This design comes from an exercise in tuning for small area on the open sky130 flow, not from production work. At most, simulation tests tie the RTL to the original design; equivalence was not proved. Not every run is shown, and edits may drop behaviour that the tests do not exercise. No functional check of the RTL was part of run 3. No activity file was given, so power comes from the tool's default toggle rates.

[design/flow/design.v]
module NoTone(clk, wave);
	input clk;
	output reg wave;
	 always@ (posedge clk)
		begin
			wave <= 1'b0;
		end
endmodule
module A(clk, rst, wave);
	 input clk;
	 input rst;
	 output reg wave;
	 reg [10:0] count;
	 always@ (posedge clk)
	 begin
		if (rst)
		begin
			wave <= 1'b0;
			count <= 0;
		end
		else
		begin
		count <= count + 1'b1;
		if (count == 1135)
		begin
			wave <= !wave;
			count <= 0;
		end
		end
	 end
endmodule
module B(clk, rst, wave);
	 input clk;
	 input rst;
	 output reg wave;
	 reg [10:0] count;
	 always@ (posedge clk)
	 begin
		if (rst)
		begin
			wave <= 1'b0;
			count <= 0;
		end
		else
		begin
		count <= count + 1'b1;
		if (count == 1011)
		begin
			wave <= !wave;
			count <= 0;
		end
		end
	 end
endmodule
module C(clk, rst, wave);
	 input clk;
	 input rst;
	 output reg wave;
	 reg [10:0] count;
	 always@ (posedge clk)
	 begin
		if (rst)
		begin
			wave <= 1'b0;
			count <= 0;
		end
		else
		begin
		count <= count + 1'b1;
		if (count == 1910)
		begin
			wave <= !wave;
			count <= 0;
		end
		end
	 end
endmodule
module D(clk, rst, wave);
	 input clk;
	 input rst;
	 output reg wave;
	 reg [10:0] count;
	 always@ (posedge clk)
	 begin
		if (rst)
		begin
			wave <= 1'b0;
			count <= 0;
		end
		else
		begin
		count <= count + 1'b1;
		if (count == 1702)
		begin
			wave <= !wave;
			count <= 0;
		end
		end
	 end
endmodule
module E(clk, rst, wave);
	 input clk;
	 input rst;
	 output reg wave;
	 reg [10:0] count;
	 always@ (posedge clk)
	 begin
		if (rst)
		begin
			wave <= 1'b0;
			count <= 0;
		end
		else
		begin
		count <= count + 1'b1;
		if (count == 1516)
		begin
			wave <= !wave;
			count <= 0;
		end
		end
	 end
endmodule
module F(clk, rst, wave);
	 input clk;
	 input rst;
	 output reg wave;
	 reg [10:0] count;
	 always@ (posedge clk)
	 begin
		if (rst)
		begin
			wave <= 1'b0;
			count <= 0;
		end
		else
		begin
		count <= count + 1'b1;
		if (count == 1431)
		begin
			wave <= !wave;
			count <= 0;
		end
		end
	 end
endmodule
module G(clk, rst, wave);
    input clk;
	 input rst;
	 output reg wave;
	 reg [10:0] count;
	 always@ (posedge clk)
	 begin
		if (rst)
		begin
			wave <= 1'b0;
			count <= 0;
		end
		else
		begin
		count <= count + 1'b1;
		if (count == 1275)
		begin
			wave <= !wave;
			count <= 0;
		end
		end
	 end
endmodule
module B4F(clk, rst, wave);
	 input clk;
	 input rst;
	 output reg wave;
	 reg [10:0] count;
	 always@ (posedge clk)
	 begin
		if (rst)
		begin
			wave <= 1'b0;
			count <= 0;
		end
		else
		begin
		count <= count + 1'b1;
		if (count == 1072)
		begin
			wave <= !wave;
			count <= 0;
		end
		end
	 end
endmodule
module C5(clk, rst, wave);
    input clk;
	 input rst;
	 output reg wave;
	 reg [10:0] count;
	 always@ (posedge clk)
	 begin
		if (rst)
		begin
			wave <= 1'b0;
			count <= 0;
		end
		else
		begin
		count <= count + 1'b1;
		if (count == 955)
		begin
			wave <= !wave;
			count <= 0;
		end
		end
	 end
endmodule
module C5S(clk, rst, wave);
    input clk;
	 input rst;
	 output reg wave;
	 reg [10:0] count;
	 always@ (posedge clk)
	 begin
		if (rst)
		begin
			wave <= 1'b0;
			count <= 0;
		end
		else
		begin
		count <= count + 1'b1;
		if (count == 901)
		begin
			wave <= !wave;
			count <= 0;
		end
		end
	 end
endmodule
module D5(clk, rst, wave);
    input clk;
	 input rst;
	 output reg wave;
	 reg [10:0] count;
	 always@ (posedge clk)
	 begin
		if (rst)
		begin
			wave <= 1'b0;
			count <= 0;
		end
		else
		begin
		count <= count + 1'b1;
		if (count == 850)
		begin
			wave <= !wave;
			count <= 0;
		end
		end
	 end
endmodule
module G4S(clk, rst, wave);
    input clk;
	 input rst;
	 output reg wave;
	 reg [10:0] count;
	 always@ (posedge clk)
	 begin
		if (rst)
		begin
			wave <= 1'b0;
			count <= 0;
		end
		else
		begin
		count <= count + 1'b1;
		if (count == 1203)
		begin
			wave <= !wave;
			count <= 0;
		end
		end
	 end
endmodule
module FSM(S, tone, clk, rst, out);
	input clk;
	input rst;
	input [3:0] S;
	input [12:0] tone;
	output reg out;
   reg [5:0]   state;
   reg [19:0]  count;
   always @ (posedge clk)
     begin
	if (rst)
	  begin
	     state <= 6'b1;
	     count <= 20'b0;
	     out <= 1'b0;
	  end
	else if (S[3] == 1'b0)
	  begin
	     case (S)
	       1: out <= tone[1];
	       2: out <= tone[2];
	       3: out <= tone[3];
	       4: out <= tone[4];
	       5: out <= tone[5];
	       6: out <= tone[6];
	       7: out <= tone[7];
	       default: out <= tone[0];
	     endcase  
	  end  
	else
	  begin  
	     case (state)
	       1:  
		 if (count < 20'd1000000)
		   begin
		      count <= count + {19'b0, 1'b1};
		      out <= tone[0]; 
		   end
		 else
		   begin
		      count <= 20'b0;
		      state = 2;
		   end
	       2:  
		 if (count < 20'd500000)
		   begin
		      count <= count + {19'b0, 1'b1};
		      out <= tone[11];
		   end
		 else
		   begin
		      count <= 20'b0;
		      state = 3;
		   end
	       3:  
		 if (count < 20'd500000)
		   begin
		      count <= count + {19'b0, 1'b1};
		      out <= tone[10];
		   end
		 else
		   begin
		      count <= 20'b0;
		      state = 4;
		   end
	       4:  
		 if (count < 20'd1000000)
		   begin
		      count <= count + {19'b0, 1'b1};
		      out <= tone[9];
		   end
		 else
		   begin
		      count <= 20'b0;
		      state = 5;
		   end
	       5:  
		 if (count < 20'd500000)
		   begin
		      count <= count + {19'b0, 1'b1};
		      out <= tone[2];
		   end
		 else
		   begin
		      count <= 20'b0;
		      state = 7;
		   end
	       7:  
		 if (count < 20'd500000)
		   begin
		      count <= count + {19'b0, 1'b1};
		      out <= tone[8];
		   end
		 else
		   begin
		      count <= 20'b0;
		      state = 8;
		   end
	       8:  
		 if (count < 20'd1000000)
		   begin
		      count <= count + {19'b0, 1'b1};
		      out <= tone[1];
		   end
		 else
		   begin
		      count <= 20'b0;
		      state = 9;
		   end
	       9:  
		 if (count < 20'd500000)
		   begin
		      count <= count + {19'b0, 1'b1};
		      out <= tone[12];
		   end
		 else
		   begin
		      count <= 20'b0;
		      state = 10;
		   end
	       10:  
		 if (count < 20'd500000)
		   begin
		      count <= count + {19'b0, 1'b1};
		      out <= tone[7];
		   end
		 else
		   begin
		      count <= 20'b0;
		      state = 11;
		   end
	       11:  
		 if (count < 20'd166667)
		   begin
		      count <= count + {19'b0, 1'b1};
		      out <= tone[6];
		   end
		 else
		   begin
		      count <= 20'b0;
		      state = 12;
		   end
	       12:  
		 if (count < 20'd166667)
		   begin
		      count <= count + {19'b0, 1'b1};
		      out <= tone[7];
		   end
		 else
		   begin
		      count <= 20'b0;
		      state = 13;
		   end
	       13:  
		 if (count < 20'd166667)
		   begin
		      count <= count + {19'b0, 1'b1};
		      out <= tone[6];
		   end
		 else
		   begin
		      count <= 20'b0;
		      state = 14;
		   end
	       14:  
		 if (count < 20'd250000)
		   begin
		      count <= count + {19'b0, 1'b1};
		      out <= tone[5];
		   end
		 else
		   begin
		      count <= 20'b0;
		      state = 15;
		   end
	       15:  
		 if (count < 20'd250000)
		   begin
		      count <= count + {19'b0, 1'b1};
		      out <= tone[6];
		   end
		 else
		   begin
		      count <= 20'b0;
		      state = 16;
		   end
	       16:  
		 if (count < 20'd500000)
		   begin
		      count <= count + {19'b0, 1'b1};
		      out <= tone[7];
		   end
		 else
		   begin
		      count <= 20'b0;
		      state = 17;
		   end
	       17:  
		 if (count < 20'd500000)
		   begin
		      count <= count + {19'b0, 1'b1};
		      out <= tone[6];
		   end
		 else
		   begin
		      count <= 20'b0;
		      state = 18;
		   end
	       18:  
		 if (count < 20'd500000)
		   begin
		      count <= count + {19'b0, 1'b1};
		      out <= tone[5];
		   end
		 else
		   begin
		      count <= 20'b0;
		      state = 19;
		   end
	       19:  
		 if (count < 20'd500000)
		   begin
		      count <= count + {19'b0, 1'b1};
		      out <= tone[0];
		   end
		 else
		   begin
		      count <= 20'b0;
		      state = 20;
		   end
	       20:  
		 if (count < 20'd500000)
		   begin
		      count <= count + {19'b0, 1'b1};
		      out <= tone[11];
		   end
		 else
		   begin
		      count <= 20'b0;
		      state = 21;
		   end
	       21:  
		 if (count < 20'd500000)
		   begin
		      count <= count + {19'b0, 1'b1};
		      out <= tone[10];
		   end
		 else
		   begin
		      count <= 20'b0;
		      state = 22;
		   end
	       22:  
		 if (count < 20'd1000000)
		   begin
		      count <= count + {19'b0, 1'b1};
		      out <= tone[9];
		   end
		 else
		   begin
		      count <= 20'b0;
		      state = 23;
		   end
	       23:  
		 if (count < 20'd500000)
		   begin
		      count <= count + {19'b0, 1'b1};
		      out <= tone[2];
		   end
		 else
		   begin
		      count <= 20'b0;
		      state = 24;
		   end
	       24:  
		 if (count < 20'd500000)
		   begin
		      count <= count + {19'b0, 1'b1};
		      out <= tone[8];
		   end
		 else
		   begin
		      count <= 20'b0;
		      state = 25;
		   end
	       25:  
		 if (count < 20'd500000)
		   begin
		      count <= count + {19'b0, 1'b1};
		      out <= tone[1];
		   end
		 else
		   begin
		      count <= 20'b0;
		      state = 26;
		   end
	       26:  
		 if (count < 20'd250000)
		   begin
		      count <= count + {19'b0, 1'b1};
		      out <= tone[0];
		   end
		 else
		   begin
		      count <= 20'b0;
		      state = 27;
		   end
	       27:  
		 if (count < 20'd250000)
		   begin
		      count <= count + {19'b0, 1'b1};
		      out <= tone[1];
		   end
		 else
		   begin
		      count <= 20'b0;
		      state = 28;
		   end
	       28:  
		 if (count < 20'd500000)
		   begin
		      count <= count + {19'b0, 1'b1};
		      out <= tone[7];
		   end
		 else
		   begin
		      count <= 20'b0;
		      state = 29;
		   end
	       29:  
		 if (count < 20'd500000)
		   begin
		      count <= count + {19'b0, 1'b1};
		      out <= tone[6];
		   end
		 else
		   begin
		      count <= 20'b0;
		      state = 30;
		   end
	       30:  
		 if (count < 20'd166667)
		   begin
		      count <= count + {19'b0, 1'b1};
		      out <= tone[5];
		   end
		 else
		   begin
		      count <= 20'b0;
		      state = 31;
		   end
	       31:  
		 if (count < 20'd166667)
		   begin
		      count <= count + {19'b0, 1'b1};
		      out <= tone[6];
		   end
		 else
		   begin
		      count <= 20'b0;
		      state = 32;
		   end
	       32:  
		 if (count < 20'd166667)
		   begin
		      count <= count + {19'b0, 1'b1};
		      out <= tone[5];
		   end
		 else
		   begin
		      count <= 20'b0;
		      state = 33;
		   end
	       33:  
		 if (count < 20'd250000)
		   begin
		      count <= count + {19'b0, 1'b1};
		      out <= tone[4];
		   end
		 else
		   begin
		      count <= 20'b0;
		      state = 34;
		   end
	       34:  
		 if (count < 20'd250000)
		   begin
		      count <= count + {19'b0, 1'b1};
		      out <= tone[5];
		   end
		 else
		   begin
		      count <= 20'b0;
		      state = 35;
		   end
	       35:  
		 if (count < 20'd500000)
		   begin
		      count <= count + {19'b0, 1'b1};
		      out <= tone[6];
		   end
		 else
		   begin
		      count <= 20'b0;
		      state = 36;
		   end
	       36:  
		 if (count < 20'd500000)
		   begin
		      count <= count + {19'b0, 1'b1};
		      out <= tone[5];
		   end
		 else
		   begin
		      count <= 20'b0;
		      state = 37;
		   end
	       37:  
		 if (count < 20'd1000000)
		   begin
		      count <= count + {19'b0, 1'b1};
		      out <= tone[4];
		   end
		 else
		   begin
		      count <= 20'b0;
		      state = 1;
		   end
	       default: out <= tone[0];
	     endcase  
	  end  
     end  
endmodule  
module ToneGenerator (S, clk, rst, out);
   input [3:0] S;
   input       clk;
   input       rst;
   output 	  out;
   wire [12:0] tone;
   NoTone U0(.clk(clk),.wave(tone[0]));
   A	U1(.clk(clk),.rst(rst),.wave(tone[1]));
   B 	U2(.clk(clk),.rst(rst),.wave(tone[2]));
   C 	U3(.clk(clk),.rst(rst),.wave(tone[3]));
   D 	U4(.clk(clk),.rst(rst),.wave(tone[4]));
   E 	U5(.clk(clk),.rst(rst),.wave(tone[5]));
   F 	U6(.clk(clk),.rst(rst),.wave(tone[6]));
   G 	U7(.clk(clk),.rst(rst),.wave(tone[7]));
   B4F 	U8(.clk(clk),.rst(rst),.wave(tone[8]));
   C5		U9(.clk(clk),.rst(rst),.wave(tone[9]));
   C5S	U10(.clk(clk),.rst(rst),.wave(tone[10]));
   D5 	U11(.clk(clk),.rst(rst),.wave(tone[11]));
   G4S 	U12(.clk(clk),.rst(rst),.wave(tone[12]));
	FSM U14 (.S(S),.clk(clk),.rst(rst),.tone(tone),.out(out));
endmodule  
[design/flow/config.mk]
export PLATFORM = sky130hd
export DESIGN_NAME = ToneGenerator
export DESIGN_NICKNAME = ToneGenerator
export VERILOG_FILES = /design/flow/design.v
export SDC_FILE = /design/flow/constraint.sdc
export NUM_CORES = 4
export LEC_CHECK = 0
export CAP_MARGIN = 20
export CORE_MARGIN = 2
export CORE_UTILIZATION = 40
export SLEW_MARGIN = 20
[design/flow/constraint.sdc]
create_clock -name core_clock -period 20.0 [get_ports {clk}]
set_input_delay 4.0000 -clock core_clock [delete_from_list [all_inputs] [get_ports {clk}]]
set_output_delay 4.0000 -clock core_clock [all_outputs]
set_load 0.01 [all_outputs]
[design/flow/run.sh]
#!/bin/bash
# synth_recipe.tcl (not shown) runs the flow's synth.tcl, then flattens the netlist and writes it again
# the make line also repeats each setting of config.mk as NAME=value (left out here)
make -C /OpenROAD-flow-scripts/flow DESIGN_CONFIG=/design/flow/config.mk WORK_HOME=/design/flow/orfs CLKGATE_MAP_FILE= SYNTH_SCRIPT=/design/flow/synth_recipe.tcl finish
Run 1, M1 wires:
Scale: 3 px per micron.
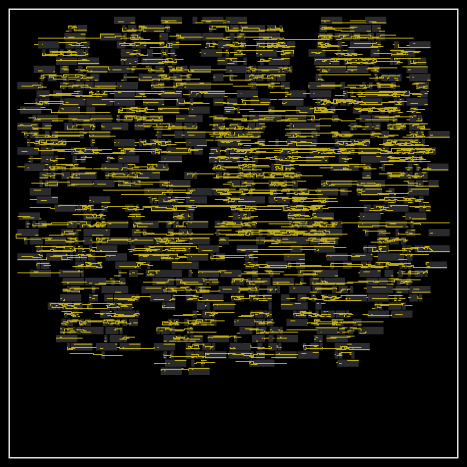
main direction: horizontal
longest straight run: 35.9 microns
Vias: 6383
Routed WL: 15.7 mm

Run 1, I/O pins on the die edge:
Scale: 3 px per micron. Pins as bars across the die edge, other pins in grey.
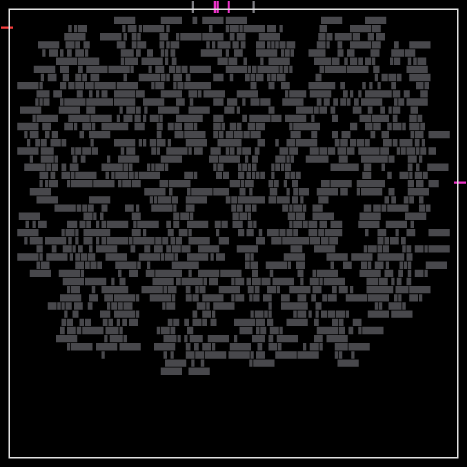
legend:
  magenta:
    port: S
    pins: 4
    direction: input
    edge: 3 north, 1 east
  red:
    port: clk
    pins: 1
    direction: input
    edge: west
Port Buffers: 6
Die H: 149 microns
Die X: 149 microns

==> reports/results.ini, run 1 <==
[worst_setup_path]
ff2ff_setup_slack_ns = 17.03
worstReg2RegStart = U14.state[0]
cp.depth = 4
slowest_delay_ns = 0.76
path_class = input port to flip-flop
cp-start-kind = input port
cp-startpoint = S[3]
path_delay_family = compound AO/OA/AOI/OAI gates
cp.required_ns = 20.28
cp.arrival_ns = 5.83
critPathBufInv = 1
crit_end = U14.count[8]

[final_layout]
diodes = 0
fin_nets = 987
fin_area_sq_mm = 0.00917
fillers = 2066
area.sequential_sq_mm = 0.00342
multi_input_area_sq_mm = 0.00466
final_cells = 1250
syn_to_final_growth_pct = 9.05
post-route-util = 0.440

[synth]
ys_seq_elements = 171
synth_nets = 1006
synth_top_flop_cell = dfxtp_1
syn-instance-count = 981
synthAdderAreaFrac = 0.0283
synth.area.mux_share = 0.0122
synth-simple-area-share = 0.280
synth_commonest_cells = nor2_1, dfxtp_1, nand3_1
avgSynthCellArea_sq_um = 8.57
yosys-top-cells-area = dfxtp_1, nor2_1, xor2_1
synth-seq-area-share = 0.407
synth.largest_area_cell = dfxtp_1
synth_compound_area_frac = 0.107
yosysUniqueCellTypes = 80

[timing]
fin_ws_ns = 14.45
finalMaxSlewViolations = 0
hold_viol_final = 0
rsz0062_at_grt = no
fin_skew_ns = 0.0112
tns_ns = 0
fin_crit_sh = 0.277
whs_ns = 0.437

[cts]
cts_inserted_buffers = 17
cts_resized = 0
holdBufCountCts = 0
clkTransAtPathRegs_ns = 0.07
cts_tree = built
cts_buffer_depth = 2
cts_max_level = 4
postCtsSetupRepairBufs = 0
cts.sinks = 171
clock_latency_ns = 0.43

[hold_path]
hold_path_startpoint = U7.count[0]
min_path_type = flip-flop to flip-flop
holdPathEnd = U7.count[0]

[die]
dieArea_sq_mm = 0.0222
rows = 53
start_util = 0.404
core_sq_mm = 0.0208

[pwr]
clockPowerShare = 0.448
intPower_mw = 0.529
seq-power_mw = 0.357
p_total_mw = 0.714
swShare = 0.259
vdd_drop_max_mv = 0.0419
p_leak_nw = 3.23
comb_cell_power_mw = 0.0362
power_frac_comb = 0.051
maxPowerGroup = registers
seqPwrFrac = 0.501

[route]
met1_length_mm = 7.83
wl_met2_mm = 7.13
drt_iter0_markers = 385
routed.top_layer = met4
met3WireLength_microns = 549
drcViolationCount = 0
dr.pass1.iters = 5

[global_route]
overflow = 0
grt_pass1_vias = 5911
antenna_found_initial = 0
grt.busiest_layer = met2

[placed_design]
dp.cells = 1218

[status]
status = timing/DRC/antenna clean

Run 1, wiring heat map:
Scale: 2 px per micron. The die is cut into 30 by 30 equal tiles; dark purple is low, yellow is high, scaled to the fullest tile. Values are wire area over tile area, all layers added.
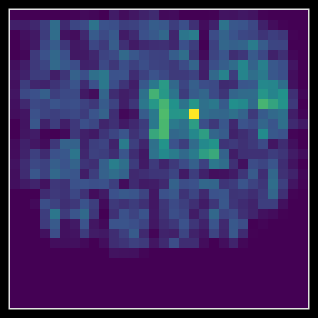
emptiest ninth of the die: south-east
fullest tile: 0.75
tiles over half the peak: 2.8%
nearly empty tiles: 30%
densest ninth of the die: centre
mean over tiles: 0.11
GRT Util Overall: 0.149
DR WL/cell: 12.6 microns

==> run 1: layout by cell type (no fill, tap or decap), types with 4 or more instances in the layout <==
master             n
o21ai_0           24
nand2_1           47
nand3_1           73
or2_2              6
o211ai_1           9
o21a_1             6
nor2_1           185
and4_1             5
nand2b_1          18
ha_1              19
nor3b_1            4
or3_1             11
o31ai_1            7
or4_1              4
nor2b_1            7
nand4_1           14
clkdlybuf4s50_1    5
inv_6              4
xnor2_1           50
nand3b_1           6
nor4_1             8
inv_1             25
clkbuf_16         17
and2_1             5
a21oi_1           25
mux2i_1            8
dfxtp_1          171
nor4b_1            5
xor2_1            72
nor3_1            20
nor4bb_1           4
and3_1            33
==> run 1: registers in the layout (all words and copies together) (netlist names), 6 cells and up <==
register,cells
U14.state,6
U10.count,11
U6.count,11
U9.count,11
U4.count,11
U12.count,11
U2.count,11
U3.count,11
U11.count,11
U8.count,11
U7.count,11
U14.count,20
U5.count,11
U1.count,11
==> run 1: final cells by class <==
cell class                      instances  share of cell area
Clock inverter                         15              0.0169
Inverter                               26              0.0106
Clock buffer                           17              0.0464
Timing Repair Buffer                    7             0.00682
Tap cell                              275              0.0375
Multi-Input combinational cell        739               0.508
Sequential cell                       171               0.373
==> run 2: a larger rewrite; changed files in full <==
==> design/flow/design.v <==
module ToneGenerator (S, clk, rst, out);
   input [3:0] S;
   input       clk;
   input       rst;
   output reg  out;
   reg [3:0] c16;
   always @(posedge clk) c16 <= rst ? 4'd0 : c16 + 4'd1;
   wire w2  = c16[0];
   wire w4  = &c16[1:0];
   wire w8  = &c16[2:0];
   wire w16 = &c16;
   reg [2:0] c7a, c7b;
   wire w7a = c7a[2] & c7a[1];             
   wire w7b = c7b[2] & c7b[1];
   always @(posedge clk) begin
      c7a <= (rst | w7a) ? 3'd0 : c7a + 3'd1;
      if (rst | (w7a & w7b)) c7b <= 3'd0;
      else if (w7a) c7b <= c7b + 3'd1;
   end
   reg [1:0] c3;   wire w3   = c3[1];
   reg [3:0] c11;  wire w11  = c11[3] & c11[1];
   reg [3:0] c13;  wire w13  = c13[3] & c13[2];
   reg [4:0] c23;  wire w23  = c23[4] & c23[2] & c23[1];
   reg [4:0] c29;  wire w29  = &c29[4:2];
   reg [5:0] c37;  wire w37  = c37[5] & c37[2];
   reg [5:0] c41;  wire w41  = c41[5] & c41[3];
   reg [5:0] c43;  wire w43  = c43[5] & c43[3] & c43[1];
   reg [6:0] c71;  wire w71  = c71[6] & c71[2] & c71[1];
   reg [7:0] c131; wire w131 = c131[7] & c131[1];
   reg [7:0] c179; wire w179 = c179[7] & c179[5] & c179[4] & c179[1];
   reg [7:0] c239; wire w239 = c239[7] & c239[6] & c239[5] & c239[3] & c239[2] & c239[1];
   always @(posedge clk) begin
      c3   <= (rst | w3  ) ? 2'd0 : c3   + 2'd1;
      c11  <= (rst | w11 ) ? 4'd0 : c11  + 4'd1;
      c13  <= (rst | w13 ) ? 4'd0 : c13  + 4'd1;
      c23  <= (rst | w23 ) ? 5'd0 : c23  + 5'd1;
      c29  <= (rst | w29 ) ? 5'd0 : c29  + 5'd1;
      c37  <= (rst | w37 ) ? 6'd0 : c37  + 6'd1;
      c41  <= (rst | w41 ) ? 6'd0 : c41  + 6'd1;
      c43  <= (rst | w43 ) ? 6'd0 : c43  + 6'd1;
      c71  <= (rst | w71 ) ? 7'd0 : c71  + 7'd1;
      c131 <= (rst | w131) ? 8'd0 : c131 + 8'd1;
      c179 <= (rst | w179) ? 8'd0 : c179 + 8'd1;
      c239 <= (rst | w239) ? 8'd0 : c239 + 8'd1;
   end
   wire [12:1] tick;
   assign tick[1]  = w16 & w71;                  
   assign tick[2]  = w4 & w11 & w23;             
   assign tick[3]  = w3 & w7a & w7b & w13;       
   assign tick[4]  = w13 & w131;                 
   assign tick[5]  = w37 & w41;                  
   assign tick[6]  = w8 & w179;                  
   assign tick[7]  = w4 & w11 & w29;             
   assign tick[8]  = w29 & w37;                  
   assign tick[9]  = w4 & w239;                  
   assign tick[10] = w2 & w11 & w41;             
   assign tick[11] = w23 & w37;                  
   assign tick[12] = w4 & w7a & w43;             
   reg [12:1] wave;
   always @(posedge clk) wave <= rst ? 12'd0 : wave ^ tick;
   wire [15:0] tone = {3'b000, wave, 1'b0};
   reg [5:0]  note;
   reg [19:0] count;
   reg [3:0]  ntone;
   reg [1:0]  ncls;
   always @(*)
     case (note)
       0:  begin ntone = 0;  ncls = 0; end
       1:  begin ntone = 11; ncls = 1; end
       2:  begin ntone = 10; ncls = 1; end
       3:  begin ntone = 9;  ncls = 0; end
       4:  begin ntone = 2;  ncls = 1; end
       5:  begin ntone = 8;  ncls = 1; end
       6:  begin ntone = 1;  ncls = 0; end
       7:  begin ntone = 12; ncls = 1; end
       8:  begin ntone = 7;  ncls = 1; end
       9:  begin ntone = 6;  ncls = 3; end
       10: begin ntone = 7;  ncls = 3; end
       11: begin ntone = 6;  ncls = 3; end
       12: begin ntone = 5;  ncls = 2; end
       13: begin ntone = 6;  ncls = 2; end
       14: begin ntone = 7;  ncls = 1; end
       15: begin ntone = 6;  ncls = 1; end
       16: begin ntone = 5;  ncls = 1; end
       17: begin ntone = 0;  ncls = 1; end
       18: begin ntone = 11; ncls = 1; end
       19: begin ntone = 10; ncls = 1; end
       20: begin ntone = 9;  ncls = 0; end
       21: begin ntone = 2;  ncls = 1; end
       22: begin ntone = 8;  ncls = 1; end
       23: begin ntone = 1;  ncls = 1; end
       24: begin ntone = 0;  ncls = 2; end
       25: begin ntone = 1;  ncls = 2; end
       26: begin ntone = 7;  ncls = 1; end
       27: begin ntone = 6;  ncls = 1; end
       28: begin ntone = 5;  ncls = 3; end
       29: begin ntone = 6;  ncls = 3; end
       30: begin ntone = 5;  ncls = 3; end
       31: begin ntone = 4;  ncls = 2; end
       32: begin ntone = 5;  ncls = 2; end
       33: begin ntone = 6;  ncls = 1; end
       34: begin ntone = 5;  ncls = 1; end
       35: begin ntone = 4;  ncls = 0; end
       default: begin ntone = 4'bxxxx; ncls = 2'bxx; end
     endcase
   reg last;
   always @(*)
     case (ncls)
       0: last = &{count[19:16], count[14], count[9], count[6]};           
       1: last = &{count[18:15], count[13], count[8], count[5]};           
       2: last = &{count[17:14], count[12], count[7], count[4]};           
       default: last = &{count[17], count[15], count[11], count[9:8], count[3], count[1:0]};  
     endcase
   wire [3:0] sel = S[3] ? ntone : {1'b0, S[2:0]};
   always @(posedge clk) begin
      if (rst) begin
         note  <= 6'd0;
         count <= 20'd0;
         out   <= 1'b0;
      end else if (S[3] & last) begin
         count <= 20'd0;
         note  <= (note == 6'd35) ? 6'd0 : note + 6'd1;
      end else begin
         if (S[3]) count <= count + 20'd1;
         out <= tone[sel];
      end
   end
endmodule
==> reports/results.ini, run 2 <==
[status]
status = timing/DRC/antenna clean

[pwr]
intPower_mw = 0.511  ; -3.3%
clockPowerShare = 0.554  ; +0.106
vdd_drop_max_mv = 0.0703  ; +68%
p_leak_nw = 2.49  ; -23%
swShare = 0.200  ; -0.0589

[final_layout]
fin_area_sq_mm = 0.00645  ; -30%
regMostFlops = count
diodes = 0  ; unchanged
clk_share = 0.105  ; +0.0420
nMultiInputCombCells = 442  ; -40%
syn_to_final_growth_pct = 15.7
largest_reg_flops = 20  ; unchanged
reg.largest.list = count: 20 flops, wave: 12 flops
final_common_cell = dfxtp_1
multi_input_area_share = 0.452  ; -0.0562
layout.buffer.nonclock.area_share = 0.00969  ; +0.00287
seq_cell_count = 124  ; -27%
final_cells = 808  ; -35%
area.sequential_sq_mm = 0.00248  ; -27%
fillers = 1305  ; -37%
clockBufferCount = 20  ; +3
layout_common_cells = dfxtp_1, nor2_1, xor2_1, nand2_1, a21oi_1
fin_nets = 643  ; -35%

[worst_setup_path]
cp-start-kind = input port
cp.required_ns = 20.34  ; +0.06 ns
path_class = input port to flip-flop
cp.arrival_ns = 7.16  ; +1.33 ns
ff2ff_setup_slack_ns = 17.08  ; +0.05 ns

[synth]
yosysUniqueCellTypes = 69  ; -14%
ys_seq_elements = 124  ; -27%
synth.largest_area_cell = dfxtp_1
synth_commonest_cells = dfxtp_1, nor2_1, xor2_1
yosys-top-cells-area = dfxtp_1, nor2_1, xor2_1
avgSynthCellArea_sq_um = 9.18  ; +7.1%
synth-seq-area-share = 0.445  ; +0.0378
synth_nets = 636  ; -37%
synth_top_flop_cell = dfxtp_1

[cts]
cts_buffer_depth = 2  ; unchanged
cts_inserted_buffers = 17  ; unchanged
clkTransAtPathRegs_ns = 0.05  ; -0.02 ns
cts_tree = built
cts.sinks = 124  ; -27%
holdBufCountCts = 0  ; unchanged
cts_resized = 0  ; unchanged
cts_max_level = 4  ; unchanged
clock_latency_ns = 0.41  ; -0.02 ns

[route]
dr.pass1.iters = 4  ; -1
drcViolationCount = 0  ; unchanged

[timing]
finalMaxSlewViolations = 0  ; unchanged
tns_ns = 0  ; unchanged
fin_skew_ns = 0.00668  ; -0.00452 ns

[die]
tap_cells = 180  ; -35%
rows = 43  ; -19%

[hold_path]
hold_path_startpoint = c3[0]
min_path_type = flip-flop to flip-flop
holdPathEnd = c3[0]

[global_route]
overflow = 0  ; unchanged
grt_pass1_vias = 4072  ; -31%
antenna_found_initial = 0  ; unchanged
grt.busiest_layer = met2

[placed_design]
dp.cells = 776  ; -36%
io_buffers = 6  ; unchanged

## run 2: changes by cell type after synthesis, moves of 12 or more
cell / previous run / this run
buf_2: 16 / 2
nor3_1: 20 / 8
o21ai_0: 24 / 11
and3_1: 33 / 14
nor2_1: 185 / 112
dfxtp_1: 171 / 124
nand3_1: 73 / 30
xor2_1: 72 / 40
xnor2_1: 50 / 19
nand2_1: 47 / 32
## run 2: how the worst max path moves through the flow
stage,to,slack [ns],depth (start not counted)
3_5_place_dp,ntone[0],12.78,10
4_1_cts,ntone[0],13.17,10
6_report,ntone[0],13.18,10
3_3_place_gp,ntone[0],12.87,10
5_1_grt,ntone[3],12.96,12
2_1_floorplan,ntone[0],13.71,10
## run 2: logic make-up after synthesis
kind of cell / synth area share
flip-flops: 0.445
buffers and inverters: 0.0321
adder cells (fa/ha/maj): 0.0493
AND/OR/NAND/NOR: 0.243
AO/OA/AOI/OAI: 0.104
XOR/XNOR: 0.0926
multiplexers: 0.0341
## run 2: per-stage QoR
stage	power [mW]	setup slack (ns)	utilization
CTS	0.646	13.17	0.469
global route	0.663	12.96	0.469
floorplan	0.284	13.71	-
finish	0.639	13.18	0.469
detailed placement	0.290	12.78	0.419
global placement	0.289	12.87	0.419
Run 2, wiring heat map:
Scale: 3 px per micron. The die is cut into 24 by 24 equal tiles; dark purple is low, yellow is high, scaled to the fullest tile. Values are wire area over tile area, all layers added.
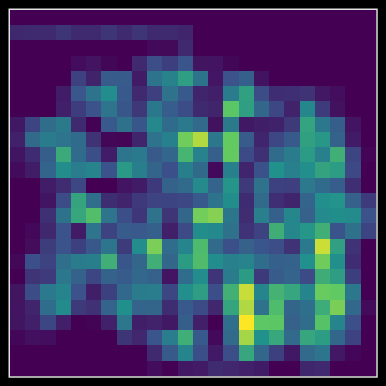
GRT Util Overall: 0.153
Vias: 4074
Routed WL: 10.1 mm
DR WL/cell: 12.5 microns

Run 2, I/O pins on the die edge:
Scale: 4 px per micron. Pins as bars across the die edge, other pins in grey.
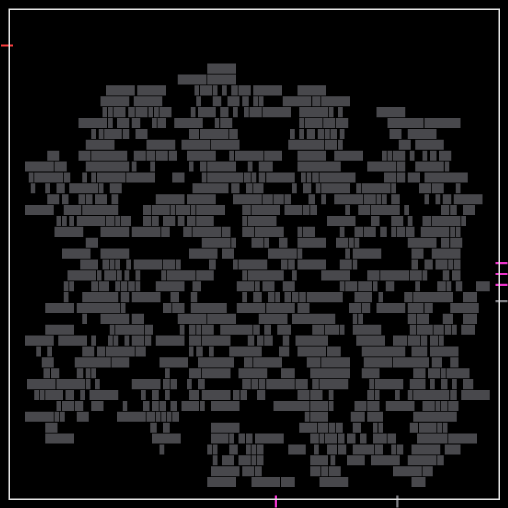
legend:
  red:
    port: clk
    pins: 1
    direction: input
    edge: west
  magenta:
    port: S
    pins: 4
    direction: input
    edge: 3 east, 1 south
all pins by edge: 4 east, 2 south, 1 west
Die H: 122 microns
Die X: 122 microns

Run 2, the routed nets:
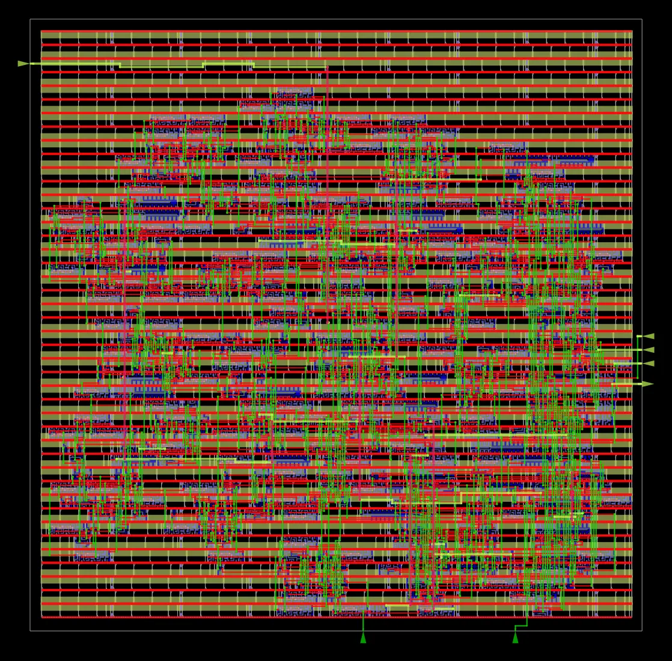
Highest Signal Layer: met4
metal3 WL: 316 microns
met2 routed WL: 4.79 mm
M1 WL: 4.74 mm

## Run 3: files that changed since run 2, shown whole
==> design/flow/design.v <==
module ToneGenerator (S, clk, rst, out);
   input [3:0] S;
   input       clk;
   input       rst;
   output reg  out;
   reg [3:0] c16;
   always @(posedge clk) c16 <= rst ? 4'd0 : c16 + 4'd1;
   wire w2  = c16[0];
   wire w4  = &c16[1:0];
   wire w8  = &c16[2:0];
   wire w16 = &c16;
   reg  [1:0] c3;
   wire w3 = c3[1];
   always @(posedge clk) c3 <= (rst | w3) ? 2'd0 : {c3[0], ~c3[0]};
   reg  [3:0] c11;
   wire w11 = c11[2] & ~c11[3];
   always @(posedge clk) c11 <= (rst | w11) ? 4'd0 : {~c11[2], c11[1], ~c11[0], (~c11[2] & ~c11[3]) | (c11[2] & ~c11[3]) | (c11[2] & c11[3])};
   reg  [3:0] c13;
   wire w13 = c13[0] & c13[1] & c13[3];
   always @(posedge clk) c13 <= (rst | w13) ? 4'd0 : {~c13[2], ~c13[1], ~c13[0], (~c13[0] & c13[3]) | (c13[0] & ~c13[3])};
   reg  [4:0] c23;
   wire w23 = ~c23[1] & c23[2] & c23[4];
   always @(posedge clk) c23 <= (rst | w23) ? 5'd0 : {~c23[3], ~c23[2], ~c23[1], ~c23[0], (~c23[1] & c23[4]) | (c23[1] & ~c23[4])};
   reg  [4:0] c29;
   wire w29 = c29[0] & c29[1] & c29[2] & c29[4];
   always @(posedge clk) c29 <= (rst | w29) ? 5'd0 : {~c29[3], ~c29[2], ~c29[1], ~c29[0], (~c29[1] & c29[4]) | (c29[1] & ~c29[4])};
   reg  [5:0] c37;
   wire w37 = ~c37[0] & ~c37[1] & ~c37[2] & ~c37[3] & c37[5];
   always @(posedge clk) c37 <= (rst | w37) ? 6'd0 : {~c37[4], ~c37[3], ~c37[2], ~c37[1], ~c37[0], (~c37[0] & c37[5]) | (c37[0] & ~c37[5])};
   reg  [5:0] c41;
   wire w41 = ~c41[1] & c41[2] & ~c41[3] & ~c41[5];
   always @(posedge clk) c41 <= (rst | w41) ? 6'd0 : {~c41[4], ~c41[3], ~c41[2], ~c41[1], ~c41[0], (~c41[0] & c41[5]) | (c41[0] & ~c41[5])};
   reg  [5:0] c43;
   wire w43 = c43[0] & ~c43[3] & c43[4] & ~c43[5];
   always @(posedge clk) c43 <= (rst | w43) ? 6'd0 : {~c43[4], ~c43[3], ~c43[2], ~c43[1], ~c43[0], (~c43[0] & c43[5]) | (c43[0] & ~c43[5])};
   reg  [6:0] c71;
   wire w71 = ~c71[0] & ~c71[1] & ~c71[3] & c71[6];
   always @(posedge clk) c71 <= (rst | w71) ? 7'd0 : {~c71[5], ~c71[4], ~c71[3], ~c71[2], ~c71[1], ~c71[0], (~c71[1] & c71[6]) | (c71[1] & ~c71[6])};
   reg  [7:0] c131;
   wire w131 = ~c131[0] & ~c131[1] & c131[2] & c131[4] & c131[5] & c131[6];
   always @(posedge clk) c131 <= (rst | w131) ? 8'd0 : {~c131[6], ~c131[5], ~c131[4], ~c131[3], ~c131[2], ~c131[1], ~c131[0], (~c131[2] & c131[7]) | (c131[2] & ~c131[7])};
   reg  [7:0] c179;
   wire w179 = ~c179[0] & c179[1] & c179[2] & c179[3] & c179[4] & ~c179[5] & c179[7];
   always @(posedge clk) c179 <= (rst | w179) ? 8'd0 : {~c179[6], ~c179[5], ~c179[4], ~c179[3], ~c179[2], ~c179[1], ~c179[0], (~c179[2] & c179[7]) | (c179[2] & ~c179[7])};
   reg  [7:0] c239;
   wire w239 = c239[0] & c239[1] & ~c239[2] & ~c239[3] & ~c239[5] & ~c239[7];
   always @(posedge clk) c239 <= (rst | w239) ? 8'd0 : {~c239[6], ~c239[5], ~c239[4], ~c239[3], ~c239[2], c239[1], ~c239[0], ~(c239[1] ^ c239[6] ^ c239[7])};
   reg  [2:0] c7a;
   wire w7a = c7a[1] & ~c7a[2];
   always @(posedge clk) c7a <= (rst | w7a) ? 3'd0 : {~c7a[1], ~c7a[0], (~c7a[1] & ~c7a[2]) | (c7a[1] & ~c7a[2]) | (c7a[1] & c7a[2])};
   reg  [2:0] c7b;
   wire w7b = c7b[1] & ~c7b[2];
   always @(posedge clk) if (rst | (w7a & w7b)) c7b <= 3'd0; else if (w7a) c7b <= {~c7b[1], ~c7b[0], (~c7b[1] & ~c7b[2]) | (c7b[1] & ~c7b[2]) | (c7b[1] & c7b[2])};
   wire [12:1] tick;
   assign tick[1]  = w16 & w71;                  
   assign tick[2]  = w4 & w11 & w23;             
   assign tick[3]  = w3 & w7a & w7b & w13;       
   assign tick[4]  = w13 & w131;                 
   assign tick[5]  = w37 & w41;                  
   assign tick[6]  = w8 & w179;                  
   assign tick[7]  = w4 & w11 & w29;             
   assign tick[8]  = w29 & w37;                  
   assign tick[9]  = w4 & w239;                  
   assign tick[10] = w2 & w11 & w41;             
   assign tick[11] = w23 & w37;                  
   assign tick[12] = w4 & w7a & w43;             
   reg [12:1] wave;
   always @(posedge clk) wave <= rst ? 12'd0 : wave ^ tick;
   wire [15:0] tone = {3'b000, wave, 1'b0};
   reg [5:0]  note;
   reg [19:0] count;
   reg [3:0]  ntone;
   reg [1:0]  ncls;
   always @(*)
     case (note)
       0:  begin ntone = 0;  ncls = 0; end
       1:  begin ntone = 11; ncls = 1; end
       2:  begin ntone = 10; ncls = 1; end
       3:  begin ntone = 9;  ncls = 0; end
       4:  begin ntone = 2;  ncls = 1; end
       5:  begin ntone = 8;  ncls = 1; end
       6:  begin ntone = 1;  ncls = 0; end
       7:  begin ntone = 12; ncls = 1; end
       8:  begin ntone = 7;  ncls = 1; end
       9:  begin ntone = 6;  ncls = 3; end
       10: begin ntone = 7;  ncls = 3; end
       11: begin ntone = 6;  ncls = 3; end
       12: begin ntone = 5;  ncls = 2; end
       13: begin ntone = 6;  ncls = 2; end
       14: begin ntone = 7;  ncls = 1; end
       15: begin ntone = 6;  ncls = 1; end
       16: begin ntone = 5;  ncls = 1; end
       17: begin ntone = 0;  ncls = 1; end
       18: begin ntone = 11; ncls = 1; end
       19: begin ntone = 10; ncls = 1; end
       20: begin ntone = 9;  ncls = 0; end
       21: begin ntone = 2;  ncls = 1; end
       22: begin ntone = 8;  ncls = 1; end
       23: begin ntone = 1;  ncls = 1; end
       24: begin ntone = 0;  ncls = 2; end
       25: begin ntone = 1;  ncls = 2; end
       26: begin ntone = 7;  ncls = 1; end
       27: begin ntone = 6;  ncls = 1; end
       28: begin ntone = 5;  ncls = 3; end
       29: begin ntone = 6;  ncls = 3; end
       30: begin ntone = 5;  ncls = 3; end
       31: begin ntone = 4;  ncls = 2; end
       32: begin ntone = 5;  ncls = 2; end
       33: begin ntone = 6;  ncls = 1; end
       34: begin ntone = 5;  ncls = 1; end
       35: begin ntone = 4;  ncls = 0; end
       default: begin ntone = 4'bxxxx; ncls = 2'bxx; end
     endcase
   reg last;
   always @(*)
     case (ncls)
       0: last = &{count[19:16], count[14], count[9], count[6]};           
       1: last = &{count[18:15], count[13], count[8], count[5]};           
       2: last = &{count[17:14], count[12], count[7], count[4]};           
       default: last = &{count[17], count[15], count[11], count[9:8], count[3], count[1:0]};  
     endcase
   wire [3:0] sel = S[3] ? ntone : {1'b0, S[2:0]};
   always @(posedge clk) begin
      if (rst) begin
         note  <= 6'd0;
         count <= 20'd0;
         out   <= 1'b0;
      end else if (S[3] & last) begin
         count <= 20'd0;
         note  <= (note == 6'd35) ? 6'd0 : note + 6'd1;
      end else begin
         if (S[3]) count <= count + 20'd1;
         out <= tone[sel];
      end
   end
endmodule
==> design/flow/config.mk <==
export PLATFORM = sky130hd
export DESIGN_NAME = ToneGenerator
export DESIGN_NICKNAME = ToneGenerator
export VERILOG_FILES = /design/flow/design.v
export SDC_FILE = /design/flow/constraint.sdc
export NUM_CORES = 4
export LEC_CHECK = 0
export ABC_AREA = 1
export CAP_MARGIN = 20
export CORE_MARGIN = 2
export CORE_UTILIZATION = 40
export SLEW_MARGIN = 20
==> reports/results.ini, run 3 <==
[cts]
cts_resized = 0  ; unchanged
clock_latency_ns = 0.41  ; about the same
cts_max_level = 4  ; unchanged
cts.sinks = 124  ; unchanged
cts_tree = built
cts_buffer_depth = 2  ; unchanged

[synth]
ys_seq_elements = 124  ; unchanged
yosysUniqueCellTypes = 34  ; -51%
synth_top_flop_cell = dfxtp_1
synth-seq-area-share = 0.508  ; +0.0629
avgSynthCellArea_sq_um = 7.87  ; -14%
synth_nets = 636  ; unchanged
synth_commonest_cells = nor2_1, dfxtp_1, nand2_1
synth.largest_area_cell = dfxtp_1

[timing]
fin_skew_ns = 0.00503  ; -0.00165 ns
finalMaxSlewViolations = 0  ; unchanged
fin_ws_ns = 13.70  ; +0.524 ns
tns_ns = 0  ; unchanged

[final_layout]
layout_common_cells = nor2_1, dfxtp_1, nand2_1, inv_1, nand3_1
fin_area_sq_mm = 0.00574  ; -11%
regMostFlops = count
final_cells = 799  ; -1.1%
fillers = 1142  ; -12%
largest_reg_flops = 20  ; unchanged
diodes = 0  ; unchanged
final_common_cell = nor2_1
fin_nets = 655  ; +1.9%
reg.largest.list = count: 20 flops, wave: 12 flops

[worst_setup_path]
path_class = input port to flip-flop
cp-start-kind = input port
ff2ff_setup_slack_ns = 17.44  ; +0.36 ns
cp.required_ns = 20.31  ; -0.03 ns
crit_end = ntone[0]

[hold_path]
holdPathEnd = c23[4]
hold_path_startpoint = c23[3]

[route]
wl_met2_mm = 4.10  ; -14%
dr.pass1.iters = 4  ; unchanged
drcViolationCount = 0  ; unchanged
routed.top_layer = met4
met3WireLength_microns = 405  ; +28%
met1_length_mm = 4.66  ; -1.7%

[pwr]
p_total_mw = 0.619  ; -3.2%
swShare = 0.211  ; +0.0114
clockPowerShare = 0.518  ; -0.036
vdd_drop_max_mv = 0.0768  ; +9.2%
p_leak_nw = 2.38  ; -4.4%

[status]
status = timing/DRC/antenna clean

[placed_design]
dp_slack_ns = 13.32  ; +0.533 ns
io_buffers = 6  ; unchanged

[global_route]
overflow = 0  ; unchanged
grt.busiest_layer = met2
grt_pass1_vias = 3570  ; -12%
antenna_found_initial = 0  ; unchanged

[die]
core_sq_mm = 0.0120

[run 3: changes by cell type after synthesis, moves of 7 or more]
cell,change
inv_1,+40
mux2i_1,-10
a21oi_1,-8
nand4b_1,-7
and3_1,-13
xor2_1,-29
nand2_1,+74
o21ai_0,+14
nand2b_1,-9
ha_1,-13
nor2_1,+23
[run 3: kinds of logic after synthesis]
| group | synth area share |
|---|---|
| xor+xnor | 0.0502 |
| fa+ha+maj | 0.0230 |
| compound gates | 0.0719 |
| simple gates | 0.287 |
| buf+inv | 0.0596 |
| flops | 0.508 |
[run 3: critical path, stage by stage]
cell and delay (ns):
clkdlybuf4s50_1 0.74, inv_2 0.20, a21oi_4 0.22, nand2_4 0.12, nand2_1 0.09, nand3_1 0.21, ha_1 0.34, nor2_1 0.16
inv_1 0.07, nand4_1 0.08, nand2_1 0.06, nand2_1 0.07, nand3_1 0.09, nand3_1 0.10, nand2_1 0.05
[run 3: cell type report]
| class | instances | area share |
|---|---|---|
| timing repair buffer | 8 | 0.0131 |
| inverter | 69 | 0.0453 |
| clock buffer | 20 | 0.0796 |
| clock inverter | 11 | 0.0292 |
| tap | 147 | 0.0320 |
| sequential | 124 | 0.432 |
| multi-input combinational | 420 | 0.368 |
Run 3, I/O pins on the die edge:
Scale: 4 px per micron. Pins as bars across the die edge, other pins in grey.
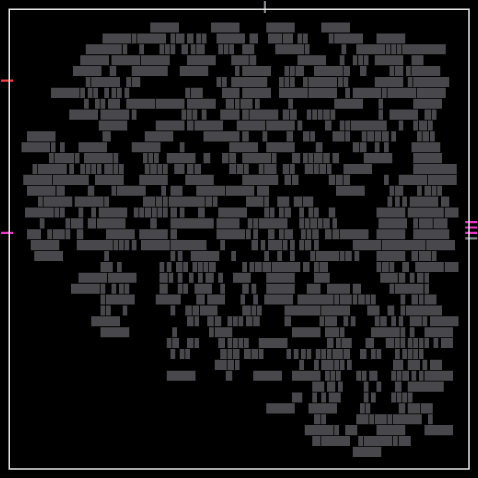
legend:
  magenta:
    port: S
    pins: 4
    direction: input
    edge: 3 east, 1 west
  red:
    port: clk
    pins: 1
    direction: input
    edge: west
all pins by edge: 4 east, 2 west, 1 north
Die H: 115 microns
Die X: 115 microns

Run 3, wiring heat map:
Scale: 3 px per micron. The die is cut into 23 by 23 equal tiles; dark purple is low, yellow is high, scaled to the fullest tile. Values are wire area over tile area, all layers added.
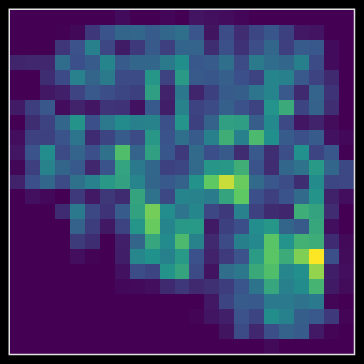
fullest tile: 0.52
nearly empty tiles: 27%
tiles over half the peak: 11%
mean over tiles: 0.11
Vias: 3849
Routed WL: 9.34 mm
GRT Util Overall: 0.156
DR WL/cell: 11.7 microns

Run 3, register map, names as in the netlist:
Scale: 6 px per micron. Other sequential cells in the stronger grey, the rest of the logic in the fainter grey.
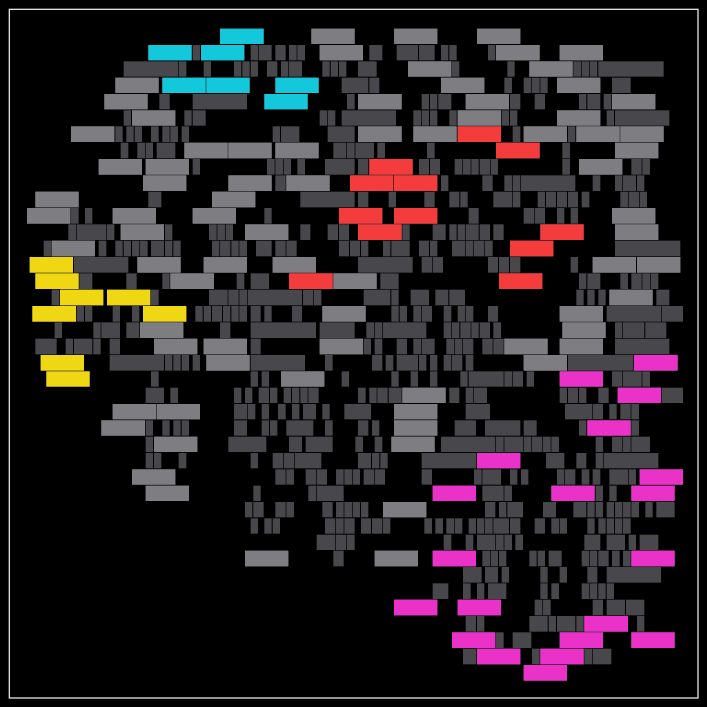
legend:
  yellow:
    netlist_name: c239
    placed_flops: 8
    where: west
  cyan:
    netlist_name: c71
    placed_flops: 7
  magenta:
    netlist_name: count
    placed_flops: 20
    where: south-east
  red:
    netlist_name: wave
    placed_flops: 12
not coloured: 77
Final Util: 0.480
Sequential Power: 0.272 mW
sequential share of cell area: 0.432
FF/Latch Area: 0.00248 sq mm

==> run 4: changes to the inputs <==
--- a/design/flow/design.v
+++ b/design/flow/design.v
@@ -71,44 +71,7 @@
    reg [19:0] count;
-   reg [3:0]  ntone;
-   reg [1:0]  ncls;
-   always @(*)
-     case (note)
-       0:  begin ntone = 0;  ncls = 0; end
-       1:  begin ntone = 11; ncls = 1; end
-       2:  begin ntone = 10; ncls = 1; end
-       3:  begin ntone = 9;  ncls = 0; end
-       4:  begin ntone = 2;  ncls = 1; end
-       5:  begin ntone = 8;  ncls = 1; end
-       6:  begin ntone = 1;  ncls = 0; end
-       7:  begin ntone = 12; ncls = 1; end
-       8:  begin ntone = 7;  ncls = 1; end
-       9:  begin ntone = 6;  ncls = 3; end
-       10: begin ntone = 7;  ncls = 3; end
-       11: begin ntone = 6;  ncls = 3; end
-       12: begin ntone = 5;  ncls = 2; end
-       13: begin ntone = 6;  ncls = 2; end
-       14: begin ntone = 7;  ncls = 1; end
-       15: begin ntone = 6;  ncls = 1; end
-       16: begin ntone = 5;  ncls = 1; end
-       17: begin ntone = 0;  ncls = 1; end
-       18: begin ntone = 11; ncls = 1; end
-       19: begin ntone = 10; ncls = 1; end
-       20: begin ntone = 9;  ncls = 0; end
-       21: begin ntone = 2;  ncls = 1; end
-       22: begin ntone = 8;  ncls = 1; end
-       23: begin ntone = 1;  ncls = 1; end
-       24: begin ntone = 0;  ncls = 2; end
-       25: begin ntone = 1;  ncls = 2; end
-       26: begin ntone = 7;  ncls = 1; end
-       27: begin ntone = 6;  ncls = 1; end
-       28: begin ntone = 5;  ncls = 3; end
-       29: begin ntone = 6;  ncls = 3; end
-       30: begin ntone = 5;  ncls = 3; end
-       31: begin ntone = 4;  ncls = 2; end
-       32: begin ntone = 5;  ncls = 2; end
-       33: begin ntone = 6;  ncls = 1; end
-       34: begin ntone = 5;  ncls = 1; end
-       35: begin ntone = 4;  ncls = 0; end
-       default: begin ntone = 4'bxxxx; ncls = 2'bxx; end
-     endcase
+   localparam [35:0] T0 = 36'h55695554a, T1 = 36'h22c2cef16,
+                     T2 = 36'hffc01ff80, T3 = 36'h0005c00ae,
+                     K0 = 36'h67cefcfb6, K1 = 36'h1f3003e00;
+   wire [3:0] ntone = {T3[note], T2[note], T1[note], T0[note]};
+   wire [1:0] ncls  = {K1[note], K0[note]};
    reg last;
==> design/flow/flow/run.sh (new file) <==
#!/bin/bash
# Own layout flow. The standard synthesis runs unchanged; then the
# combinational cells of its netlist are re-mapped for area with ABC while
# every register instance is kept as it is (same names and cells). Floorplan,
# placement, CTS and routing are the standard ones, with smaller clock-tree
# buffers, no dummy clock loads and buf_1 port buffers.
set -euo pipefail
W=$(pwd)
F=$W/flow
R=$W/orfs/results/$FLOW_PLATFORM/ToneGenerator/base
LIB=$FLOW_HOME/platforms/$FLOW_PLATFORM/lib/sky130_fd_sc_hd__tt_025C_1v80.lib
YOSYS=$(command -v yosys || echo /OpenROAD-flow-scripts/tools/install/yosys/bin/yosys)

bash standard.sh synth > $W/1_standard_synth.log 2>&1
cp $R/1_2_yosys.v $W/standard_netlist.v

sed -e "s|@LIB@|$LIB|g" -e "s|@IN@|$W/standard_netlist.v|" -e "s|@OUT@|$W/reopt_netlist.v|" \
    -e "s|@ABC@|$F/area.abc|" $F/reopt.ys > $W/reopt_run.ys
$YOSYS -s $W/reopt_run.ys > $W/2_reopt.log 2>&1
cp $W/reopt_netlist.v $R/1_2_yosys.v
rm -f $R/1_synth.odb $R/1_synth.sdc
bash standard.sh synth > $W/3_synth_odb.log 2>&1

export CTS_ARGS="$(cat $F/cts_args)"
export BUFFER_PORTS_ARGS="-buffer_cell sky130_fd_sc_hd__buf_1"
bash standard.sh finish > $W/4_finish.log 2>&1
==> design/flow/flow/area.abc (new file) <==
strash; balance -l; resub -K 6 -l; rewrite -l; resub -K 6 -N 2 -l; refactor -l; resub -K 8 -l; balance -l; resub -K 8 -N 2 -l; rewrite -l; resub -K 10 -l; rewrite -z -l; resub -K 10 -N 2 -l; balance -l; resub -K 12 -l; refactor -z -l; resub -K 12 -N 2 -l; rewrite -z -l; balance -l; dch -f; amap
==> design/flow/flow/cts_args (new file) <==
-sink_clustering_enable -repair_clock_nets -dont_use_dummy_load -buf_list sky130_fd_sc_hd__clkbuf_4 -sink_clustering_size 20
==> design/flow/flow/reopt.ys (new file) <==
read_liberty -ignore_miss_func @LIB@
blackbox sky130_fd_sc_hd__*df* sky130_fd_sc_hd__*dl* sky130_fd_sc_hd__*probe* sky130_fd_sc_hd__*lpflow*
read_verilog @IN@
hierarchy -top ToneGenerator
flatten
opt_clean
abc -liberty @LIB@ -dont_use *lpflow* -dont_use *probe* -script @ABC@
opt_clean -purge
hilomap -singleton -hicell sky130_fd_sc_hd__conb_1 HI -locell sky130_fd_sc_hd__conb_1 LO
splitnets
opt_clean -purge
hierarchy -top ToneGenerator
stat -liberty @LIB@
write_verilog -noattr -noexpr -nohex -nodec @OUT@
==> design/flow/standard.sh (new file) <==
#!/bin/bash
# synth_recipe.tcl (not shown) runs the flow's synth.tcl, then flattens the netlist and writes it again
# the make line also repeats each setting of config.mk as NAME=value (left out here)
make -C /OpenROAD-flow-scripts/flow DESIGN_CONFIG=/design/flow/config.mk WORK_HOME=/design/flow/orfs CLKGATE_MAP_FILE= SYNTH_SCRIPT=/design/flow/synth_recipe.tcl "${@:-finish}"
--- a/design/flow/config.mk
+++ b/design/flow/config.mk
@@ -7,3 +7,2 @@
 export LEC_CHECK = 0
-export ABC_AREA = 1
 export CAP_MARGIN = 20
removed: design/flow/run.sh
==> reports/results.ini, run 4 <==
[final_layout]
drive_gt1_frac = 0.0378
final_cells = 636  ; -20%
regMostFlops = count
layout_common_cells = nor2_1, dfxtp_1, clkinv_1, nand2_1, nor3_1
largest_reg_flops = 20  ; unchanged
diodes = 0  ; unchanged
reg.largest.list = count: 20 flops, wave: 12 flops
fin_nets = 511  ; -22%
fillers = 961  ; -16%
final_common_cell = nor2_1

[die]
core_sq_mm = 0.00986  ; -18%

[cts]
clock_latency_ns = 0.50  ; +0.09 ns
cts_max_level = 4  ; unchanged
cts_resized = 0  ; unchanged
cts.sinks = 118  ; -4.8%
cts_buffer_depth = 2  ; unchanged

[status]
status = timing/DRC/antenna clean

[route]
drcViolationCount = 0  ; unchanged

[synth]
synth_nets = 485  ; -24%
avgSynthCellArea_sq_um = 8.56  ; +8.8%

[worst_setup_path]
crit_top_cell = nand2_1
path_cells = buf_1 -> nand2_1 -> clkinv_1 -> and3_1 -> nand2_1 -> clkinv_1 -> and3_1 -> nand2_1 -> nor3_1 -> and3_1 -> nand2_1 -> nor2_1 -> nand2_1 -> nor2_1 -> clkinv_1 -> nor3_1 -> and2_0 -> nor3_1
worstReg2RegStart = note[4]
worstRegToRegCells = 13
cp.required_ns = 20.33  ; +0.02 ns
crit_end = count[18]
ff2ff_setup_slack_ns = 16.38  ; -1.06 ns
path_class = input port to flip-flop
slowest_stage = nor3_1

[hold_path]
hold_path_startpoint = c13[2]
holdPathEnd = c13[3]

[placed_design]
dp_slack_ns = 13.07  ; -0.243 ns
io_buffers = 6  ; unchanged

[pwr]
vdd_drop_max_mv = 0.0438  ; -43%
p_total_mw = 0.387  ; -37%
p_leak_nw = 1.61  ; -32%

[timing]
tns_ns = 0  ; unchanged
slew-limit-headroom = 0.469
fin_ws_ns = 13.54  ; -0.161 ns

[global_route]
antenna_found_initial = 0  ; unchanged
grt_pass1_vias = 2946  ; -17%
overflow = 0  ; unchanged

## run 4: cell type report
class                      instances  area share
clock buffer                      17      0.0288
inverter                          42      0.0356
multi-input combinational        319       0.357
sequential                       118       0.534
tap                              133      0.0376
timing repair buffer               7     0.00707
## run 4: stage by stage
step / cell area [sq um] / hold WS, ns
3_3_place_gp: 4300 / 0.370
5_1_grt: 4430 / 0.379
4_1_cts: 4430 / 0.370
6_report: 4430 / 0.370
3_5_place_dp: 4300 / 0.372
2_1_floorplan: 4100 / 0.367
## run 4: routing by layer
metal | GRT usage | share of wire | vias up | routed length, microns
li1 | - | - | 1703 | -
met2 | 0.218 | 0.43 | 78 | 3140
met3 | 0.0600 | 0.061 | 17 | 448
met5 | 0 | 0 | - | 0
met4 | 0.0495 | 0.014 | 0 | 99
met1 | 0.192 | 0.50 | 1444 | 3640
## run 4: worst max-delay path, delay by kind of cell
| family | cells | cell delay [ns] |
|---|---|---|
| buffers and inverters | 4 | 0.40 |
| AND/OR/NAND/NOR | 14 | 2.37 |
## run 4: where the power goes
group	total (mW)	internal, mW	switching, mW
Clock	0.108	0.0389	0.0692
Sequential	0.257	0.250	0.00721
Combinational	0.0222	0.00846	0.0137
Total	0.387	0.297	0.0901
Run 4, I/O pins on the die edge:
Scale: 4 px per micron. Pins as bars across the die edge, other pins in grey.
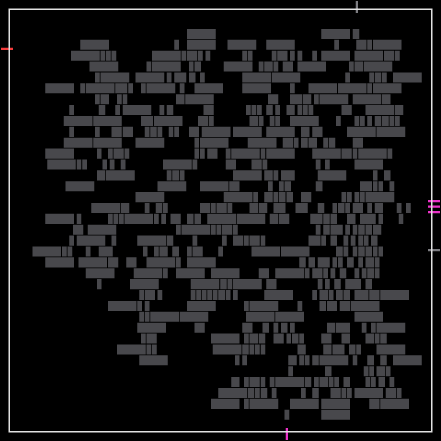
legend:
  magenta:
    port: S
    pins: 4
    direction: input
    edge: 3 east, 1 south
  red:
    port: clk
    pins: 1
    direction: input
    edge: west
Die H: 105 microns
Die X: 105 microns

Run 4, wiring heat map:
Scale: 4 px per micron. The die is cut into 21 by 21 equal tiles; dark purple is low, yellow is high, scaled to the fullest tile. Values are wire area over tile area, all layers added.
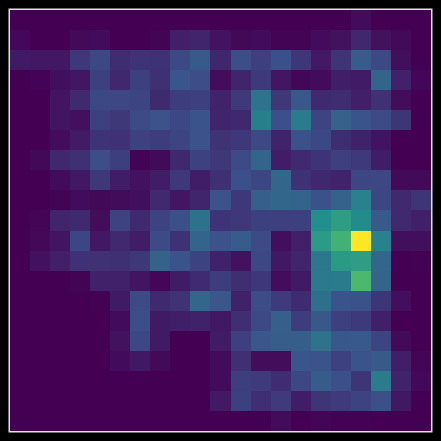
mean over tiles: 0.11
densest ninth of the die: east
tiles over half the peak: 1.6%
nearly empty tiles: 31%
fullest tile: 0.88
Vias: 3242
GRT Util Overall: 0.147
DR WL/cell: 11.5 microns
Routed WL: 7.32 mm

Run 4, register map, names as in the netlist:
Scale: 8 px per micron. Other sequential cells in the stronger grey, the rest of the logic in the fainter grey.
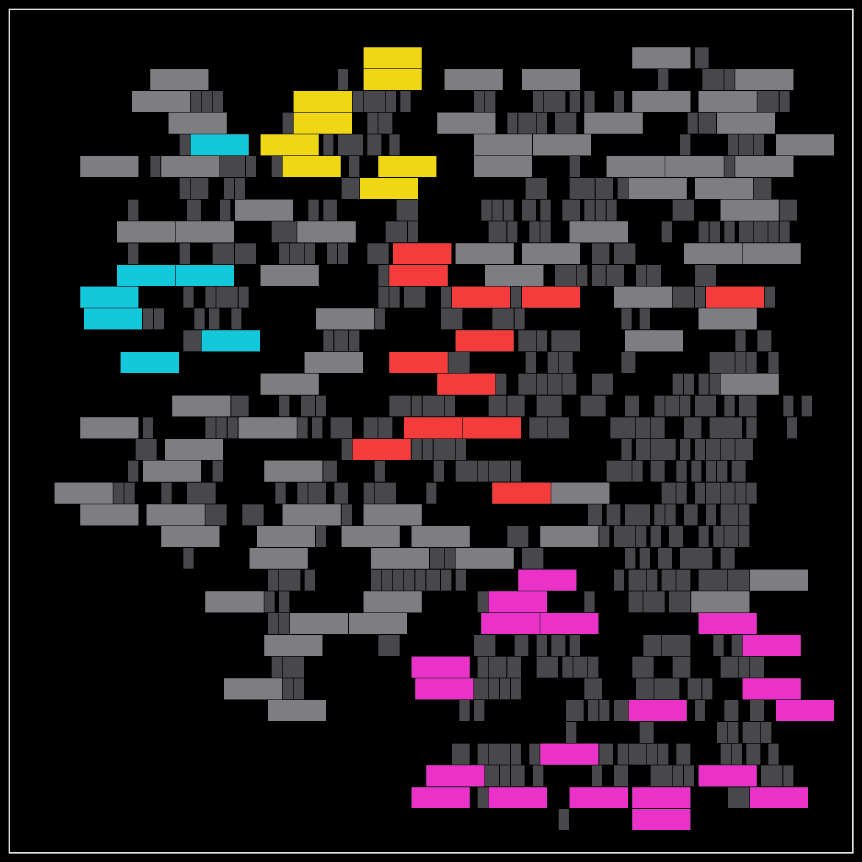
legend:
  yellow:
    netlist_name: c239
    placed_flops: 8
    where: north
  cyan:
    netlist_name: c71
    placed_flops: 7
  magenta:
    netlist_name: count
    placed_flops: 20
  red:
    netlist_name: wave
    placed_flops: 12
    where: centre
not coloured: 71
sequential share of cell area: 0.534
Final Util: 0.449
Sequential Power: 0.257 mW
FF/Latch Area: 0.00236 sq mm

==> run 5: changes to the inputs <==
--- a/design/flow/design.v
+++ b/design/flow/design.v
@@ -68,10 +68,19 @@
    always @(posedge clk) wave <= rst ? 12'd0 : wave ^ tick;
-   wire [15:0] tone = {3'b000, wave, 1'b0};
    reg [5:0]  note;
    reg [19:0] count;
-   localparam [35:0] T0 = 36'h55695554a, T1 = 36'h22c2cef16,
-                     T2 = 36'hffc01ff80, T3 = 36'h0005c00ae,
-                     K0 = 36'h67cefcfb6, K1 = 36'h1f3003e00;
-   wire [3:0] ntone = {T3[note], T2[note], T1[note], T0[note]};
-   wire [1:0] ncls  = {K1[note], K0[note]};
+   wire [5:0] nnext;
+   assign nnext[0] = (~note[0]);
+   assign nnext[1] = (note[0] & ~note[1]) | (~note[0] & note[1]);
+   assign nnext[2] = (~note[0] & note[2]) | (~note[1] & note[2]) | (note[0] & note[1] & ~note[2] & ~note[5]);
+   assign nnext[3] = (~note[1] & note[3]) | (~note[0] & note[3]) | (~note[2] & note[3]) | (note[0] & note[1] & note[2] & ~note[3]);
+   assign nnext[4] = (~note[3] & note[4]) | (~note[1] & note[4]) | (~note[2] & note[4]) | (~note[0] & note[4]) | (note[0] & note[1] & note[2] & note[3] & ~note[4]);
+   assign nnext[5] = (~note[0] & note[5]) | (~note[1] & note[5]) | (note[0] & note[1] & note[2] & note[3] & note[4]);
+   wire [3:0] nsel;
+   assign nsel[0] = (~note[0] & note[1] & note[3]) | (~note[0] & note[5]) | (~note[0] & note[3] & ~note[4]) | (note[1] & note[2] & ~note[3] & ~note[4]) | (~note[0] & note[2] & note[3]) | (note[0] & note[1] & note[2] & ~note[3]) | (note[0] & ~note[1] & ~note[2] & note[3] & note[4]) | (~note[0] & ~note[1] & ~note[2] & ~note[3] & note[4]);
+   assign nsel[1] = (~note[1] & note[2] & ~note[3]) | (note[1] & note[3] & ~note[4]) | (note[0] & ~note[1] & note[2]) | (note[1] & ~note[2] & note[3]) | (~note[2] & note[3] & ~note[4]) | (note[0] & note[1] & ~note[4] & ~note[5]) | (note[0] & ~note[1] & note[5]) | (~note[0] & note[2] & ~note[3] & note[4]);
+   assign nsel[2] = ~((note[0] & ~note[3] & note[4]) | (~note[0] & ~note[3] & ~note[4] & ~note[5]) | (~note[1] & ~note[2] & note[3] & note[4]) | (note[1] & note[2] & ~note[3] & note[4]) | (note[0] & ~note[1] & note[2] & ~note[3]));
+   assign nsel[3] = (note[1] & ~note[2] & ~note[3] & ~note[5]) | (note[0] & ~note[3] & ~note[4] & ~note[5]) | (~note[0] & note[2] & ~note[3] & note[4]);
+   wire [1:0] ncls;
+   assign ncls[0] = ~((~note[3] & ~note[5]) | (note[1] & note[5]) | (note[1] & note[2] & ~note[4]) | (note[1] & ~note[2] & note[4]) | (note[0] & note[5]) | (~note[0] & ~note[1] & ~note[2] & note[3] & ~note[4]));
+   assign ncls[1] = (~note[1] & note[2] & note[3] & ~note[4]) | (~note[1] & ~note[2] & note[3] & note[4]) | (~note[0] & ~note[1] & ~note[2] & ~note[3] & ~note[4]) | (note[0] & note[1] & ~note[2] & ~note[3] & ~note[4]) | (~note[0] & ~note[1] & note[2] & ~note[3] & note[4]) | (note[0] & note[1] & note[2] & note[3] & note[4]) | (~note[0] & note[1] & note[2] & ~note[3] & ~note[4]);
    reg last;
@@ -79,8 +88,9 @@
      case (ncls)
-       0: last = &{count[19:16], count[14], count[9], count[6]};           
-       1: last = &{count[18:15], count[13], count[8], count[5]};           
-       2: last = &{count[17:14], count[12], count[7], count[4]};           
-       default: last = &{count[17], count[15], count[11], count[9:8], count[3], count[1:0]};  
+       2'd0: last = &{count[18], count[17], count[16], count[15], count[13], count[8], count[5]};  
+       2'd1: last = &{count[17], count[15], count[11], count[9], count[8], count[3], count[1], count[0]};  
+       2'd2: last = &{count[19], count[18], count[17], count[16], count[14], count[9], count[6]};  
+       default: last = &{count[17], count[16], count[15], count[14], count[12], count[7], count[4]};  
      endcase
-   wire [3:0] sel = S[3] ? ntone : {1'b0, S[2:0]};
+   wire [15:0] tmux = {wave[12], wave[9], 1'b0, wave[11], 1'b0, wave[8], 1'b0, wave[10], wave[7], wave[6], wave[5], wave[4], wave[3], wave[2], wave[1], 1'b0};
+   wire [3:0] sel = S[3] ? nsel : {1'b0, S[2:0]};
    always @(posedge clk) begin
@@ -92,6 +102,6 @@
          count <= 20'd0;
-         note  <= (note == 6'd35) ? 6'd0 : note + 6'd1;
+         note  <= nnext;
       end else begin
          if (S[3]) count <= count + 20'd1;
-         out <= tone[sel];
+         out <= tmux[sel];
       end
==> reports/results.ini, run 5 <==
[status]
status = timing/DRC/antenna clean

[final_layout]
area.sequential_sq_mm = 0.00236  ; unchanged
fin_nets = 505  ; -1.2%
fin_area_sq_mm = 0.00440  ; -0.57%
layout_common_cells = nor2_1, dfxtp_1, clkinv_1, nand2_1, a211oi_1
reg.largest.list = count: 20 flops, wave: 12 flops
drive_gt1_frac = 0.0382  ; +0.000456
final_cells = 630  ; -0.94%
diodes = 0  ; unchanged
regMostFlops = count
fillers = 1001  ; +4.2%
final_common_cell = nor2_1

[cts]
cts.sinks = 118  ; unchanged
cts_resized = 0  ; unchanged
clock_latency_ns = 0.47  ; -0.03 ns
cts_max_level = 4  ; unchanged
cts_buffer_depth = 2  ; unchanged

[worst_setup_path]
cp.depth = 20  ; +2
crit_end = count[18]
worstRegToRegCells = 16  ; +3
critPathBufInv = 2  ; -2
ff2ff_setup_slack_ns = 16.46  ; +0.08 ns
worstReg2RegStart = note[0]
path_cells = buf_1 -> clkinv_1 -> nor2_1 -> nand2_1 -> nor2_1 -> nand2_1 -> nor2_1 -> nand2_1 -> nor2_1 -> nand2_1 -> nor2_1 -> nand2_1 -> nor2_1 -> nand2_1 -> nor2_1 -> nand2_1 -> nor2_1 -> nand2_1 -> nor3_1 -> nor3_1
cp.required_ns = 20.32  ; about the same
slowest_stage = nor3_1
path_delay_family = simple AND/OR/NAND/NOR gates

[timing]
slew-limit-headroom = 0.409  ; -0.0601
fin_ws_ns = 13.28  ; -0.262 ns
tns_ns = 0  ; unchanged

[placed_design]
dp_slack_ns = 12.85  ; -0.226 ns
place_area_sq_mm = 0.00427  ; -0.58%

[hold_path]
hold_path_startpoint = c37[4]
holdPathEnd = c37[5]
min_path_type = flip-flop to flip-flop

[pwr]
p_total_mw = 0.386  ; -0.29%
vdd_drop_max_mv = 0.0296  ; -32%
p_leak_nw = 1.58  ; -1.6%

[route]
routed.top_layer = met4
met3WireLength_microns = 272  ; -39%
met1_length_mm = 3.68  ; +1.3%
drt-total-wl_mm = 7.20  ; -1.7%
drcViolationCount = 0  ; unchanged
wl_met2_mm = 3.16  ; +0.83%
ant_nets = 0

[global_route]
grt_pass1_vias = 2859  ; -3.0%
overflow = 0  ; unchanged
antenna_found_initial = 0  ; unchanged

[synth]
avgSynthCellArea_sq_um = 8.62  ; +0.65%
synth_nets = 479  ; -1.2%

[die]
die_x_microns = 105  ; -0.29%
dieHeight_microns = 105  ; -0.29%

## run 5: changes by cell type in the layout (fill, tap and decap cells not counted), sizes merged, moves of 3 or more
cell    previous run  this run
a311oi             0         4
o22ai              9         5
o32ai              1         5
nand3              9         6
o2111a             0         3
and3               7         3
o41ai              3         0
nand2             29        41
a22oi              1         4
a31oi              2         6
a221oi             5         1
nor2             143       131
nor3              28        19
## run 5: area by class of cell
| class | instances | area share |
|---|---|---|
| clock buffers | 17 | 0.0290 |
| flip-flops and latches | 118 | 0.537 |
| well taps | 133 | 0.0378 |
| inverters | 44 | 0.0375 |
| multi-input cells | 311 | 0.352 |
| repair buffers | 7 | 0.00711 |
## run 5: metal layers
| layer | up-vias | global-route usage |
|---|---|---|
| met5 | - | 0 |
| met4 | 0 | 0.0600 |
| met3 | 9 | 0.0512 |
| met2 | 51 | 0.215 |
| met1 | 1434 | 0.181 |
| li1 | 1668 | - |
## run 5: power breakdown
part	switching (mW)	leakage (nW)	internal, mW	total, mW
combinational	0.0135	0.530	0.00830	0.0218
clock	0.0684	0.0782	0.0389	0.107
sequential	0.00722	0.975	0.250	0.257
Run 5, nets reached from selected ports:
Scale: 4 px per micron.
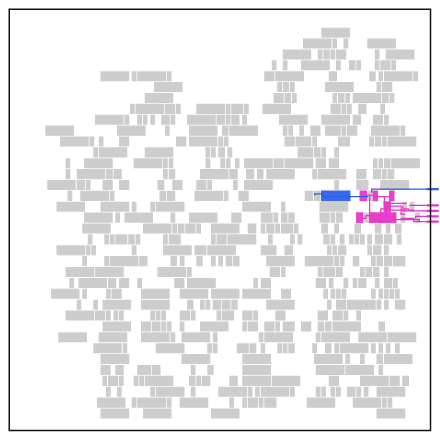
legend:
  magenta:
    port: S
    bits: 4
    direction: input
    end_cells: 8
    buffers: 4
    wire: 84.2 microns
  blue:
    port: out
    bits: 1
    direction: output
    end_cells: 1
    buffers: 1
    wire: 29.9 microns
I/O Pins: 7

Run 5, wiring heat map:
Scale: 4 px per micron. The die is cut into 21 by 21 equal tiles; dark purple is low, yellow is high, scaled to the fullest tile. Values are wire area over tile area, all layers added.
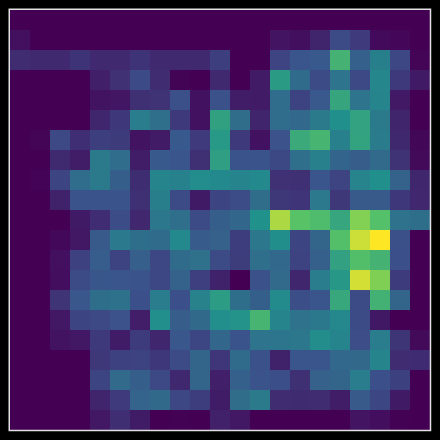
nearly empty tiles: 26%
emptiest ninth of the die: north-west
mean over tiles: 0.10
tiles over half the peak: 6.8%
fullest tile: 0.49
densest ninth of the die: east
GRT Util Overall: 0.141
Vias: 3162
DR WL/cell: 11.4 microns

Run 5, register map, names as in the netlist:
Scale: 8 px per micron. Other sequential cells in the stronger grey, the rest of the logic in the fainter grey.
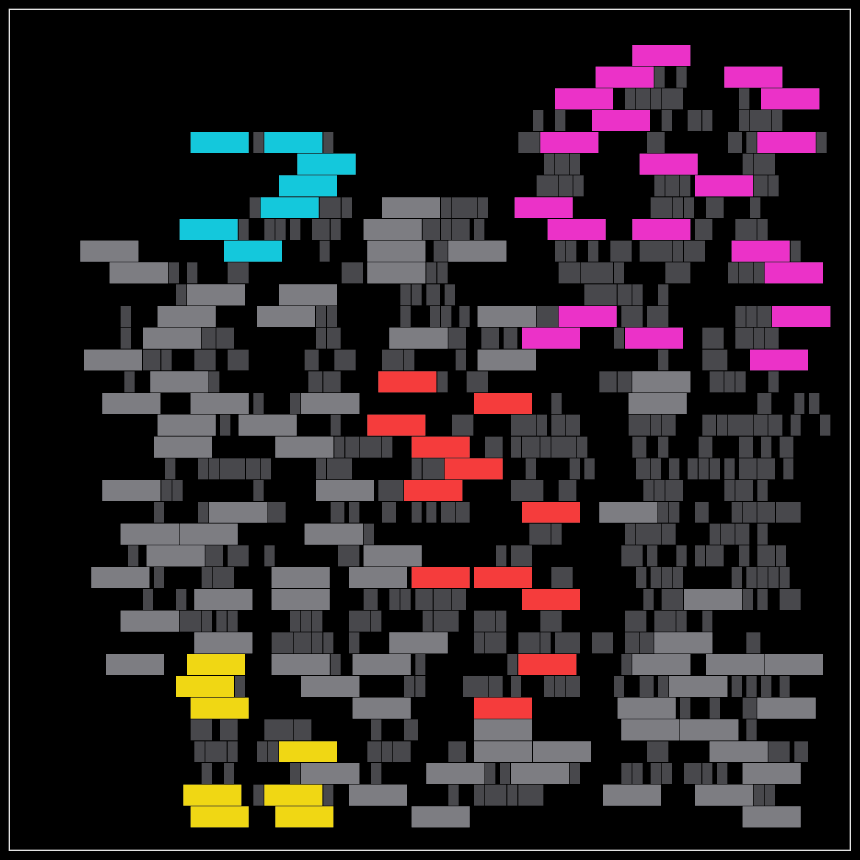
Final Util: 0.448
sequential share of cell area: 0.537

==> run 6: changes to the inputs <==
==> design/flow/flow/run.sh (replaced) <==
#!/bin/bash
# Own layout flow. The standard synthesis runs unchanged; then the
# combinational cells of its netlist are re-synthesized for area with ABC
# (three &deepsyn seeds, the smallest result is kept) while every register
# instance stays as it is (same names and cells). Floorplan, placement, CTS
# and routing are the standard ones, with clkbuf_4 clock-tree buffers, no
# dummy clock loads and buf_1 port buffers. Each tool logs to its own file.
set -euo pipefail
W=$(pwd)
F=$W/flow
R=$W/orfs/results/$FLOW_PLATFORM/ToneGenerator/base
LIB=$FLOW_HOME/platforms/$FLOW_PLATFORM/lib/sky130_fd_sc_hd__tt_025C_1v80.lib
YOSYS=$(command -v yosys || echo /OpenROAD-flow-scripts/tools/install/yosys/bin/yosys)

bash standard.sh synth > $W/1_standard_synth.log 2>&1
cp $R/1_2_yosys.v $W/standard_netlist.v

for s in 1 2 3; do
  sed -e "s|@SEED@|$s|" $F/area.abc > $W/area_$s.abc
  sed -e "s|@LIB@|$LIB|g" -e "s|@IN@|$W/standard_netlist.v|" -e "s|@OUT@|$W/reopt_$s.v|" \
      -e "s|@ABC@|$W/area_$s.abc|" $F/reopt.ys > $W/reopt_$s.ys
  $YOSYS -s $W/reopt_$s.ys > $W/2_reopt_$s.log 2>&1 &
done
wait
best=""; besta=""
for s in 1 2 3; do
  a=$(grep "Chip area" $W/2_reopt_$s.log | tail -1 | awk '{print $NF}')
  echo "seed $s: $a" >> $W/2_reopt_choice.log
  if [[ -n "$a" && -s $W/reopt_$s.v ]] && { [[ -z "$besta" ]] || awk -v a="$a" -v b="$besta" 'BEGIN{exit !(a<b)}'; }; then
    best=$s; besta=$a
  fi
done
echo "chosen: seed $best ($besta)" >> $W/2_reopt_choice.log
cp $W/reopt_$best.v $R/1_2_yosys.v
rm -f $R/1_synth.odb $R/1_synth.sdc
bash standard.sh synth > $W/3_synth_odb.log 2>&1

export CTS_ARGS="$(cat $F/cts_args)"
export BUFFER_PORTS_ARGS="-buffer_cell sky130_fd_sc_hd__buf_1"
bash standard.sh finish > $W/4_finish.log 2>&1
==> design/flow/flow/area.abc (replaced) <==
strash; balance -l; resub -K 6 -l; rewrite -l; resub -K 6 -N 2 -l; refactor -l; resub -K 8 -l; balance -l; resub -K 8 -N 2 -l; rewrite -l; resub -K 10 -l; rewrite -z -l; resub -K 10 -N 2 -l; balance -l; resub -K 12 -l; refactor -z -l; resub -K 12 -N 2 -l; rewrite -z -l; balance -l; &get -n; &deepsyn -S @SEED@ -T 120; &put; dch -f; amap
==> reports/results.ini, run 6 <==
[placed_design]
dp.cells = 601
io_buffers = 6
dpl.hpwl_mm = 4.95
place_area_sq_mm = 0.00423  ; -1.0%
dp_slack_ns = 13.19  ; +0.339 ns

[pwr]
maxPowerGroup = registers
comb_cell_power_mw = 0.0211  ; -3%
p_total_mw = 0.386  ; about the same
seqPwrFrac = 0.666  ; about the same
power_frac_comb = 0.055  ; about the same
p_leak_nw = 1.59  ; +0.24%
intPower_mw = 0.297  ; -0.12%
p_sw_mw = 0.0894  ; +0.35%
clockPowerShare = 0.279  ; about the same
powerClk_mw = 0.108  ; about the same
swShare = 0.232  ; +0.000841
seq-power_mw = 0.257  ; about the same
vdd_drop_max_mv = 0.0603  ; +100%

[die]
core_sq_mm = 0.00977
die_x_microns = 104  ; -0.51%
dieArea_sq_mm = 0.0109
dieHeight_microns = 104  ; -0.51%
tap_cells = 133  ; unchanged
boundaryPins = 7  ; unchanged

[final_layout]
fillers = 973  ; -2.8%
clk_share = 0.0293  ; +0.000283
area.sequential_sq_mm = 0.00236  ; unchanged
largest_reg_flops = 20
layout_common_cells = nor2_1, dfxtp_1, clkinv_1, nand2_1, nor3_1
fin_nets = 493  ; -2.4%
nMultiInputCombCells = 304  ; -2.3%
largestClassByArea = flip-flops and latches
layout.buffer.nonclock.area_share = 0.00718  ; +0.0000693
num-nonclk-inverters = 39  ; -11%
final_common_cell = nor2_1
seq_cell_count = 118  ; unchanged
final_cells = 618  ; -1.9%
reg.largest.list = count: 20 flops, wave: 12 flops
diodes = 0  ; unchanged
buffers = 7  ; unchanged
multi_input_area_share = 0.350  ; -0.00202
multi_input_area_sq_mm = 0.00153
regMostFlops = count
syn_to_final_growth_pct = 8.06
drive_gt1_frac = 0.0392  ; +0.000946
clockBufferCount = 17  ; unchanged
fin_area_sq_mm = 0.00436  ; -0.97%

[worst_setup_path]
cp.required_ns = 20.39  ; +0.07 ns
slowest_stage = and3_1
cp.arrival_ns = 6.73
critPathBufInv = 1  ; -1
path_delay_family = simple AND/OR/NAND/NOR gates
path_class = input port to flip-flop
cp-end-kind = flip-flop
path_cells = buf_1 -> and3_1 -> nand2_1 -> nor2_1 -> and3_1 -> and3_1 -> nand2_1 -> nor2_1 -> nand2_1 -> nor2_1 -> and2_0 -> nand2_1 -> nor2_1 -> nand2_1 -> nor3_1 -> nor2_1 -> nor3_1

[cts]
clkTransAtPathRegs_ns = 0.10
cts_max_level = 4  ; unchanged
clock_latency_ns = 0.49  ; +0.02 ns
cts_buffer_depth = 2  ; unchanged
cts_tree = built
cts.sinks = 118  ; unchanged
cts_resized = 0  ; unchanged
holdBufCountCts = 0

[timing]
rsz0062_at_grt = no
slew-limit-headroom = 0.259  ; -0.150
tns_ns = 0  ; unchanged
fin_skew_ns = 0.0366
finalMaxSlewViolations = 0
fin_ws_ns = 13.66  ; +0.375 ns
fmax_ghz = 0.158
fin_crit_sh = 0.317

[route]
dr.pass1.iters = 4
drt_iter0_markers = 160
ant_nets = 0  ; unchanged
drcViolationCount = 0  ; unchanged
viasPerCell = 4.98
wl_per_cell_microns = 11.5  ; +0.84%

[synth]
avgSynthCellArea_sq_um = 8.75  ; +1.5%
synthesis.area_sq_mm = 0.00403
yosys_warnings = 1
synth_nets = 467  ; -2.5%

[status]
status = timing/DRC/antenna clean

[flow_run]
drv_cap = 0

[global_route]
overflow = 0  ; unchanged
antenna_found_initial = 0  ; unchanged
grt_pass1_vias = 2861  ; +0.070%
grt_max_degree = 52

[hold_path]
min_path_type = flip-flop to flip-flop

-- run 6: routing by layer --
| metal | vias up | track usage | wire length (microns) | part of all wire |
|---|---|---|---|---|
| met5 | - | 0 | 0 | 0 |
| met4 | 0 | 0.0569 | 97 | 0.014 |
| met3 | 10 | 0.0620 | 422 | 0.059 |
| met2 | 66 | 0.217 | 3090 | 0.43 |
| met1 | 1367 | 0.178 | 3510 | 0.49 |
| li1 | 1633 | - | - | - |
-- run 6: worst register-to-register path, stage by stage, from the launching register on --
cell and delay, ns:
dfxtp_1 0.46, clkinv_1 0.21, nor2_1 0.27, nor2_1 0.13
nand2_1 0.11, o21a_1 0.16, o211ai_1 0.09, o211ai_1 0.19
and2_0 0.22, nand4_1 0.12, o31ai_1 0.10, a41oi_1 0.22
nor3_1 0.25, clkinv_1 0.20, nand2_1 0.50, nor3_1 0.14
-- run 6: path summary, 6_finish.rpt --
| path | start | to | slack [ns] | cells past startpoint |
|---|---|---|---|---|
| worst max-delay path | S[3] | count[18] | 13.66 | 17 |
| worst min-delay path | c71[4] | c71[5] | 0.38 | 1 |
| worst max register to register | note[1] | count[18] | 16.52 | 15 |
| worst min register to register | c71[4] | c71[5] | 0.38 | 1 |
Run 6, register map, names as in the netlist:
Scale: 8 px per micron. Other sequential cells in the stronger grey, the rest of the logic in the fainter grey.
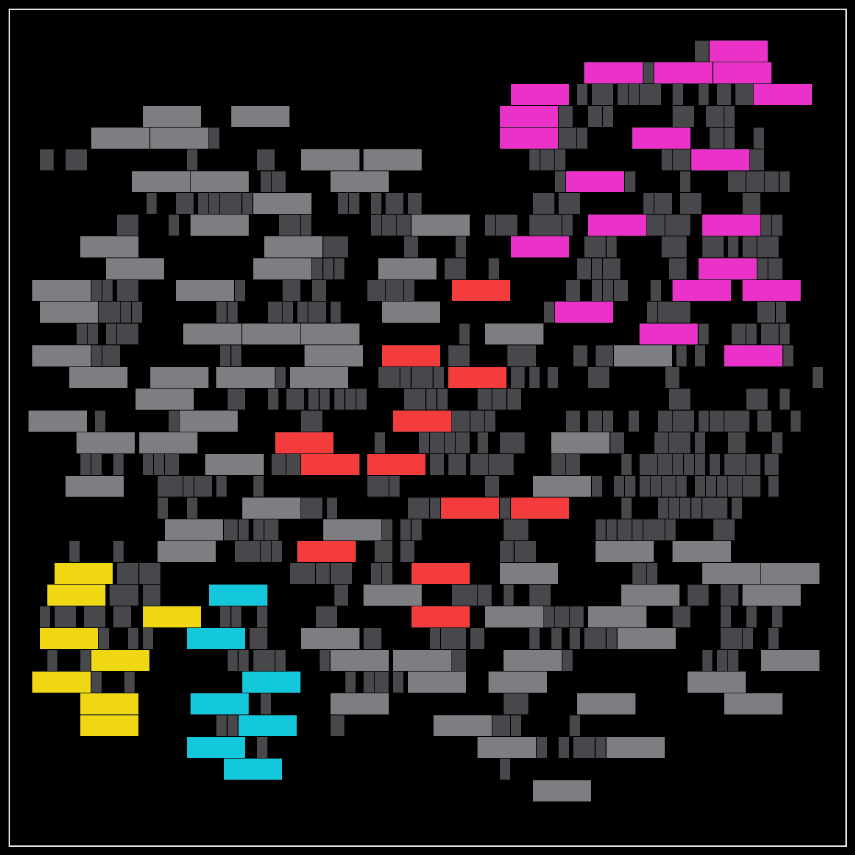
legend:
  yellow:
    netlist_name: c239
    placed_flops: 8
    where: south-west
  magenta:
    netlist_name: count
    placed_flops: 20
    where: north-east
  cyan:
    netlist_name: c71
    placed_flops: 7
    where: south-west
  red:
    netlist_name: wave
    placed_flops: 12
    where: centre
not coloured: 71
sequential share of cell area: 0.542
Final Util: 0.446

Run 6, wiring heat map:
Scale: 4 px per micron. The die is cut into 21 by 21 equal tiles; dark purple is low, yellow is high, scaled to the fullest tile. Values are wire area over tile area, all layers added.
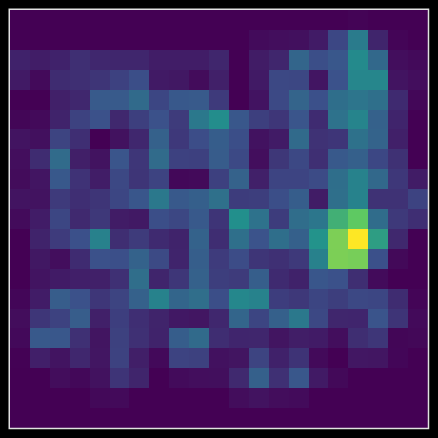
GRT Util Overall: 0.143
Routed WL: 7.12 mm
Vias: 3076

Run 6, nets reached from selected ports:
Scale: 4 px per micron.
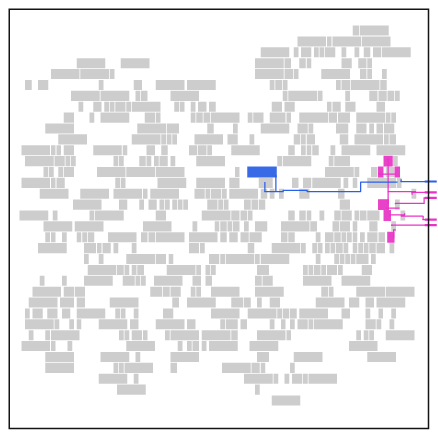
legend:
  magenta:
    port: S
    bits: 4
    direction: input
    end_cells: 6
    buffers: 4
    wire: 61.8 microns
  blue:
    port: out
    bits: 1
    direction: output
    end_cells: 1
    buffers: 1
    wire: 49.4 microns

==> run 7: changes to the inputs <==
--- a/design/flow/flow/run.sh
+++ b/design/flow/flow/run.sh
@@ -3,3 +3,3 @@
 # combinational cells of its netlist are re-synthesized for area with ABC
-# (three &deepsyn seeds, the smallest result is kept) while every register
+# (three &deepsyn seeds run one after another, the smallest result is kept) while every register
 # instance stays as it is (same names and cells). Floorplan, placement, CTS
@@ -21,5 +21,4 @@
       -e "s|@ABC@|$W/area_$s.abc|" $F/reopt.ys > $W/reopt_$s.ys
-  $YOSYS -s $W/reopt_$s.ys > $W/2_reopt_$s.log 2>&1 &
+  $YOSYS -s $W/reopt_$s.ys > $W/2_reopt_$s.log 2>&1
 done
-wait
 best=""; besta=""
==> design/flow/flow/area.abc (replaced) <==
strash; balance -l; resub -K 6 -l; rewrite -l; resub -K 6 -N 2 -l; refactor -l; resub -K 8 -l; balance -l; resub -K 8 -N 2 -l; rewrite -l; resub -K 10 -l; rewrite -z -l; resub -K 10 -N 2 -l; balance -l; resub -K 12 -l; refactor -z -l; resub -K 12 -N 2 -l; rewrite -z -l; balance -l; &get -n; &deepsyn -S @SEED@ -T 100; &put; dch -f; amap
==> reports/results.ini, run 7 <==
[status]
status = timing/DRC/antenna clean

[worst_setup_path]
worstReg2RegStart = note[1]
slowest_stage = and3_1
cp-end-kind = flip-flop
cp-startpoint = S[3]
cp.required_ns = 20.39  ; about the same
path_class = input port to flip-flop
worstRegToRegCells = 15  ; unchanged
path_cells = buf_1 -> and3_1 -> nand2_1 -> nor2_1 -> and3_1 -> and3_1 -> nand2_1 -> nor2_1 -> nand2_1 -> nor2_1 -> and2_0 -> nand2_1 -> nor2_1 -> nand2_1 -> nor3_1 -> nor2_1 -> nor3_1
r2r_end = count[18]
cp.arrival_ns = 6.73  ; about the same
ff2ff_setup_slack_ns = 16.52  ; about the same

[final_layout]
syn_to_final_growth_pct = 8.06  ; unchanged
area.sequential_sq_mm = 0.00236  ; unchanged
multi_input_area_sq_mm = 0.00153  ; unchanged
reg.largest.list = count: 20 flops, wave: 12 flops
diodes = 0  ; unchanged
fin_nets = 493  ; unchanged
drive_gt1_frac = 0.0392  ; unchanged
fillers = 973  ; unchanged
final_common_cell = nor2_1
largestClassByArea = flip-flops and latches
layout_common_cells = nor2_1, dfxtp_1, clkinv_1, nand2_1, nor3_1
clockBufferCount = 17  ; unchanged
nMultiInputCombCells = 304  ; unchanged
layout.buffer.nonclock.area_share = 0.00718  ; unchanged
post-route-util = 0.446  ; unchanged
regMostFlops = count
clk_share = 0.0293  ; unchanged
fin_area_sq_mm = 0.00436  ; unchanged
largest_reg_flops = 20  ; unchanged
buffers = 7  ; unchanged
num-nonclk-inverters = 39  ; unchanged

[global_route]
use_met1 = 0.178  ; unchanged
gr-usage-met3 = 0.0620  ; unchanged
antenna_found_initial = 0  ; unchanged
grt_use_total = 0.143  ; unchanged
gr-usage-met2 = 0.217  ; unchanged
overflow = 0  ; unchanged
grt.busiest_layer = met2

[pwr]
intPower_mw = 0.297  ; unchanged
seq-power_mw = 0.257  ; about the same
seqPwrFrac = 0.666  ; about the same
p_leak_nw = 1.59  ; unchanged
vdd_drop_max_mv = 0.0603  ; unchanged
powerClk_mw = 0.108  ; about the same
power_frac_comb = 0.055  ; about the same
maxPowerGroup = registers
swShare = 0.232  ; unchanged
clockPowerShare = 0.279  ; about the same
p_sw_mw = 0.0894  ; unchanged
comb_cell_power_mw = 0.0211  ; about the same

[timing]
finalCriticalPeriod_ns = 6.34
finalMaxSlewViolations = 0  ; unchanged
fin_crit_sh = 0.317  ; unchanged
fin_skew_ns = 0.0366  ; unchanged
tns_ns = 0  ; unchanged
rsz0062_at_grt = no
fmax_ghz = 0.158  ; unchanged

[cts]
cts_tree = built
clock_latency_ns = 0.49  ; about the same
cts.sinks = 118  ; unchanged
clkTransAtPathRegs_ns = 0.10  ; about the same
cts-root-buf = clkbuf_4
cts_resized = 0  ; unchanged
cts_max_level = 4  ; unchanged
holdBufCountCts = 0  ; unchanged
cts_buffer_depth = 2  ; unchanged

[route]
drcViolationCount = 0  ; unchanged
viasPerCell = 4.98  ; unchanged
routed.top_layer = met4
dr.pass1.iters = 4  ; unchanged
met3WireLength_microns = 422  ; unchanged
drt_iter0_markers = 160  ; unchanged
met1_length_mm = 3.51  ; unchanged
wl_met2_mm = 3.09  ; unchanged
ant_nets = 0  ; unchanged

[synth]
yosys_warnings = 1  ; unchanged
avgSynthCellArea_sq_um = 8.75  ; unchanged
synthesis.area_sq_mm = 0.00403  ; unchanged
synth_nets = 467  ; unchanged

[placed_design]
io_buffers = 6  ; unchanged
dpl.hpwl_mm = 4.95  ; unchanged

[flow_run]
drv_cap = 0  ; unchanged

[hold_path]
holdPathEnd = c71[5]
min_path_type = flip-flop to flip-flop
hold_path_startpoint = c71[4]
hold_depth = 1  ; unchanged

[die]
boundaryPins = 7  ; unchanged
dieArea_sq_mm = 0.0109  ; unchanged

-- run 7: stage by stage --
| stage | total power, mW | setup slack [ns] | instances | hold WS (ns) |
|---|---|---|---|---|
| after floorplan | 0.277 | 13.74 | 461 | 0.367 |
| after global placement | 0.283 | 13.34 | 601 | 0.369 |
| after detailed placement | 0.284 | 13.19 | 601 | 0.371 |
| after CTS | 0.393 | 13.71 | 618 | 0.379 |
| after global routing | 0.407 | 13.25 | 618 | 0.386 |
| final | 0.386 | 13.66 | 618 | 0.375 |
-- run 7: worst reg2reg max path: stages, from the launching register on --
cell      delay [ns]
dfxtp_1         0.46
clkinv_1        0.21
nor2_1          0.27
nor2_1          0.13
nand2_1         0.11
o21a_1          0.16
o211ai_1        0.09
o211ai_1        0.19
and2_0          0.22
nand4_1         0.12
o31ai_1         0.10
a41oi_1         0.22
nor3_1          0.25
clkinv_1        0.20
nand2_1         0.50
nor3_1          0.14
-- run 7: worst max-delay path by stage --
stage                endpoint  cells after the start
floorplan           count[18]                     16
global placement    count[18]                     17
detailed placement  count[18]                     17
CTS                 count[18]                     17
global route        count[18]                     17
finish              count[18]                     17
Run 7, I/O pins on the die edge:
Scale: 4 px per micron. Pins as bars across the die edge, other pins in grey.
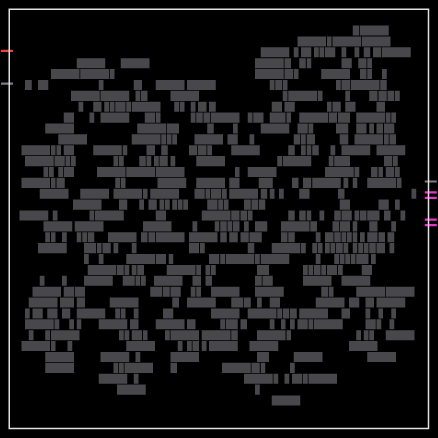
legend:
  red:
    port: clk
    pins: 1
    direction: input
    edge: west
  magenta:
    port: S
    pins: 4
    direction: input
    edge: east
all pins by edge: 5 east, 2 west
Die X: 104 microns
Die H: 104 microns

==> run 8: changes to the inputs <==
--- a/design/flow/flow/run.sh
+++ b/design/flow/flow/run.sh
@@ -3,3 +3,3 @@
 # combinational cells of its netlist are re-synthesized for area with ABC
-# (three &deepsyn seeds run one after another, the smallest result is kept) while every register
+# (twelve &deepsyn seeds, four at a time; the smallest result is kept) while every register
 # instance stays as it is (same names and cells). Floorplan, placement, CTS
@@ -17,3 +17,5 @@
 
-for s in 1 2 3; do
+SEEDS="0 1 2 3 4 5 6 7 8 9 10 11"
+n=0
+for s in $SEEDS; do
   sed -e "s|@SEED@|$s|" $F/area.abc > $W/area_$s.abc
@@ -21,7 +23,10 @@
       -e "s|@ABC@|$W/area_$s.abc|" $F/reopt.ys > $W/reopt_$s.ys
-  $YOSYS -s $W/reopt_$s.ys > $W/2_reopt_$s.log 2>&1
+  $YOSYS -s $W/reopt_$s.ys > $W/2_reopt_$s.log 2>&1 &
+  n=$((n + 1))
+  if (( n % 4 == 0 )); then wait || true; fi
 done
+wait || true
 best=""; besta=""
-for s in 1 2 3; do
-  a=$(grep "Chip area" $W/2_reopt_$s.log | tail -1 | awk '{print $NF}')
+for s in $SEEDS; do
+  a=$(grep "Chip area" $W/2_reopt_$s.log | tail -1 | awk '{print $NF}' || true)
   echo "seed $s: $a" >> $W/2_reopt_choice.log
--- a/design/flow/config.mk
+++ b/design/flow/config.mk
@@ -7,5 +7,5 @@
 export LEC_CHECK = 0
-export CAP_MARGIN = 20
+export CAP_MARGIN = 0
 export CORE_MARGIN = 2
 export CORE_UTILIZATION = 40
-export SLEW_MARGIN = 20
+export SLEW_MARGIN = 0
==> reports/results.ini, run 8 <==
[status]
status = timing/DRC/antenna clean

[route]
wl_met2_mm = 3.03  ; -2.1%
met1_length_mm = 3.59  ; +2.3%
viasPerCell = 4.95  ; -0.52%
ant_nets = 0  ; unchanged
dr.pass1.iters = 4  ; unchanged
drt_iter0_markers = 156  ; -2.5%
routed.top_layer = met4
met3WireLength_microns = 328  ; -22%
drcViolationCount = 0  ; unchanged

[die]
dieHeight_microns = 104  ; -0.22%
dieArea_sq_mm = 0.0109  ; -0.44%
boundaryPins = 7  ; unchanged
die_x_microns = 104  ; -0.22%

[final_layout]
largest_reg_flops = 20  ; unchanged
diodes = 0  ; unchanged
final_common_cell = nor2_1
drive_gt1_frac = 0.0373  ; -0.00191
regMostFlops = count
layout_common_cells = nor2_1, dfxtp_1, clkinv_1, nand2_1, a211oi_1
fin_nets = 491  ; -0.41%
reg.largest.list = count: 20 flops, wave: 12 flops

[global_route]
overflow = 0  ; unchanged
grt.busiest_layer = met2
use_met1 = 0.188  ; +0.0104
gr-usage-met3 = 0.0476  ; -0.0144

[worst_setup_path]
path_class = input port to flip-flop
cp-end-kind = flip-flop
slowest_stage = nor3_1
cp.required_ns = 20.30  ; -0.09 ns

[timing]
fmax_ghz = 0.148  ; -6.4%
finalMaxSlewViolations = 0  ; unchanged
finalCriticalPeriod_ns = 6.78  ; +0.431 ns
tns_ns = 0  ; unchanged
fin_crit_sh = 0.339  ; +0.0215
fin_skew_ns = 0.0459  ; +0.00927 ns
rsz0062_at_grt = no

[placed_design]
dpl.hpwl_mm = 5.01  ; +1.3%
io_buffers = 6  ; unchanged
dp.cells = 599  ; -0.33%

[synth]
yosys_warnings = 1  ; unchanged
synthesis.area_sq_mm = 0.00402  ; -0.47%
avgSynthCellArea_sq_um = 8.73  ; -0.25%

[cts]
clkTransAtPathRegs_ns = 0.12  ; +0.02 ns
cts_tree = built
clock_latency_ns = 0.48  ; about the same
cts_max_level = 4  ; unchanged
cts-root-buf = clkbuf_4
cts_buffer_depth = 2  ; unchanged
cts_resized = 0  ; unchanged

[hold_path]
min_path_type = flip-flop to flip-flop

[pwr]
p_leak_nw = 1.57  ; -1.3%
p_total_mw = 0.385  ; -0.23%

[flow_run]
drv_cap = 0  ; unchanged

[run 8: through the flow]
stage               utilization  cell area, sq um  hold WS, ns  setup WS (ns)
floorplan                     -              4020        0.367          13.57
global placement          0.430              4210        0.370          13.04
detailed placement        0.430              4210        0.372          12.83
CTS                       0.443              4330        0.342          13.30
global route              0.443              4330        0.363          12.68
finish                    0.443              4330        0.343          13.22
[run 8: path summary, 6_finish.rpt]
kind         startpoint   endpoint  slack, ns  depth (start not counted)
max                S[3]  count[18]      13.22                         20
min              c29[3]     c29[4]       0.34                          1
max reg2reg     note[4]    note[5]      16.25                         18
min reg2reg      c29[3]     c29[4]       0.34                          1
[run 8: final cells by class]
cell class | count | area [sq um]
tap | 133 | 166
timing repair buffer | 6 | 23.8
multi-input combinational | 304 | 1510
clock buffer | 17 | 128
inverter | 38 | 143
fill | 969 | 5440
sequential | 118 | 2360
[run 8: where the power goes]
group	switching, mW	internal (mW)	total (mW)
clock	0.0682	0.0389	0.107
combinational	0.0130	0.00801	0.0210
sequential	0.00727	0.250	0.257
total	0.0885	0.297	0.385
Run 8, nets reached from selected ports:
Scale: 4 px per micron.
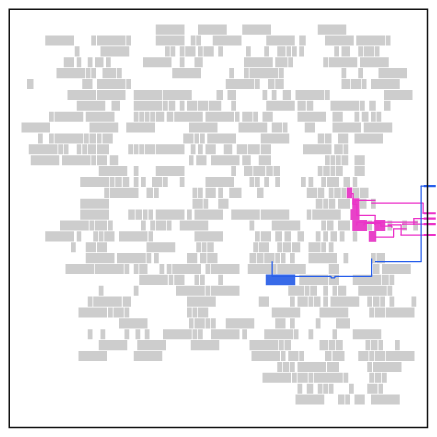
legend:
  blue:
    port: out
    bits: 1
    direction: output
    end_cells: 1
    buffers: 1
    wire: 64.7 microns
  magenta:
    port: S
    bits: 4
    direction: input
    end_cells: 7
    buffers: 4
    wire: 90.9 microns

Run 8, wiring heat map:
Scale: 4 px per micron. The die is cut into 21 by 21 equal tiles; dark purple is low, yellow is high, scaled to the fullest tile. Values are wire area over tile area, all layers added.
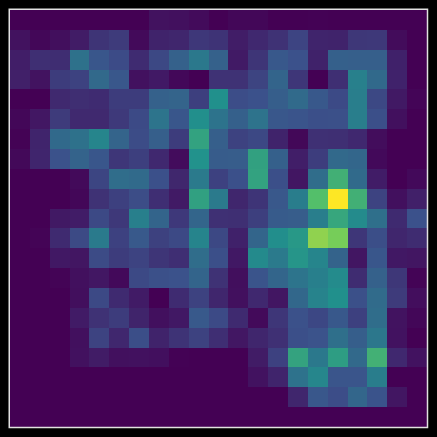
mean over tiles: 0.10
nearly empty tiles: 27%
tiles over half the peak: 3.9%
DR WL/cell: 11.5 microns
Vias: 3050
GRT Util Overall: 0.143
Routed WL: 7.07 mm

Run 8, register map, names as in the netlist:
Scale: 8 px per micron. Other sequential cells in the stronger grey, the rest of the logic in the fainter grey.
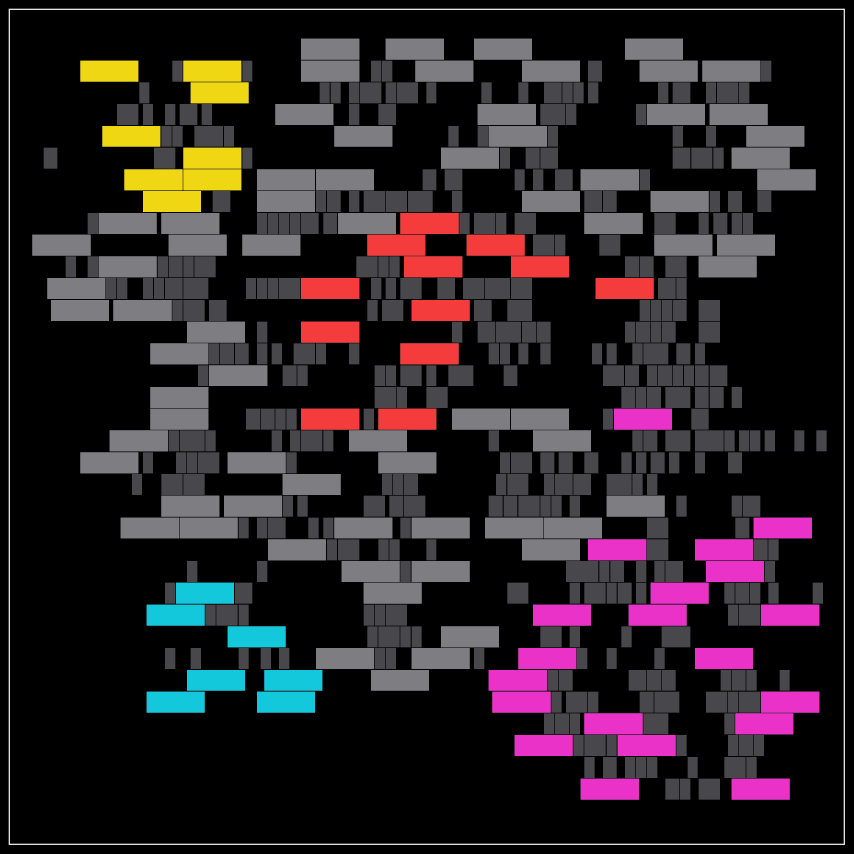
sequential share of cell area: 0.545
Final Util: 0.443

==> run 9: changes to the inputs <==
--- a/design/flow/config.mk
+++ b/design/flow/config.mk
@@ -7,5 +7,5 @@
 export LEC_CHECK = 0
-export CAP_MARGIN = 0
+export CAP_MARGIN = 20
 export CORE_MARGIN = 2
 export CORE_UTILIZATION = 40
-export SLEW_MARGIN = 0
+export SLEW_MARGIN = 20
==> reports/results.ini, run 9 <==
[final_layout]
post-route-util = 0.443  ; unchanged
fin_nets = 491  ; unchanged
final_common_cell = nor2_1
multi_input_area_sq_mm = 0.00151  ; unchanged
layout_common_cells = nor2_1, dfxtp_1, clkinv_1, nand2_1, a211oi_1
area.sequential_sq_mm = 0.00236  ; unchanged
diodes = 0  ; unchanged
reg.largest.list = count: 20 flops, wave: 12 flops
fin_area_sq_mm = 0.00433  ; unchanged

[route]
ant_nets = 0  ; unchanged
drt_iter0_markers = 156  ; unchanged
vias = 3050  ; unchanged
viasPerCell = 4.95  ; unchanged
drt-total-wl_mm = 7.07  ; unchanged
wl_per_cell_microns = 11.5  ; unchanged
drcViolationCount = 0  ; unchanged
dr.pass1.iters = 4  ; unchanged

[flow_run]
drv_cap = 0  ; unchanged

[pwr]
p_leak_nw = 1.57  ; unchanged
p_total_mw = 0.385  ; unchanged

[die]
boundaryPins = 7  ; unchanged
dieArea_sq_mm = 0.0109  ; unchanged

[global_route]
overflow = 0  ; unchanged
grt_use_total = 0.143  ; unchanged

[timing]
tns_ns = 0  ; unchanged
finalMaxSlewViolations = 0  ; unchanged
rsz0062_at_grt = no
fmax_ghz = 0.148  ; unchanged
whs_ns = 0.343  ; unchanged
finalCriticalPeriod_ns = 6.78  ; unchanged

[cts]
cts_max_level = 4  ; unchanged
clkTransAtPathRegs_ns = 0.12  ; about the same
cts_tree = built
clock_latency_ns = 0.48  ; about the same
cts_resized = 0  ; unchanged

[synth]
synthesis.area_sq_mm = 0.00402  ; unchanged
avgSynthCellArea_sq_um = 8.73  ; unchanged
yosys_warnings = 1  ; unchanged

[status]
status = timing/DRC/antenna clean

[placed_design]
dp.cells = 599  ; unchanged
dpl.hpwl_mm = 5.01  ; unchanged
dp_slack_ns = 12.83  ; unchanged

[worst_setup_path]
path_class = input port to flip-flop
cp-end-kind = flip-flop

[hold_path]
min_path_type = flip-flop to flip-flop

run 9: worst paths after layout:
path,slack (ns),start,depth (start not counted),endpoint
max,13.22,S[3],20,count[18]
min,0.34,c29[3],1,c29[4]
max reg2reg,16.25,note[4],18,note[5]
min reg2reg,0.34,c29[3],1,c29[4]
run 9: routing by layer:
metal | GRT usage | vias to the layer above | share of wire
li1 | - | 1621 | -
met1 | 0.188 | 1352 | 0.51
met2 | 0.217 | 65 | 0.43
met3 | 0.0476 | 12 | 0.046
met4 | 0.0569 | 0 | 0.018
met5 | 0 | - | 0
run 9: power by group:
part / total, mW / leakage (nW) / switching [mW] / internal [mW]
Combinational: 0.0210 / 0.514 / 0.0130 / 0.00801
Clock: 0.107 / 0.0782 / 0.0682 / 0.0389
Sequential: 0.257 / 0.975 / 0.00727 / 0.250
Total: 0.385 / 1.57 / 0.0885 / 0.297
run 9: cell type report:
| class | count | area share |
|---|---|---|
| sequential | 118 | 0.545 |
| multi-input combinational | 304 | 0.349 |
| tap | 133 | 0.0384 |
| inverter | 38 | 0.0329 |
| clock buffer | 17 | 0.0295 |
| timing repair buffer | 6 | 0.00549 |
Run 9, I/O pins on the die edge:
Scale: 4 px per micron. Pins as bars across the die edge, other pins in grey.
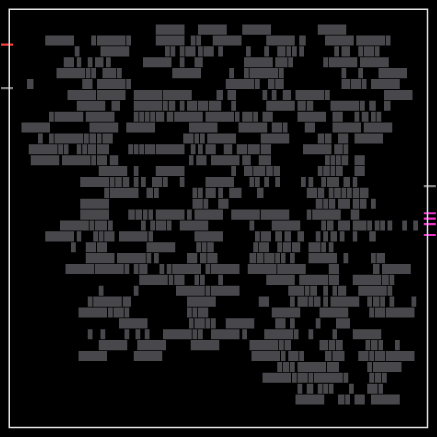
legend:
  red:
    port: clk
    pins: 1
    direction: input
    edge: west
  magenta:
    port: S
    pins: 4
    direction: input
    edge: east
all pins by edge: 5 east, 2 west
Die H: 104 microns
Die X: 104 microns

==> run 10: changes to the inputs <==
--- a/design/flow/flow/run.sh
+++ b/design/flow/flow/run.sh
@@ -3,3 +3,4 @@
 # combinational cells of its netlist are re-synthesized for area with ABC
-# (twelve &deepsyn seeds, four at a time; the smallest result is kept) while every register
+# (24 runs: twelve &deepsyn seeds, each with and without a Yosys opt
+# pass first, four at a time; the smallest result is kept) while every register
 # instance stays as it is (same names and cells). Floorplan, placement, CTS
@@ -17,8 +18,11 @@
 
-SEEDS="0 1 2 3 4 5 6 7 8 9 10 11"
+# a run is PREP.SEED: PREP a (plain) or b (opt -full first), SEED the &deepsyn seed
+SEEDS=""
+for p in a b; do for k in 0 1 2 3 4 5 6 7 8 9 10 11; do SEEDS="$SEEDS $p$k"; done; done
 n=0
 for s in $SEEDS; do
-  sed -e "s|@SEED@|$s|" $F/area.abc > $W/area_$s.abc
+  sed -e "s|@SEED@|${s:1}|" $F/area.abc > $W/area_$s.abc
+  ys=$F/reopt.ys; [[ ${s:0:1} == b ]] && ys=$F/reopt_full.ys
   sed -e "s|@LIB@|$LIB|g" -e "s|@IN@|$W/standard_netlist.v|" -e "s|@OUT@|$W/reopt_$s.v|" \
-      -e "s|@ABC@|$W/area_$s.abc|" $F/reopt.ys > $W/reopt_$s.ys
+      -e "s|@ABC@|$W/area_$s.abc|" $ys > $W/reopt_$s.ys
   $YOSYS -s $W/reopt_$s.ys > $W/2_reopt_$s.log 2>&1 &
==> design/flow/flow/reopt_full.ys (new file) <==
read_liberty -ignore_miss_func @LIB@
blackbox sky130_fd_sc_hd__*df* sky130_fd_sc_hd__*dl* sky130_fd_sc_hd__*probe* sky130_fd_sc_hd__*lpflow*
read_verilog @IN@
hierarchy -top ToneGenerator
flatten
opt -full
abc -liberty @LIB@ -dont_use *lpflow* -dont_use *probe* -script @ABC@
opt_clean -purge
hilomap -singleton -hicell sky130_fd_sc_hd__conb_1 HI -locell sky130_fd_sc_hd__conb_1 LO
splitnets
opt_clean -purge
hierarchy -top ToneGenerator
stat -liberty @LIB@
write_verilog -noattr -noexpr -nohex -nodec @OUT@
==> reports/results.ini, run 10 <==
[status]
status = timing/DRC/antenna clean

[route]
drt_iter0_markers = 156  ; unchanged
drt-total-wl_mm = 7.07  ; unchanged
viasPerCell = 4.95  ; unchanged
drcViolationCount = 0  ; unchanged
ant_nets = 0  ; unchanged
wl_per_cell_microns = 11.5  ; unchanged
vias = 3050  ; unchanged
dr.pass1.iters = 4  ; unchanged

[die]
dieArea_sq_mm = 0.0109  ; unchanged
die_x_microns = 104  ; unchanged
start_util = 0.411
rows = 36
boundaryPins = 7  ; unchanged
core_sq_mm = 0.00977
dieHeight_microns = 104  ; unchanged

[pwr]
vdd_drop_max_mv = 0.0372
power.density_mw_per_mm2 = 88.9
p_total_mw = 0.385  ; unchanged
p_leak_nw = 1.57  ; unchanged

[worst_setup_path]
ff2ff_setup_slack_ns = 16.25  ; about the same
path_delay_family = simple AND/OR/NAND/NOR gates
cp-end-kind = flip-flop
cp.required_ns = 20.30
worstRegToRegCells = 18  ; unchanged
critPathBufInv = 2
critPathMaxFanout = 7
path_cells = buf_1 -> clkinv_1 -> nor2_1 -> nand2_1 -> nor2_1 -> nand2_1 -> nor2_1 -> nand2_1 -> nor2_1 -> nand2_1 -> nor2_1 -> nand2_1 -> nor2_1 -> nand2_1 -> nor2_1 -> nand2_1 -> nor2_1 -> nand2_1 -> nor3_1 -> nor3_1
slowest_delay_ns = 0.24
cp.arrival_ns = 7.07
path_class = input port to flip-flop
r2r_end = note[5]
cp-start-kind = input port
slowest_stage = nor3_1
worstReg2RegStart = note[4]

[global_route]
antenna_found_initial = 0
grt_pass1_wl_mm = 12.6
grt_max_degree = 45
overflow = 0  ; unchanged
grt_pass1_vias = 2852
grt_use_total = 0.143  ; unchanged

[cts]
clock_latency_ns = 0.48  ; about the same
clkTransAtPathRegs_ns = 0.12  ; about the same
cts_inserted_buffers = 17
cts-root-buf = clkbuf_4
cts_buffer_depth = 2
postCtsSetupRepairBufs = 0
cts_resized = 0  ; unchanged
holdBufCountCts = 0
cts_tree = built
cts_max_level = 4  ; unchanged
cts.sinks = 118

[timing]
fin_crit_sh = 0.339
tns_ns = 0  ; unchanged
setup_violations = 0
fin_skew_ns = 0.0459
whs_ns = 0.343  ; unchanged
fin_ws_ns = 13.22
finalCriticalPeriod_ns = 6.78  ; unchanged
finalMaxSlewViolations = 0  ; unchanged
fmax_ghz = 0.148  ; unchanged
rsz0062_at_grt = no
worst_slew_pin_slew_ns = 0.879
hold_viol_final = 0
slew-limit-headroom = 0.414

[synth]
syn-instance-count = 460
synthesis.area_sq_mm = 0.00402  ; unchanged
synth_nets = 466
avgSynthCellArea_sq_um = 8.73  ; unchanged
yosys_warnings = 1  ; unchanged

[final_layout]
drive_gt1_frac = 0.0373
fin_nets = 491  ; unchanged
syn_to_final_growth_pct = 7.92
diodes = 0  ; unchanged
final_cells = 616
regMostFlops = count
post-route-util = 0.443  ; unchanged
layout_common_cells = nor2_1, dfxtp_1, clkinv_1, nand2_1, a211oi_1
fin_area_sq_mm = 0.00433  ; unchanged
largest_reg_flops = 20
fillers = 969
reg.largest.list = count: 20 flops, wave: 12 flops
final_common_cell = nor2_1

[hold_path]
holdPathEnd = c29[4]
hold_depth = 1  ; unchanged
min_path_type = flip-flop to flip-flop
hold_path_startpoint = c29[3]

[placed_design]
gp_congestion = 0.859
dp_slack_ns = 12.83  ; unchanged
place_area_sq_mm = 0.00421
dpl.hpwl_mm = 5.01  ; unchanged
io_buffers = 6
dp.cells = 599  ; unchanged

[flow_run]
drv_cap = 0  ; unchanged

-- run 10: routing by layer --
metal	GRT usage	vias to the layer above	share of wire
met2	0.217	65	0.43
li1	-	1621	-
met1	0.188	1352	0.51
met5	0	-	0
met4	0.0569	0	0.018
met3	0.0476	12	0.046
-- run 10: worst max-delay path by stage --
stage                     cells after the start  startpoint  slack [ns]        end
final                                        20        S[3]       13.22  count[18]
after global routing                         20        S[3]       12.68  count[18]
after floorplan                              19        S[3]       13.57  count[18]
after global placement                       20        S[3]       13.04  count[18]
after CTS                                    20        S[3]       13.30  count[18]
after detailed placement                     20        S[3]       12.83  count[18]
-- run 10: report_power, final --
part,leakage (nW),switching [mW],internal [mW]
registers,0.975,0.00727,0.250
clock network,0.0782,0.0682,0.0389
logic,0.514,0.0130,0.00801
-- run 10: final cells by class --
class                           instances  area (sq um)  area share
Sequential cell                       118          2360       0.545
Multi-Input combinational cell        304          1510       0.349
Tap cell                              133           166      0.0384
Inverter                               38           143      0.0329
Clock buffer                           17           128      0.0295
Timing Repair Buffer                    6          23.8     0.00549
==> run 11: changes to the inputs <==
--- a/design/flow/design.v
+++ b/design/flow/design.v
@@ -13,42 +13,42 @@
    wire w3 = c3[1];
-   always @(posedge clk) c3 <= (rst | w3) ? 2'd0 : {c3[0], ~c3[0]};
+   always @(posedge clk) c3 <= (rst | w3) ? 2'd1 : {~c3[0], c3[0] & c3[1]};
    reg  [3:0] c11;
-   wire w11 = c11[2] & ~c11[3];
-   always @(posedge clk) c11 <= (rst | w11) ? 4'd0 : {~c11[2], c11[1], ~c11[0], (~c11[2] & ~c11[3]) | (c11[2] & ~c11[3]) | (c11[2] & c11[3])};
+   wire w11 = c11[0] & ~c11[3];
+   always @(posedge clk) c11 <= (rst | w11) ? 4'd13 : {~c11[2], ~c11[1], ~c11[0], c11[3] & ~c11[0]};
    reg  [3:0] c13;
    wire w13 = c13[0] & c13[1] & c13[3];
-   always @(posedge clk) c13 <= (rst | w13) ? 4'd0 : {~c13[2], ~c13[1], ~c13[0], (~c13[0] & c13[3]) | (c13[0] & ~c13[3])};
+   always @(posedge clk) c13 <= (rst | w13) ? 4'd0 : {~c13[2], ~c13[1], ~c13[0], c13[0] ^ c13[3]};
    reg  [4:0] c23;
    wire w23 = ~c23[1] & c23[2] & c23[4];
-   always @(posedge clk) c23 <= (rst | w23) ? 5'd0 : {~c23[3], ~c23[2], ~c23[1], ~c23[0], (~c23[1] & c23[4]) | (c23[1] & ~c23[4])};
+   always @(posedge clk) c23 <= (rst | w23) ? 5'd3 : {~c23[3], ~c23[2], ~c23[1], ~c23[0], ~(c23[2] ^ c23[4])};
    reg  [4:0] c29;
-   wire w29 = c29[0] & c29[1] & c29[2] & c29[4];
-   always @(posedge clk) c29 <= (rst | w29) ? 5'd0 : {~c29[3], ~c29[2], ~c29[1], ~c29[0], (~c29[1] & c29[4]) | (c29[1] & ~c29[4])};
+   wire w29 = c29[0] & c29[1] & c29[3] & ~c29[4];
+   always @(posedge clk) c29 <= (rst | w29) ? 5'd0 : {~c29[3], ~c29[2], ~c29[1], ~c29[0], ~(c29[1] ^ c29[4])};
    reg  [5:0] c37;
-   wire w37 = ~c37[0] & ~c37[1] & ~c37[2] & ~c37[3] & c37[5];
-   always @(posedge clk) c37 <= (rst | w37) ? 6'd0 : {~c37[4], ~c37[3], ~c37[2], ~c37[1], ~c37[0], (~c37[0] & c37[5]) | (c37[0] & ~c37[5])};
+   wire w37 = c37[0] & c37[4] & ~c37[5];
+   always @(posedge clk) c37 <= (rst | w37) ? 6'd5 : {~c37[4], ~c37[3], ~c37[2], ~c37[1], ~c37[0], c37[0] ^ c37[5]};
    reg  [5:0] c41;
    wire w41 = ~c41[1] & c41[2] & ~c41[3] & ~c41[5];
-   always @(posedge clk) c41 <= (rst | w41) ? 6'd0 : {~c41[4], ~c41[3], ~c41[2], ~c41[1], ~c41[0], (~c41[0] & c41[5]) | (c41[0] & ~c41[5])};
+   always @(posedge clk) c41 <= (rst | w41) ? 6'd0 : {~c41[4], ~c41[3], ~c41[2], ~c41[1], ~c41[0], c41[0] ^ c41[5]};
    reg  [5:0] c43;
-   wire w43 = c43[0] & ~c43[3] & c43[4] & ~c43[5];
-   always @(posedge clk) c43 <= (rst | w43) ? 6'd0 : {~c43[4], ~c43[3], ~c43[2], ~c43[1], ~c43[0], (~c43[0] & c43[5]) | (c43[0] & ~c43[5])};
+   wire w43 = c43[0] & ~c43[2] & c43[4] & c43[5];
+   always @(posedge clk) c43 <= (rst | w43) ? 6'd0 : {~c43[4], ~c43[3], ~c43[2], ~c43[1], ~c43[0], c43[4] ^ c43[5]};
    reg  [6:0] c71;
-   wire w71 = ~c71[0] & ~c71[1] & ~c71[3] & c71[6];
-   always @(posedge clk) c71 <= (rst | w71) ? 7'd0 : {~c71[5], ~c71[4], ~c71[3], ~c71[2], ~c71[1], ~c71[0], (~c71[1] & c71[6]) | (c71[1] & ~c71[6])};
+   wire w71 = ~c71[0] & ~c71[1] & ~c71[2] & ~c71[4];
+   always @(posedge clk) c71 <= (rst | w71) ? 7'd1 : {~c71[5], ~c71[4], ~c71[3], ~c71[2], ~c71[1], ~c71[0], ~(c71[1] ^ c71[6])};
    reg  [7:0] c131;
-   wire w131 = ~c131[0] & ~c131[1] & c131[2] & c131[4] & c131[5] & c131[6];
-   always @(posedge clk) c131 <= (rst | w131) ? 8'd0 : {~c131[6], ~c131[5], ~c131[4], ~c131[3], ~c131[2], ~c131[1], ~c131[0], (~c131[2] & c131[7]) | (c131[2] & ~c131[7])};
+   wire w131 = ~c131[3] & ~c131[4] & ~c131[5] & c131[6] & c131[7];
+   always @(posedge clk) c131 <= (rst | w131) ? 8'd8 : {~c131[6], ~c131[5], ~c131[4], ~c131[3], ~c131[2], ~c131[1], ~c131[0], c131[2] ^ c131[7]};
    reg  [7:0] c179;
-   wire w179 = ~c179[0] & c179[1] & c179[2] & c179[3] & c179[4] & ~c179[5] & c179[7];
-   always @(posedge clk) c179 <= (rst | w179) ? 8'd0 : {~c179[6], ~c179[5], ~c179[4], ~c179[3], ~c179[2], ~c179[1], ~c179[0], (~c179[2] & c179[7]) | (c179[2] & ~c179[7])};
+   wire w179 = c179[0] & c179[1] & c179[2] & c179[4] & c179[5] & c179[7];
+   always @(posedge clk) c179 <= (rst | w179) ? 8'd5 : {~c179[6], ~c179[5], ~c179[4], ~c179[3], ~c179[2], ~c179[1], ~c179[0], ~(c179[2] ^ c179[7])};
    reg  [7:0] c239;
-   wire w239 = c239[0] & c239[1] & ~c239[2] & ~c239[3] & ~c239[5] & ~c239[7];
-   always @(posedge clk) c239 <= (rst | w239) ? 8'd0 : {~c239[6], ~c239[5], ~c239[4], ~c239[3], ~c239[2], c239[1], ~c239[0], ~(c239[1] ^ c239[6] ^ c239[7])};
+   wire w239 = c239[0] & c239[1] & c239[2] & ~c239[3] & c239[4] & ~c239[5] & ~c239[6];
+   always @(posedge clk) c239 <= (rst | w239) ? 8'd7 : {~c239[6], ~c239[5], ~c239[4], ~c239[3], ~c239[2], ~c239[1], ~c239[0], ~(c239[3] ^ c239[6] ^ c239[7])};
    reg  [2:0] c7a;
-   wire w7a = c7a[1] & ~c7a[2];
-   always @(posedge clk) c7a <= (rst | w7a) ? 3'd0 : {~c7a[1], ~c7a[0], (~c7a[1] & ~c7a[2]) | (c7a[1] & ~c7a[2]) | (c7a[1] & c7a[2])};
+   wire w7a = ~c7a[0] & ~c7a[2];
+   always @(posedge clk) c7a <= (rst | w7a) ? 3'd6 : {~c7a[1], ~c7a[0], ~c7a[0] | ~c7a[2]};
    reg  [2:0] c7b;
-   wire w7b = c7b[1] & ~c7b[2];
-   always @(posedge clk) if (rst | (w7a & w7b)) c7b <= 3'd0; else if (w7a) c7b <= {~c7b[1], ~c7b[0], (~c7b[1] & ~c7b[2]) | (c7b[1] & ~c7b[2]) | (c7b[1] & c7b[2])};
+   wire w7b = ~c7b[0] & ~c7b[2];
+   always @(posedge clk) if (rst | (w7a & w7b)) c7b <= 3'd6; else if (w7a) c7b <= {~c7b[1], ~c7b[0], ~c7b[0] | ~c7b[2]};
    wire [12:1] tick;
@@ -88,6 +88,6 @@
      case (ncls)
-       2'd0: last = &{count[18], count[17], count[16], count[15], count[13], count[8], count[5]};  
-       2'd1: last = &{count[17], count[15], count[11], count[9], count[8], count[3], count[1], count[0]};  
-       2'd2: last = &{count[19], count[18], count[17], count[16], count[14], count[9], count[6]};  
-       default: last = &{count[17], count[16], count[15], count[14], count[12], count[7], count[4]};  
+       2'd0: last = &{count[19], count[13], count[8], count[5]};  
+       2'd1: last = &{count[17], count[16], count[11], count[9], count[8], count[3], count[1], count[0]};  
+       2'd2: last = &{count[19], count[18], count[17], count[16], count[15], count[14], count[9], count[6]};  
+       default: last = &{count[18], count[14], count[12], count[7], count[4]};  
      endcase
@@ -98,6 +98,6 @@
          note  <= 6'd0;
-         count <= 20'd0;
+         count <= 20'd32768;
          out   <= 1'b0;
       end else if (S[3] & last) begin
-         count <= 20'd0;
+         count <= 20'd32768;
          note  <= nnext;
==> reports/results.ini, run 11 <==
[worst_setup_path]
worstRegToRegCells = 15  ; -3
cp.arrival_ns = 7.26  ; +0.19 ns
path_class = input port to flip-flop
worstReg2RegStart = note[4]
ff2ff_setup_slack_ns = 16.34  ; +0.09 ns
cp-start-kind = input port
critPathMaxFanout = 8  ; +1
path_cells = buf_1 -> clkinv_1 -> nor2b_1 -> and3_1 -> and2_0 -> nand2_1 -> nor2_1 -> nand2_1 -> nor2_1 -> and2_0 -> and3_1 -> nand2_1 -> nor2_1 -> nand2_1 -> nor2_1 -> and3_1 -> nand2_1 -> nor2_1 -> nor2_1 -> nor2_1
path_delay_family = simple AND/OR/NAND/NOR gates
slowest_delay_ns = 0.27  ; +0.03 ns
cp.required_ns = 20.38  ; +0.08 ns
cp-startpoint = S[3]
r2r_end = count[18]
slowest_stage = buf_1
cp.depth = 20  ; unchanged
cp-end-kind = flip-flop
critPathBufInv = 2  ; unchanged

[flow_run]
drv_cap = 0  ; unchanged

[timing]
fin_skew_ns = 0.0406  ; -0.00531 ns
worst_slew_pin_slew_ns = 0.823  ; -0.0560 ns
setup_violations = 0  ; unchanged
finalCriticalPeriod_ns = 6.88  ; +0.107 ns
tns_ns = 0  ; unchanged
rsz0062_at_grt = no
slew-limit-headroom = 0.450  ; +0.0360
fin_crit_sh = 0.344  ; +0.00533
hold_viol_final = 0  ; unchanged
fmax_ghz = 0.145  ; -1.6%
fin_ws_ns = 13.12  ; -0.107 ns
whs_ns = 0.368  ; +0.0248 ns
finalMaxSlewViolations = 0  ; unchanged

[pwr]
p_leak_nw = 1.57  ; about the same
vdd_drop_max_mv = 0.0553  ; +48%
swShare = 0.233  ; +0.00325
power_frac_comb = 0.052  ; -0.003
p_sw_mw = 0.0898  ; +1.5%
clockPowerShare = 0.280  ; +0.002
intPower_mw = 0.296  ; -0.31%
power.density_mw_per_mm2 = 89.8  ; +0.99%
seqPwrFrac = 0.668  ; about the same
p_total_mw = 0.386  ; +0.11%

[global_route]
grt.busiest_layer = met2
overflow = 0  ; unchanged
grt_max_degree = 51  ; +13%
grt_use_total = 0.143  ; +0.000365
antenna_found_initial = 0  ; unchanged
gr-usage-met2 = 0.227  ; +0.0104
use_met1 = 0.175  ; -0.0136
grt_pass1_vias = 2906  ; +1.9%
gr-usage-met3 = 0.0592  ; +0.0115
grt_pass1_wl_mm = 12.4  ; -1.4%

[final_layout]
regMostFlops = count
fin_nets = 478  ; -2.6%
multi_input_area_sq_mm = 0.00147  ; -2.5%
fin_area_sq_mm = 0.00430  ; -0.87%
largest_reg_flops = 20  ; unchanged
final_cells = 603  ; -2.1%
final_common_cell = dfxtp_1
layout_common_cells = dfxtp_1, nor2_1, nand2_1, clkinv_1, nor3_1
fillers = 970  ; +0.10%
drive_gt1_frac = 0.0426  ; +0.00529
diodes = 0  ; unchanged
area.sequential_sq_mm = 0.00236  ; unchanged
syn_to_final_growth_pct = 8.43
reg.largest.list = count: 20 flops, wave: 12 flops

[route]
drt_iter0_markers = 101  ; -35%
wl_per_cell_microns = 11.6  ; +1.4%
ant_nets = 0  ; unchanged
dr.pass1.iters = 4  ; unchanged
met1_length_mm = 3.55  ; -1.1%
drcViolationCount = 0  ; unchanged
met3WireLength_microns = 247  ; -25%
routed.top_layer = met4
viasPerCell = 4.99  ; +0.85%
wl_met2_mm = 3.14  ; +3.6%

[placed_design]
dpl.hpwl_mm = 4.85  ; -3.2%
gp_congestion = 0.772  ; -10%
place_area_sq_mm = 0.00417  ; -0.92%
dp_slack_ns = 12.71  ; -0.127 ns
io_buffers = 6  ; unchanged
dp.cells = 586  ; -2.2%

[cts]
cts-root-buf = clkbuf_4
cts.sinks = 118  ; unchanged
holdBufCountCts = 0  ; unchanged
clkTransAtPathRegs_ns = 0.12  ; about the same
clock_latency_ns = 0.49  ; about the same
cts_inserted_buffers = 17  ; unchanged
cts_tree = built
cts_max_level = 4  ; unchanged
postCtsSetupRepairBufs = 0  ; unchanged
cts_resized = 0  ; unchanged

[synth]
avgSynthCellArea_sq_um = 8.90  ; +2.0%
synthesis.area_sq_mm = 0.00396  ; -1.3%
yosys_warnings = 1  ; unchanged
syn-instance-count = 445  ; -3.3%
synth_nets = 451  ; -3.2%

[die]
rows = 36  ; unchanged
boundaryPins = 7  ; unchanged
dieArea_sq_mm = 0.0107  ; -1.3%
core_sq_mm = 0.00968  ; -0.92%
start_util = 0.409  ; -0.00173

[hold_path]
hold_path_startpoint = c11[2]
min_path_type = flip-flop to flip-flop

[status]
status = timing/DRC/antenna clean

==> run 11: changes by cell type in the layout (fill, tap and decap cells not counted), sizes merged, moves of 6 or more <==
cell,change
nor3,+12
o21ai,-6
nor2,-23
a211oi,-6
==> run 11: power groups by stage <==
stage | registers (mW) | clock network, mW | logic [mW]
final | 0.257 | 0.108 | 0.0201
after global routing | 0.259 | 0.125 | 0.0235
after CTS | 0.257 | 0.114 | 0.0205
after detailed placement | 0.263 | 0 | 0.0204
after global placement | 0.263 | 0 | 0.0196
after floorplan | 0.261 | 0 | 0.0149
==> run 11: layout make-up <==
class / count / share of cell area
tap: 133 / 0.0387
sequential: 118 / 0.550
multi-input combinational: 293 / 0.343
inverter: 34 / 0.0297
clock buffer: 17 / 0.0297
timing repair buffer: 8 / 0.00903
==> run 11: worst min-delay path by stage <==
stage | endpoint | slack [ns] | depth (start not counted)
after floorplan | c7a[2] | 0.34 | 1
after global placement | c7a[2] | 0.35 | 1
after detailed placement | c7a[2] | 0.36 | 1
after CTS | c11[3] | 0.37 | 1
after global routing | c11[3] | 0.37 | 1
final | c11[3] | 0.37 | 1
Run 11, wiring heat map:
Scale: 4 px per micron. The die is cut into 21 by 21 equal tiles; dark purple is low, yellow is high, scaled to the fullest tile. Values are wire area over tile area, all layers added.
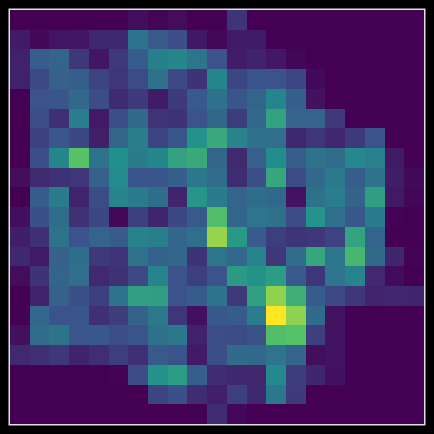
fullest tile: 0.50
tiles over half the peak: 6.8%
emptiest ninth of the die: north-east
Vias: 3011
Routed WL: 7.02 mm

Run 11, register map, names as in the netlist:
Scale: 8 px per micron. Other sequential cells in the stronger grey, the rest of the logic in the fainter grey.
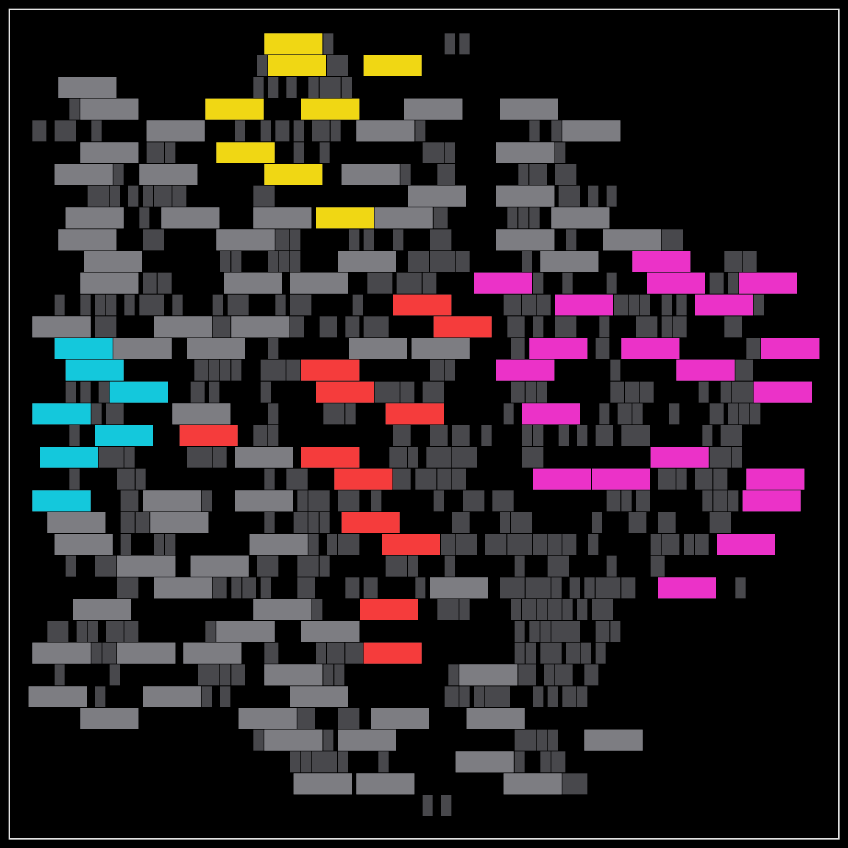
legend:
  cyan:
    netlist_name: c71
    placed_flops: 7
    where: west
  magenta:
    netlist_name: count
    placed_flops: 20
    where: east
  yellow:
    netlist_name: c239
    placed_flops: 8
  red:
    netlist_name: wave
    placed_flops: 12
    where: centre
not coloured: 71
sequential share of cell area: 0.550
Final Util: 0.444

Run 11, I/O pins on the die edge:
Scale: 4 px per micron. Pins as bars across the die edge, other pins in grey.
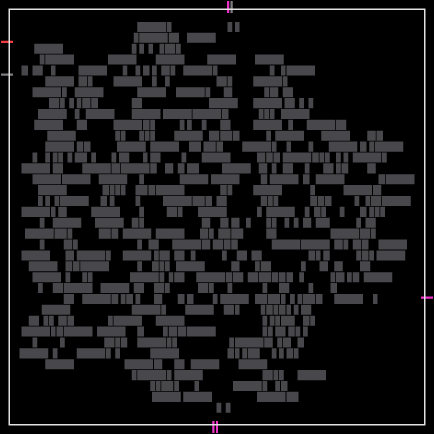
legend:
  red:
    port: clk
    pins: 1
    direction: input
    edge: west
  magenta:
    port: S
    pins: 4
    direction: input
    edge: 2 south, 1 north, 1 east
all pins by edge: 2 south, 2 north, 2 west, 1 east
Die H: 104 microns
Die X: 104 microns

==> separate check: timing with driven ports <==
In the flow no input, the clock included, has a driving cell. The finished layouts below were timed again as built, in two steps.
Step 1 sets driving cells, clkbuf_16 on the clock port and buf_2 on the other inputs (assumed; they add their load-dependent delay and slew).
Step 2 times the ports against the registers' clock, not the clock port: input delays grow and output delays shrink by t, the midpoint of the rising clock arrivals with the driver on.
Three values: no drivers, after step 1, after step 2; two values: the first two.
| run | t (ns) | setup WS [ns] | latest minus earliest clock arrival (ns) | cell pins on the clock port's net |
|---|---|---|---|---|
| run 1 | 0.474 | 14.453 / 14.475 / 14.001 | 0.013 / 0.012 | 1 |
| run 2 | 0.452 | 13.180 / 13.198 / 12.746 | 0.009 / 0.009 | 1 |
| run 3 | 0.447 | 13.704 / 13.714 / 13.267 | 0.006 / 0.006 | 1 |
| run 4 | 0.508 | 13.542 / 13.552 / 13.044 | 0.041 / 0.041 | 1 |
| run 5 | 0.480 | 13.281 / 13.285 / 12.805 | 0.042 / 0.042 | 1 |
| run 6 | 0.503 | 13.656 / 13.661 / 13.158 | 0.038 / 0.038 | 1 |
| run 7 | 0.503 | 13.656 / 13.661 / 13.158 | 0.038 / 0.038 | 1 |
| run 8 | 0.487 | 13.225 / 13.227 / 12.740 | 0.053 / 0.052 | 1 |
| run 9 | 0.487 | 13.225 / 13.227 / 12.740 | 0.053 / 0.052 | 1 |
| run 10 | 0.487 | 13.225 / 13.227 / 12.740 | 0.053 / 0.052 | 1 |
| run 11 | 0.510 | 13.118 / 13.119 / 12.609 | 0.056 / 0.056 | 1 |
After both steps every run listed still meets setup and hold. For run 11, which loses most, drivers alone change the setup slack by +0.001 ns; drivers and shift together by -0.509 ns.
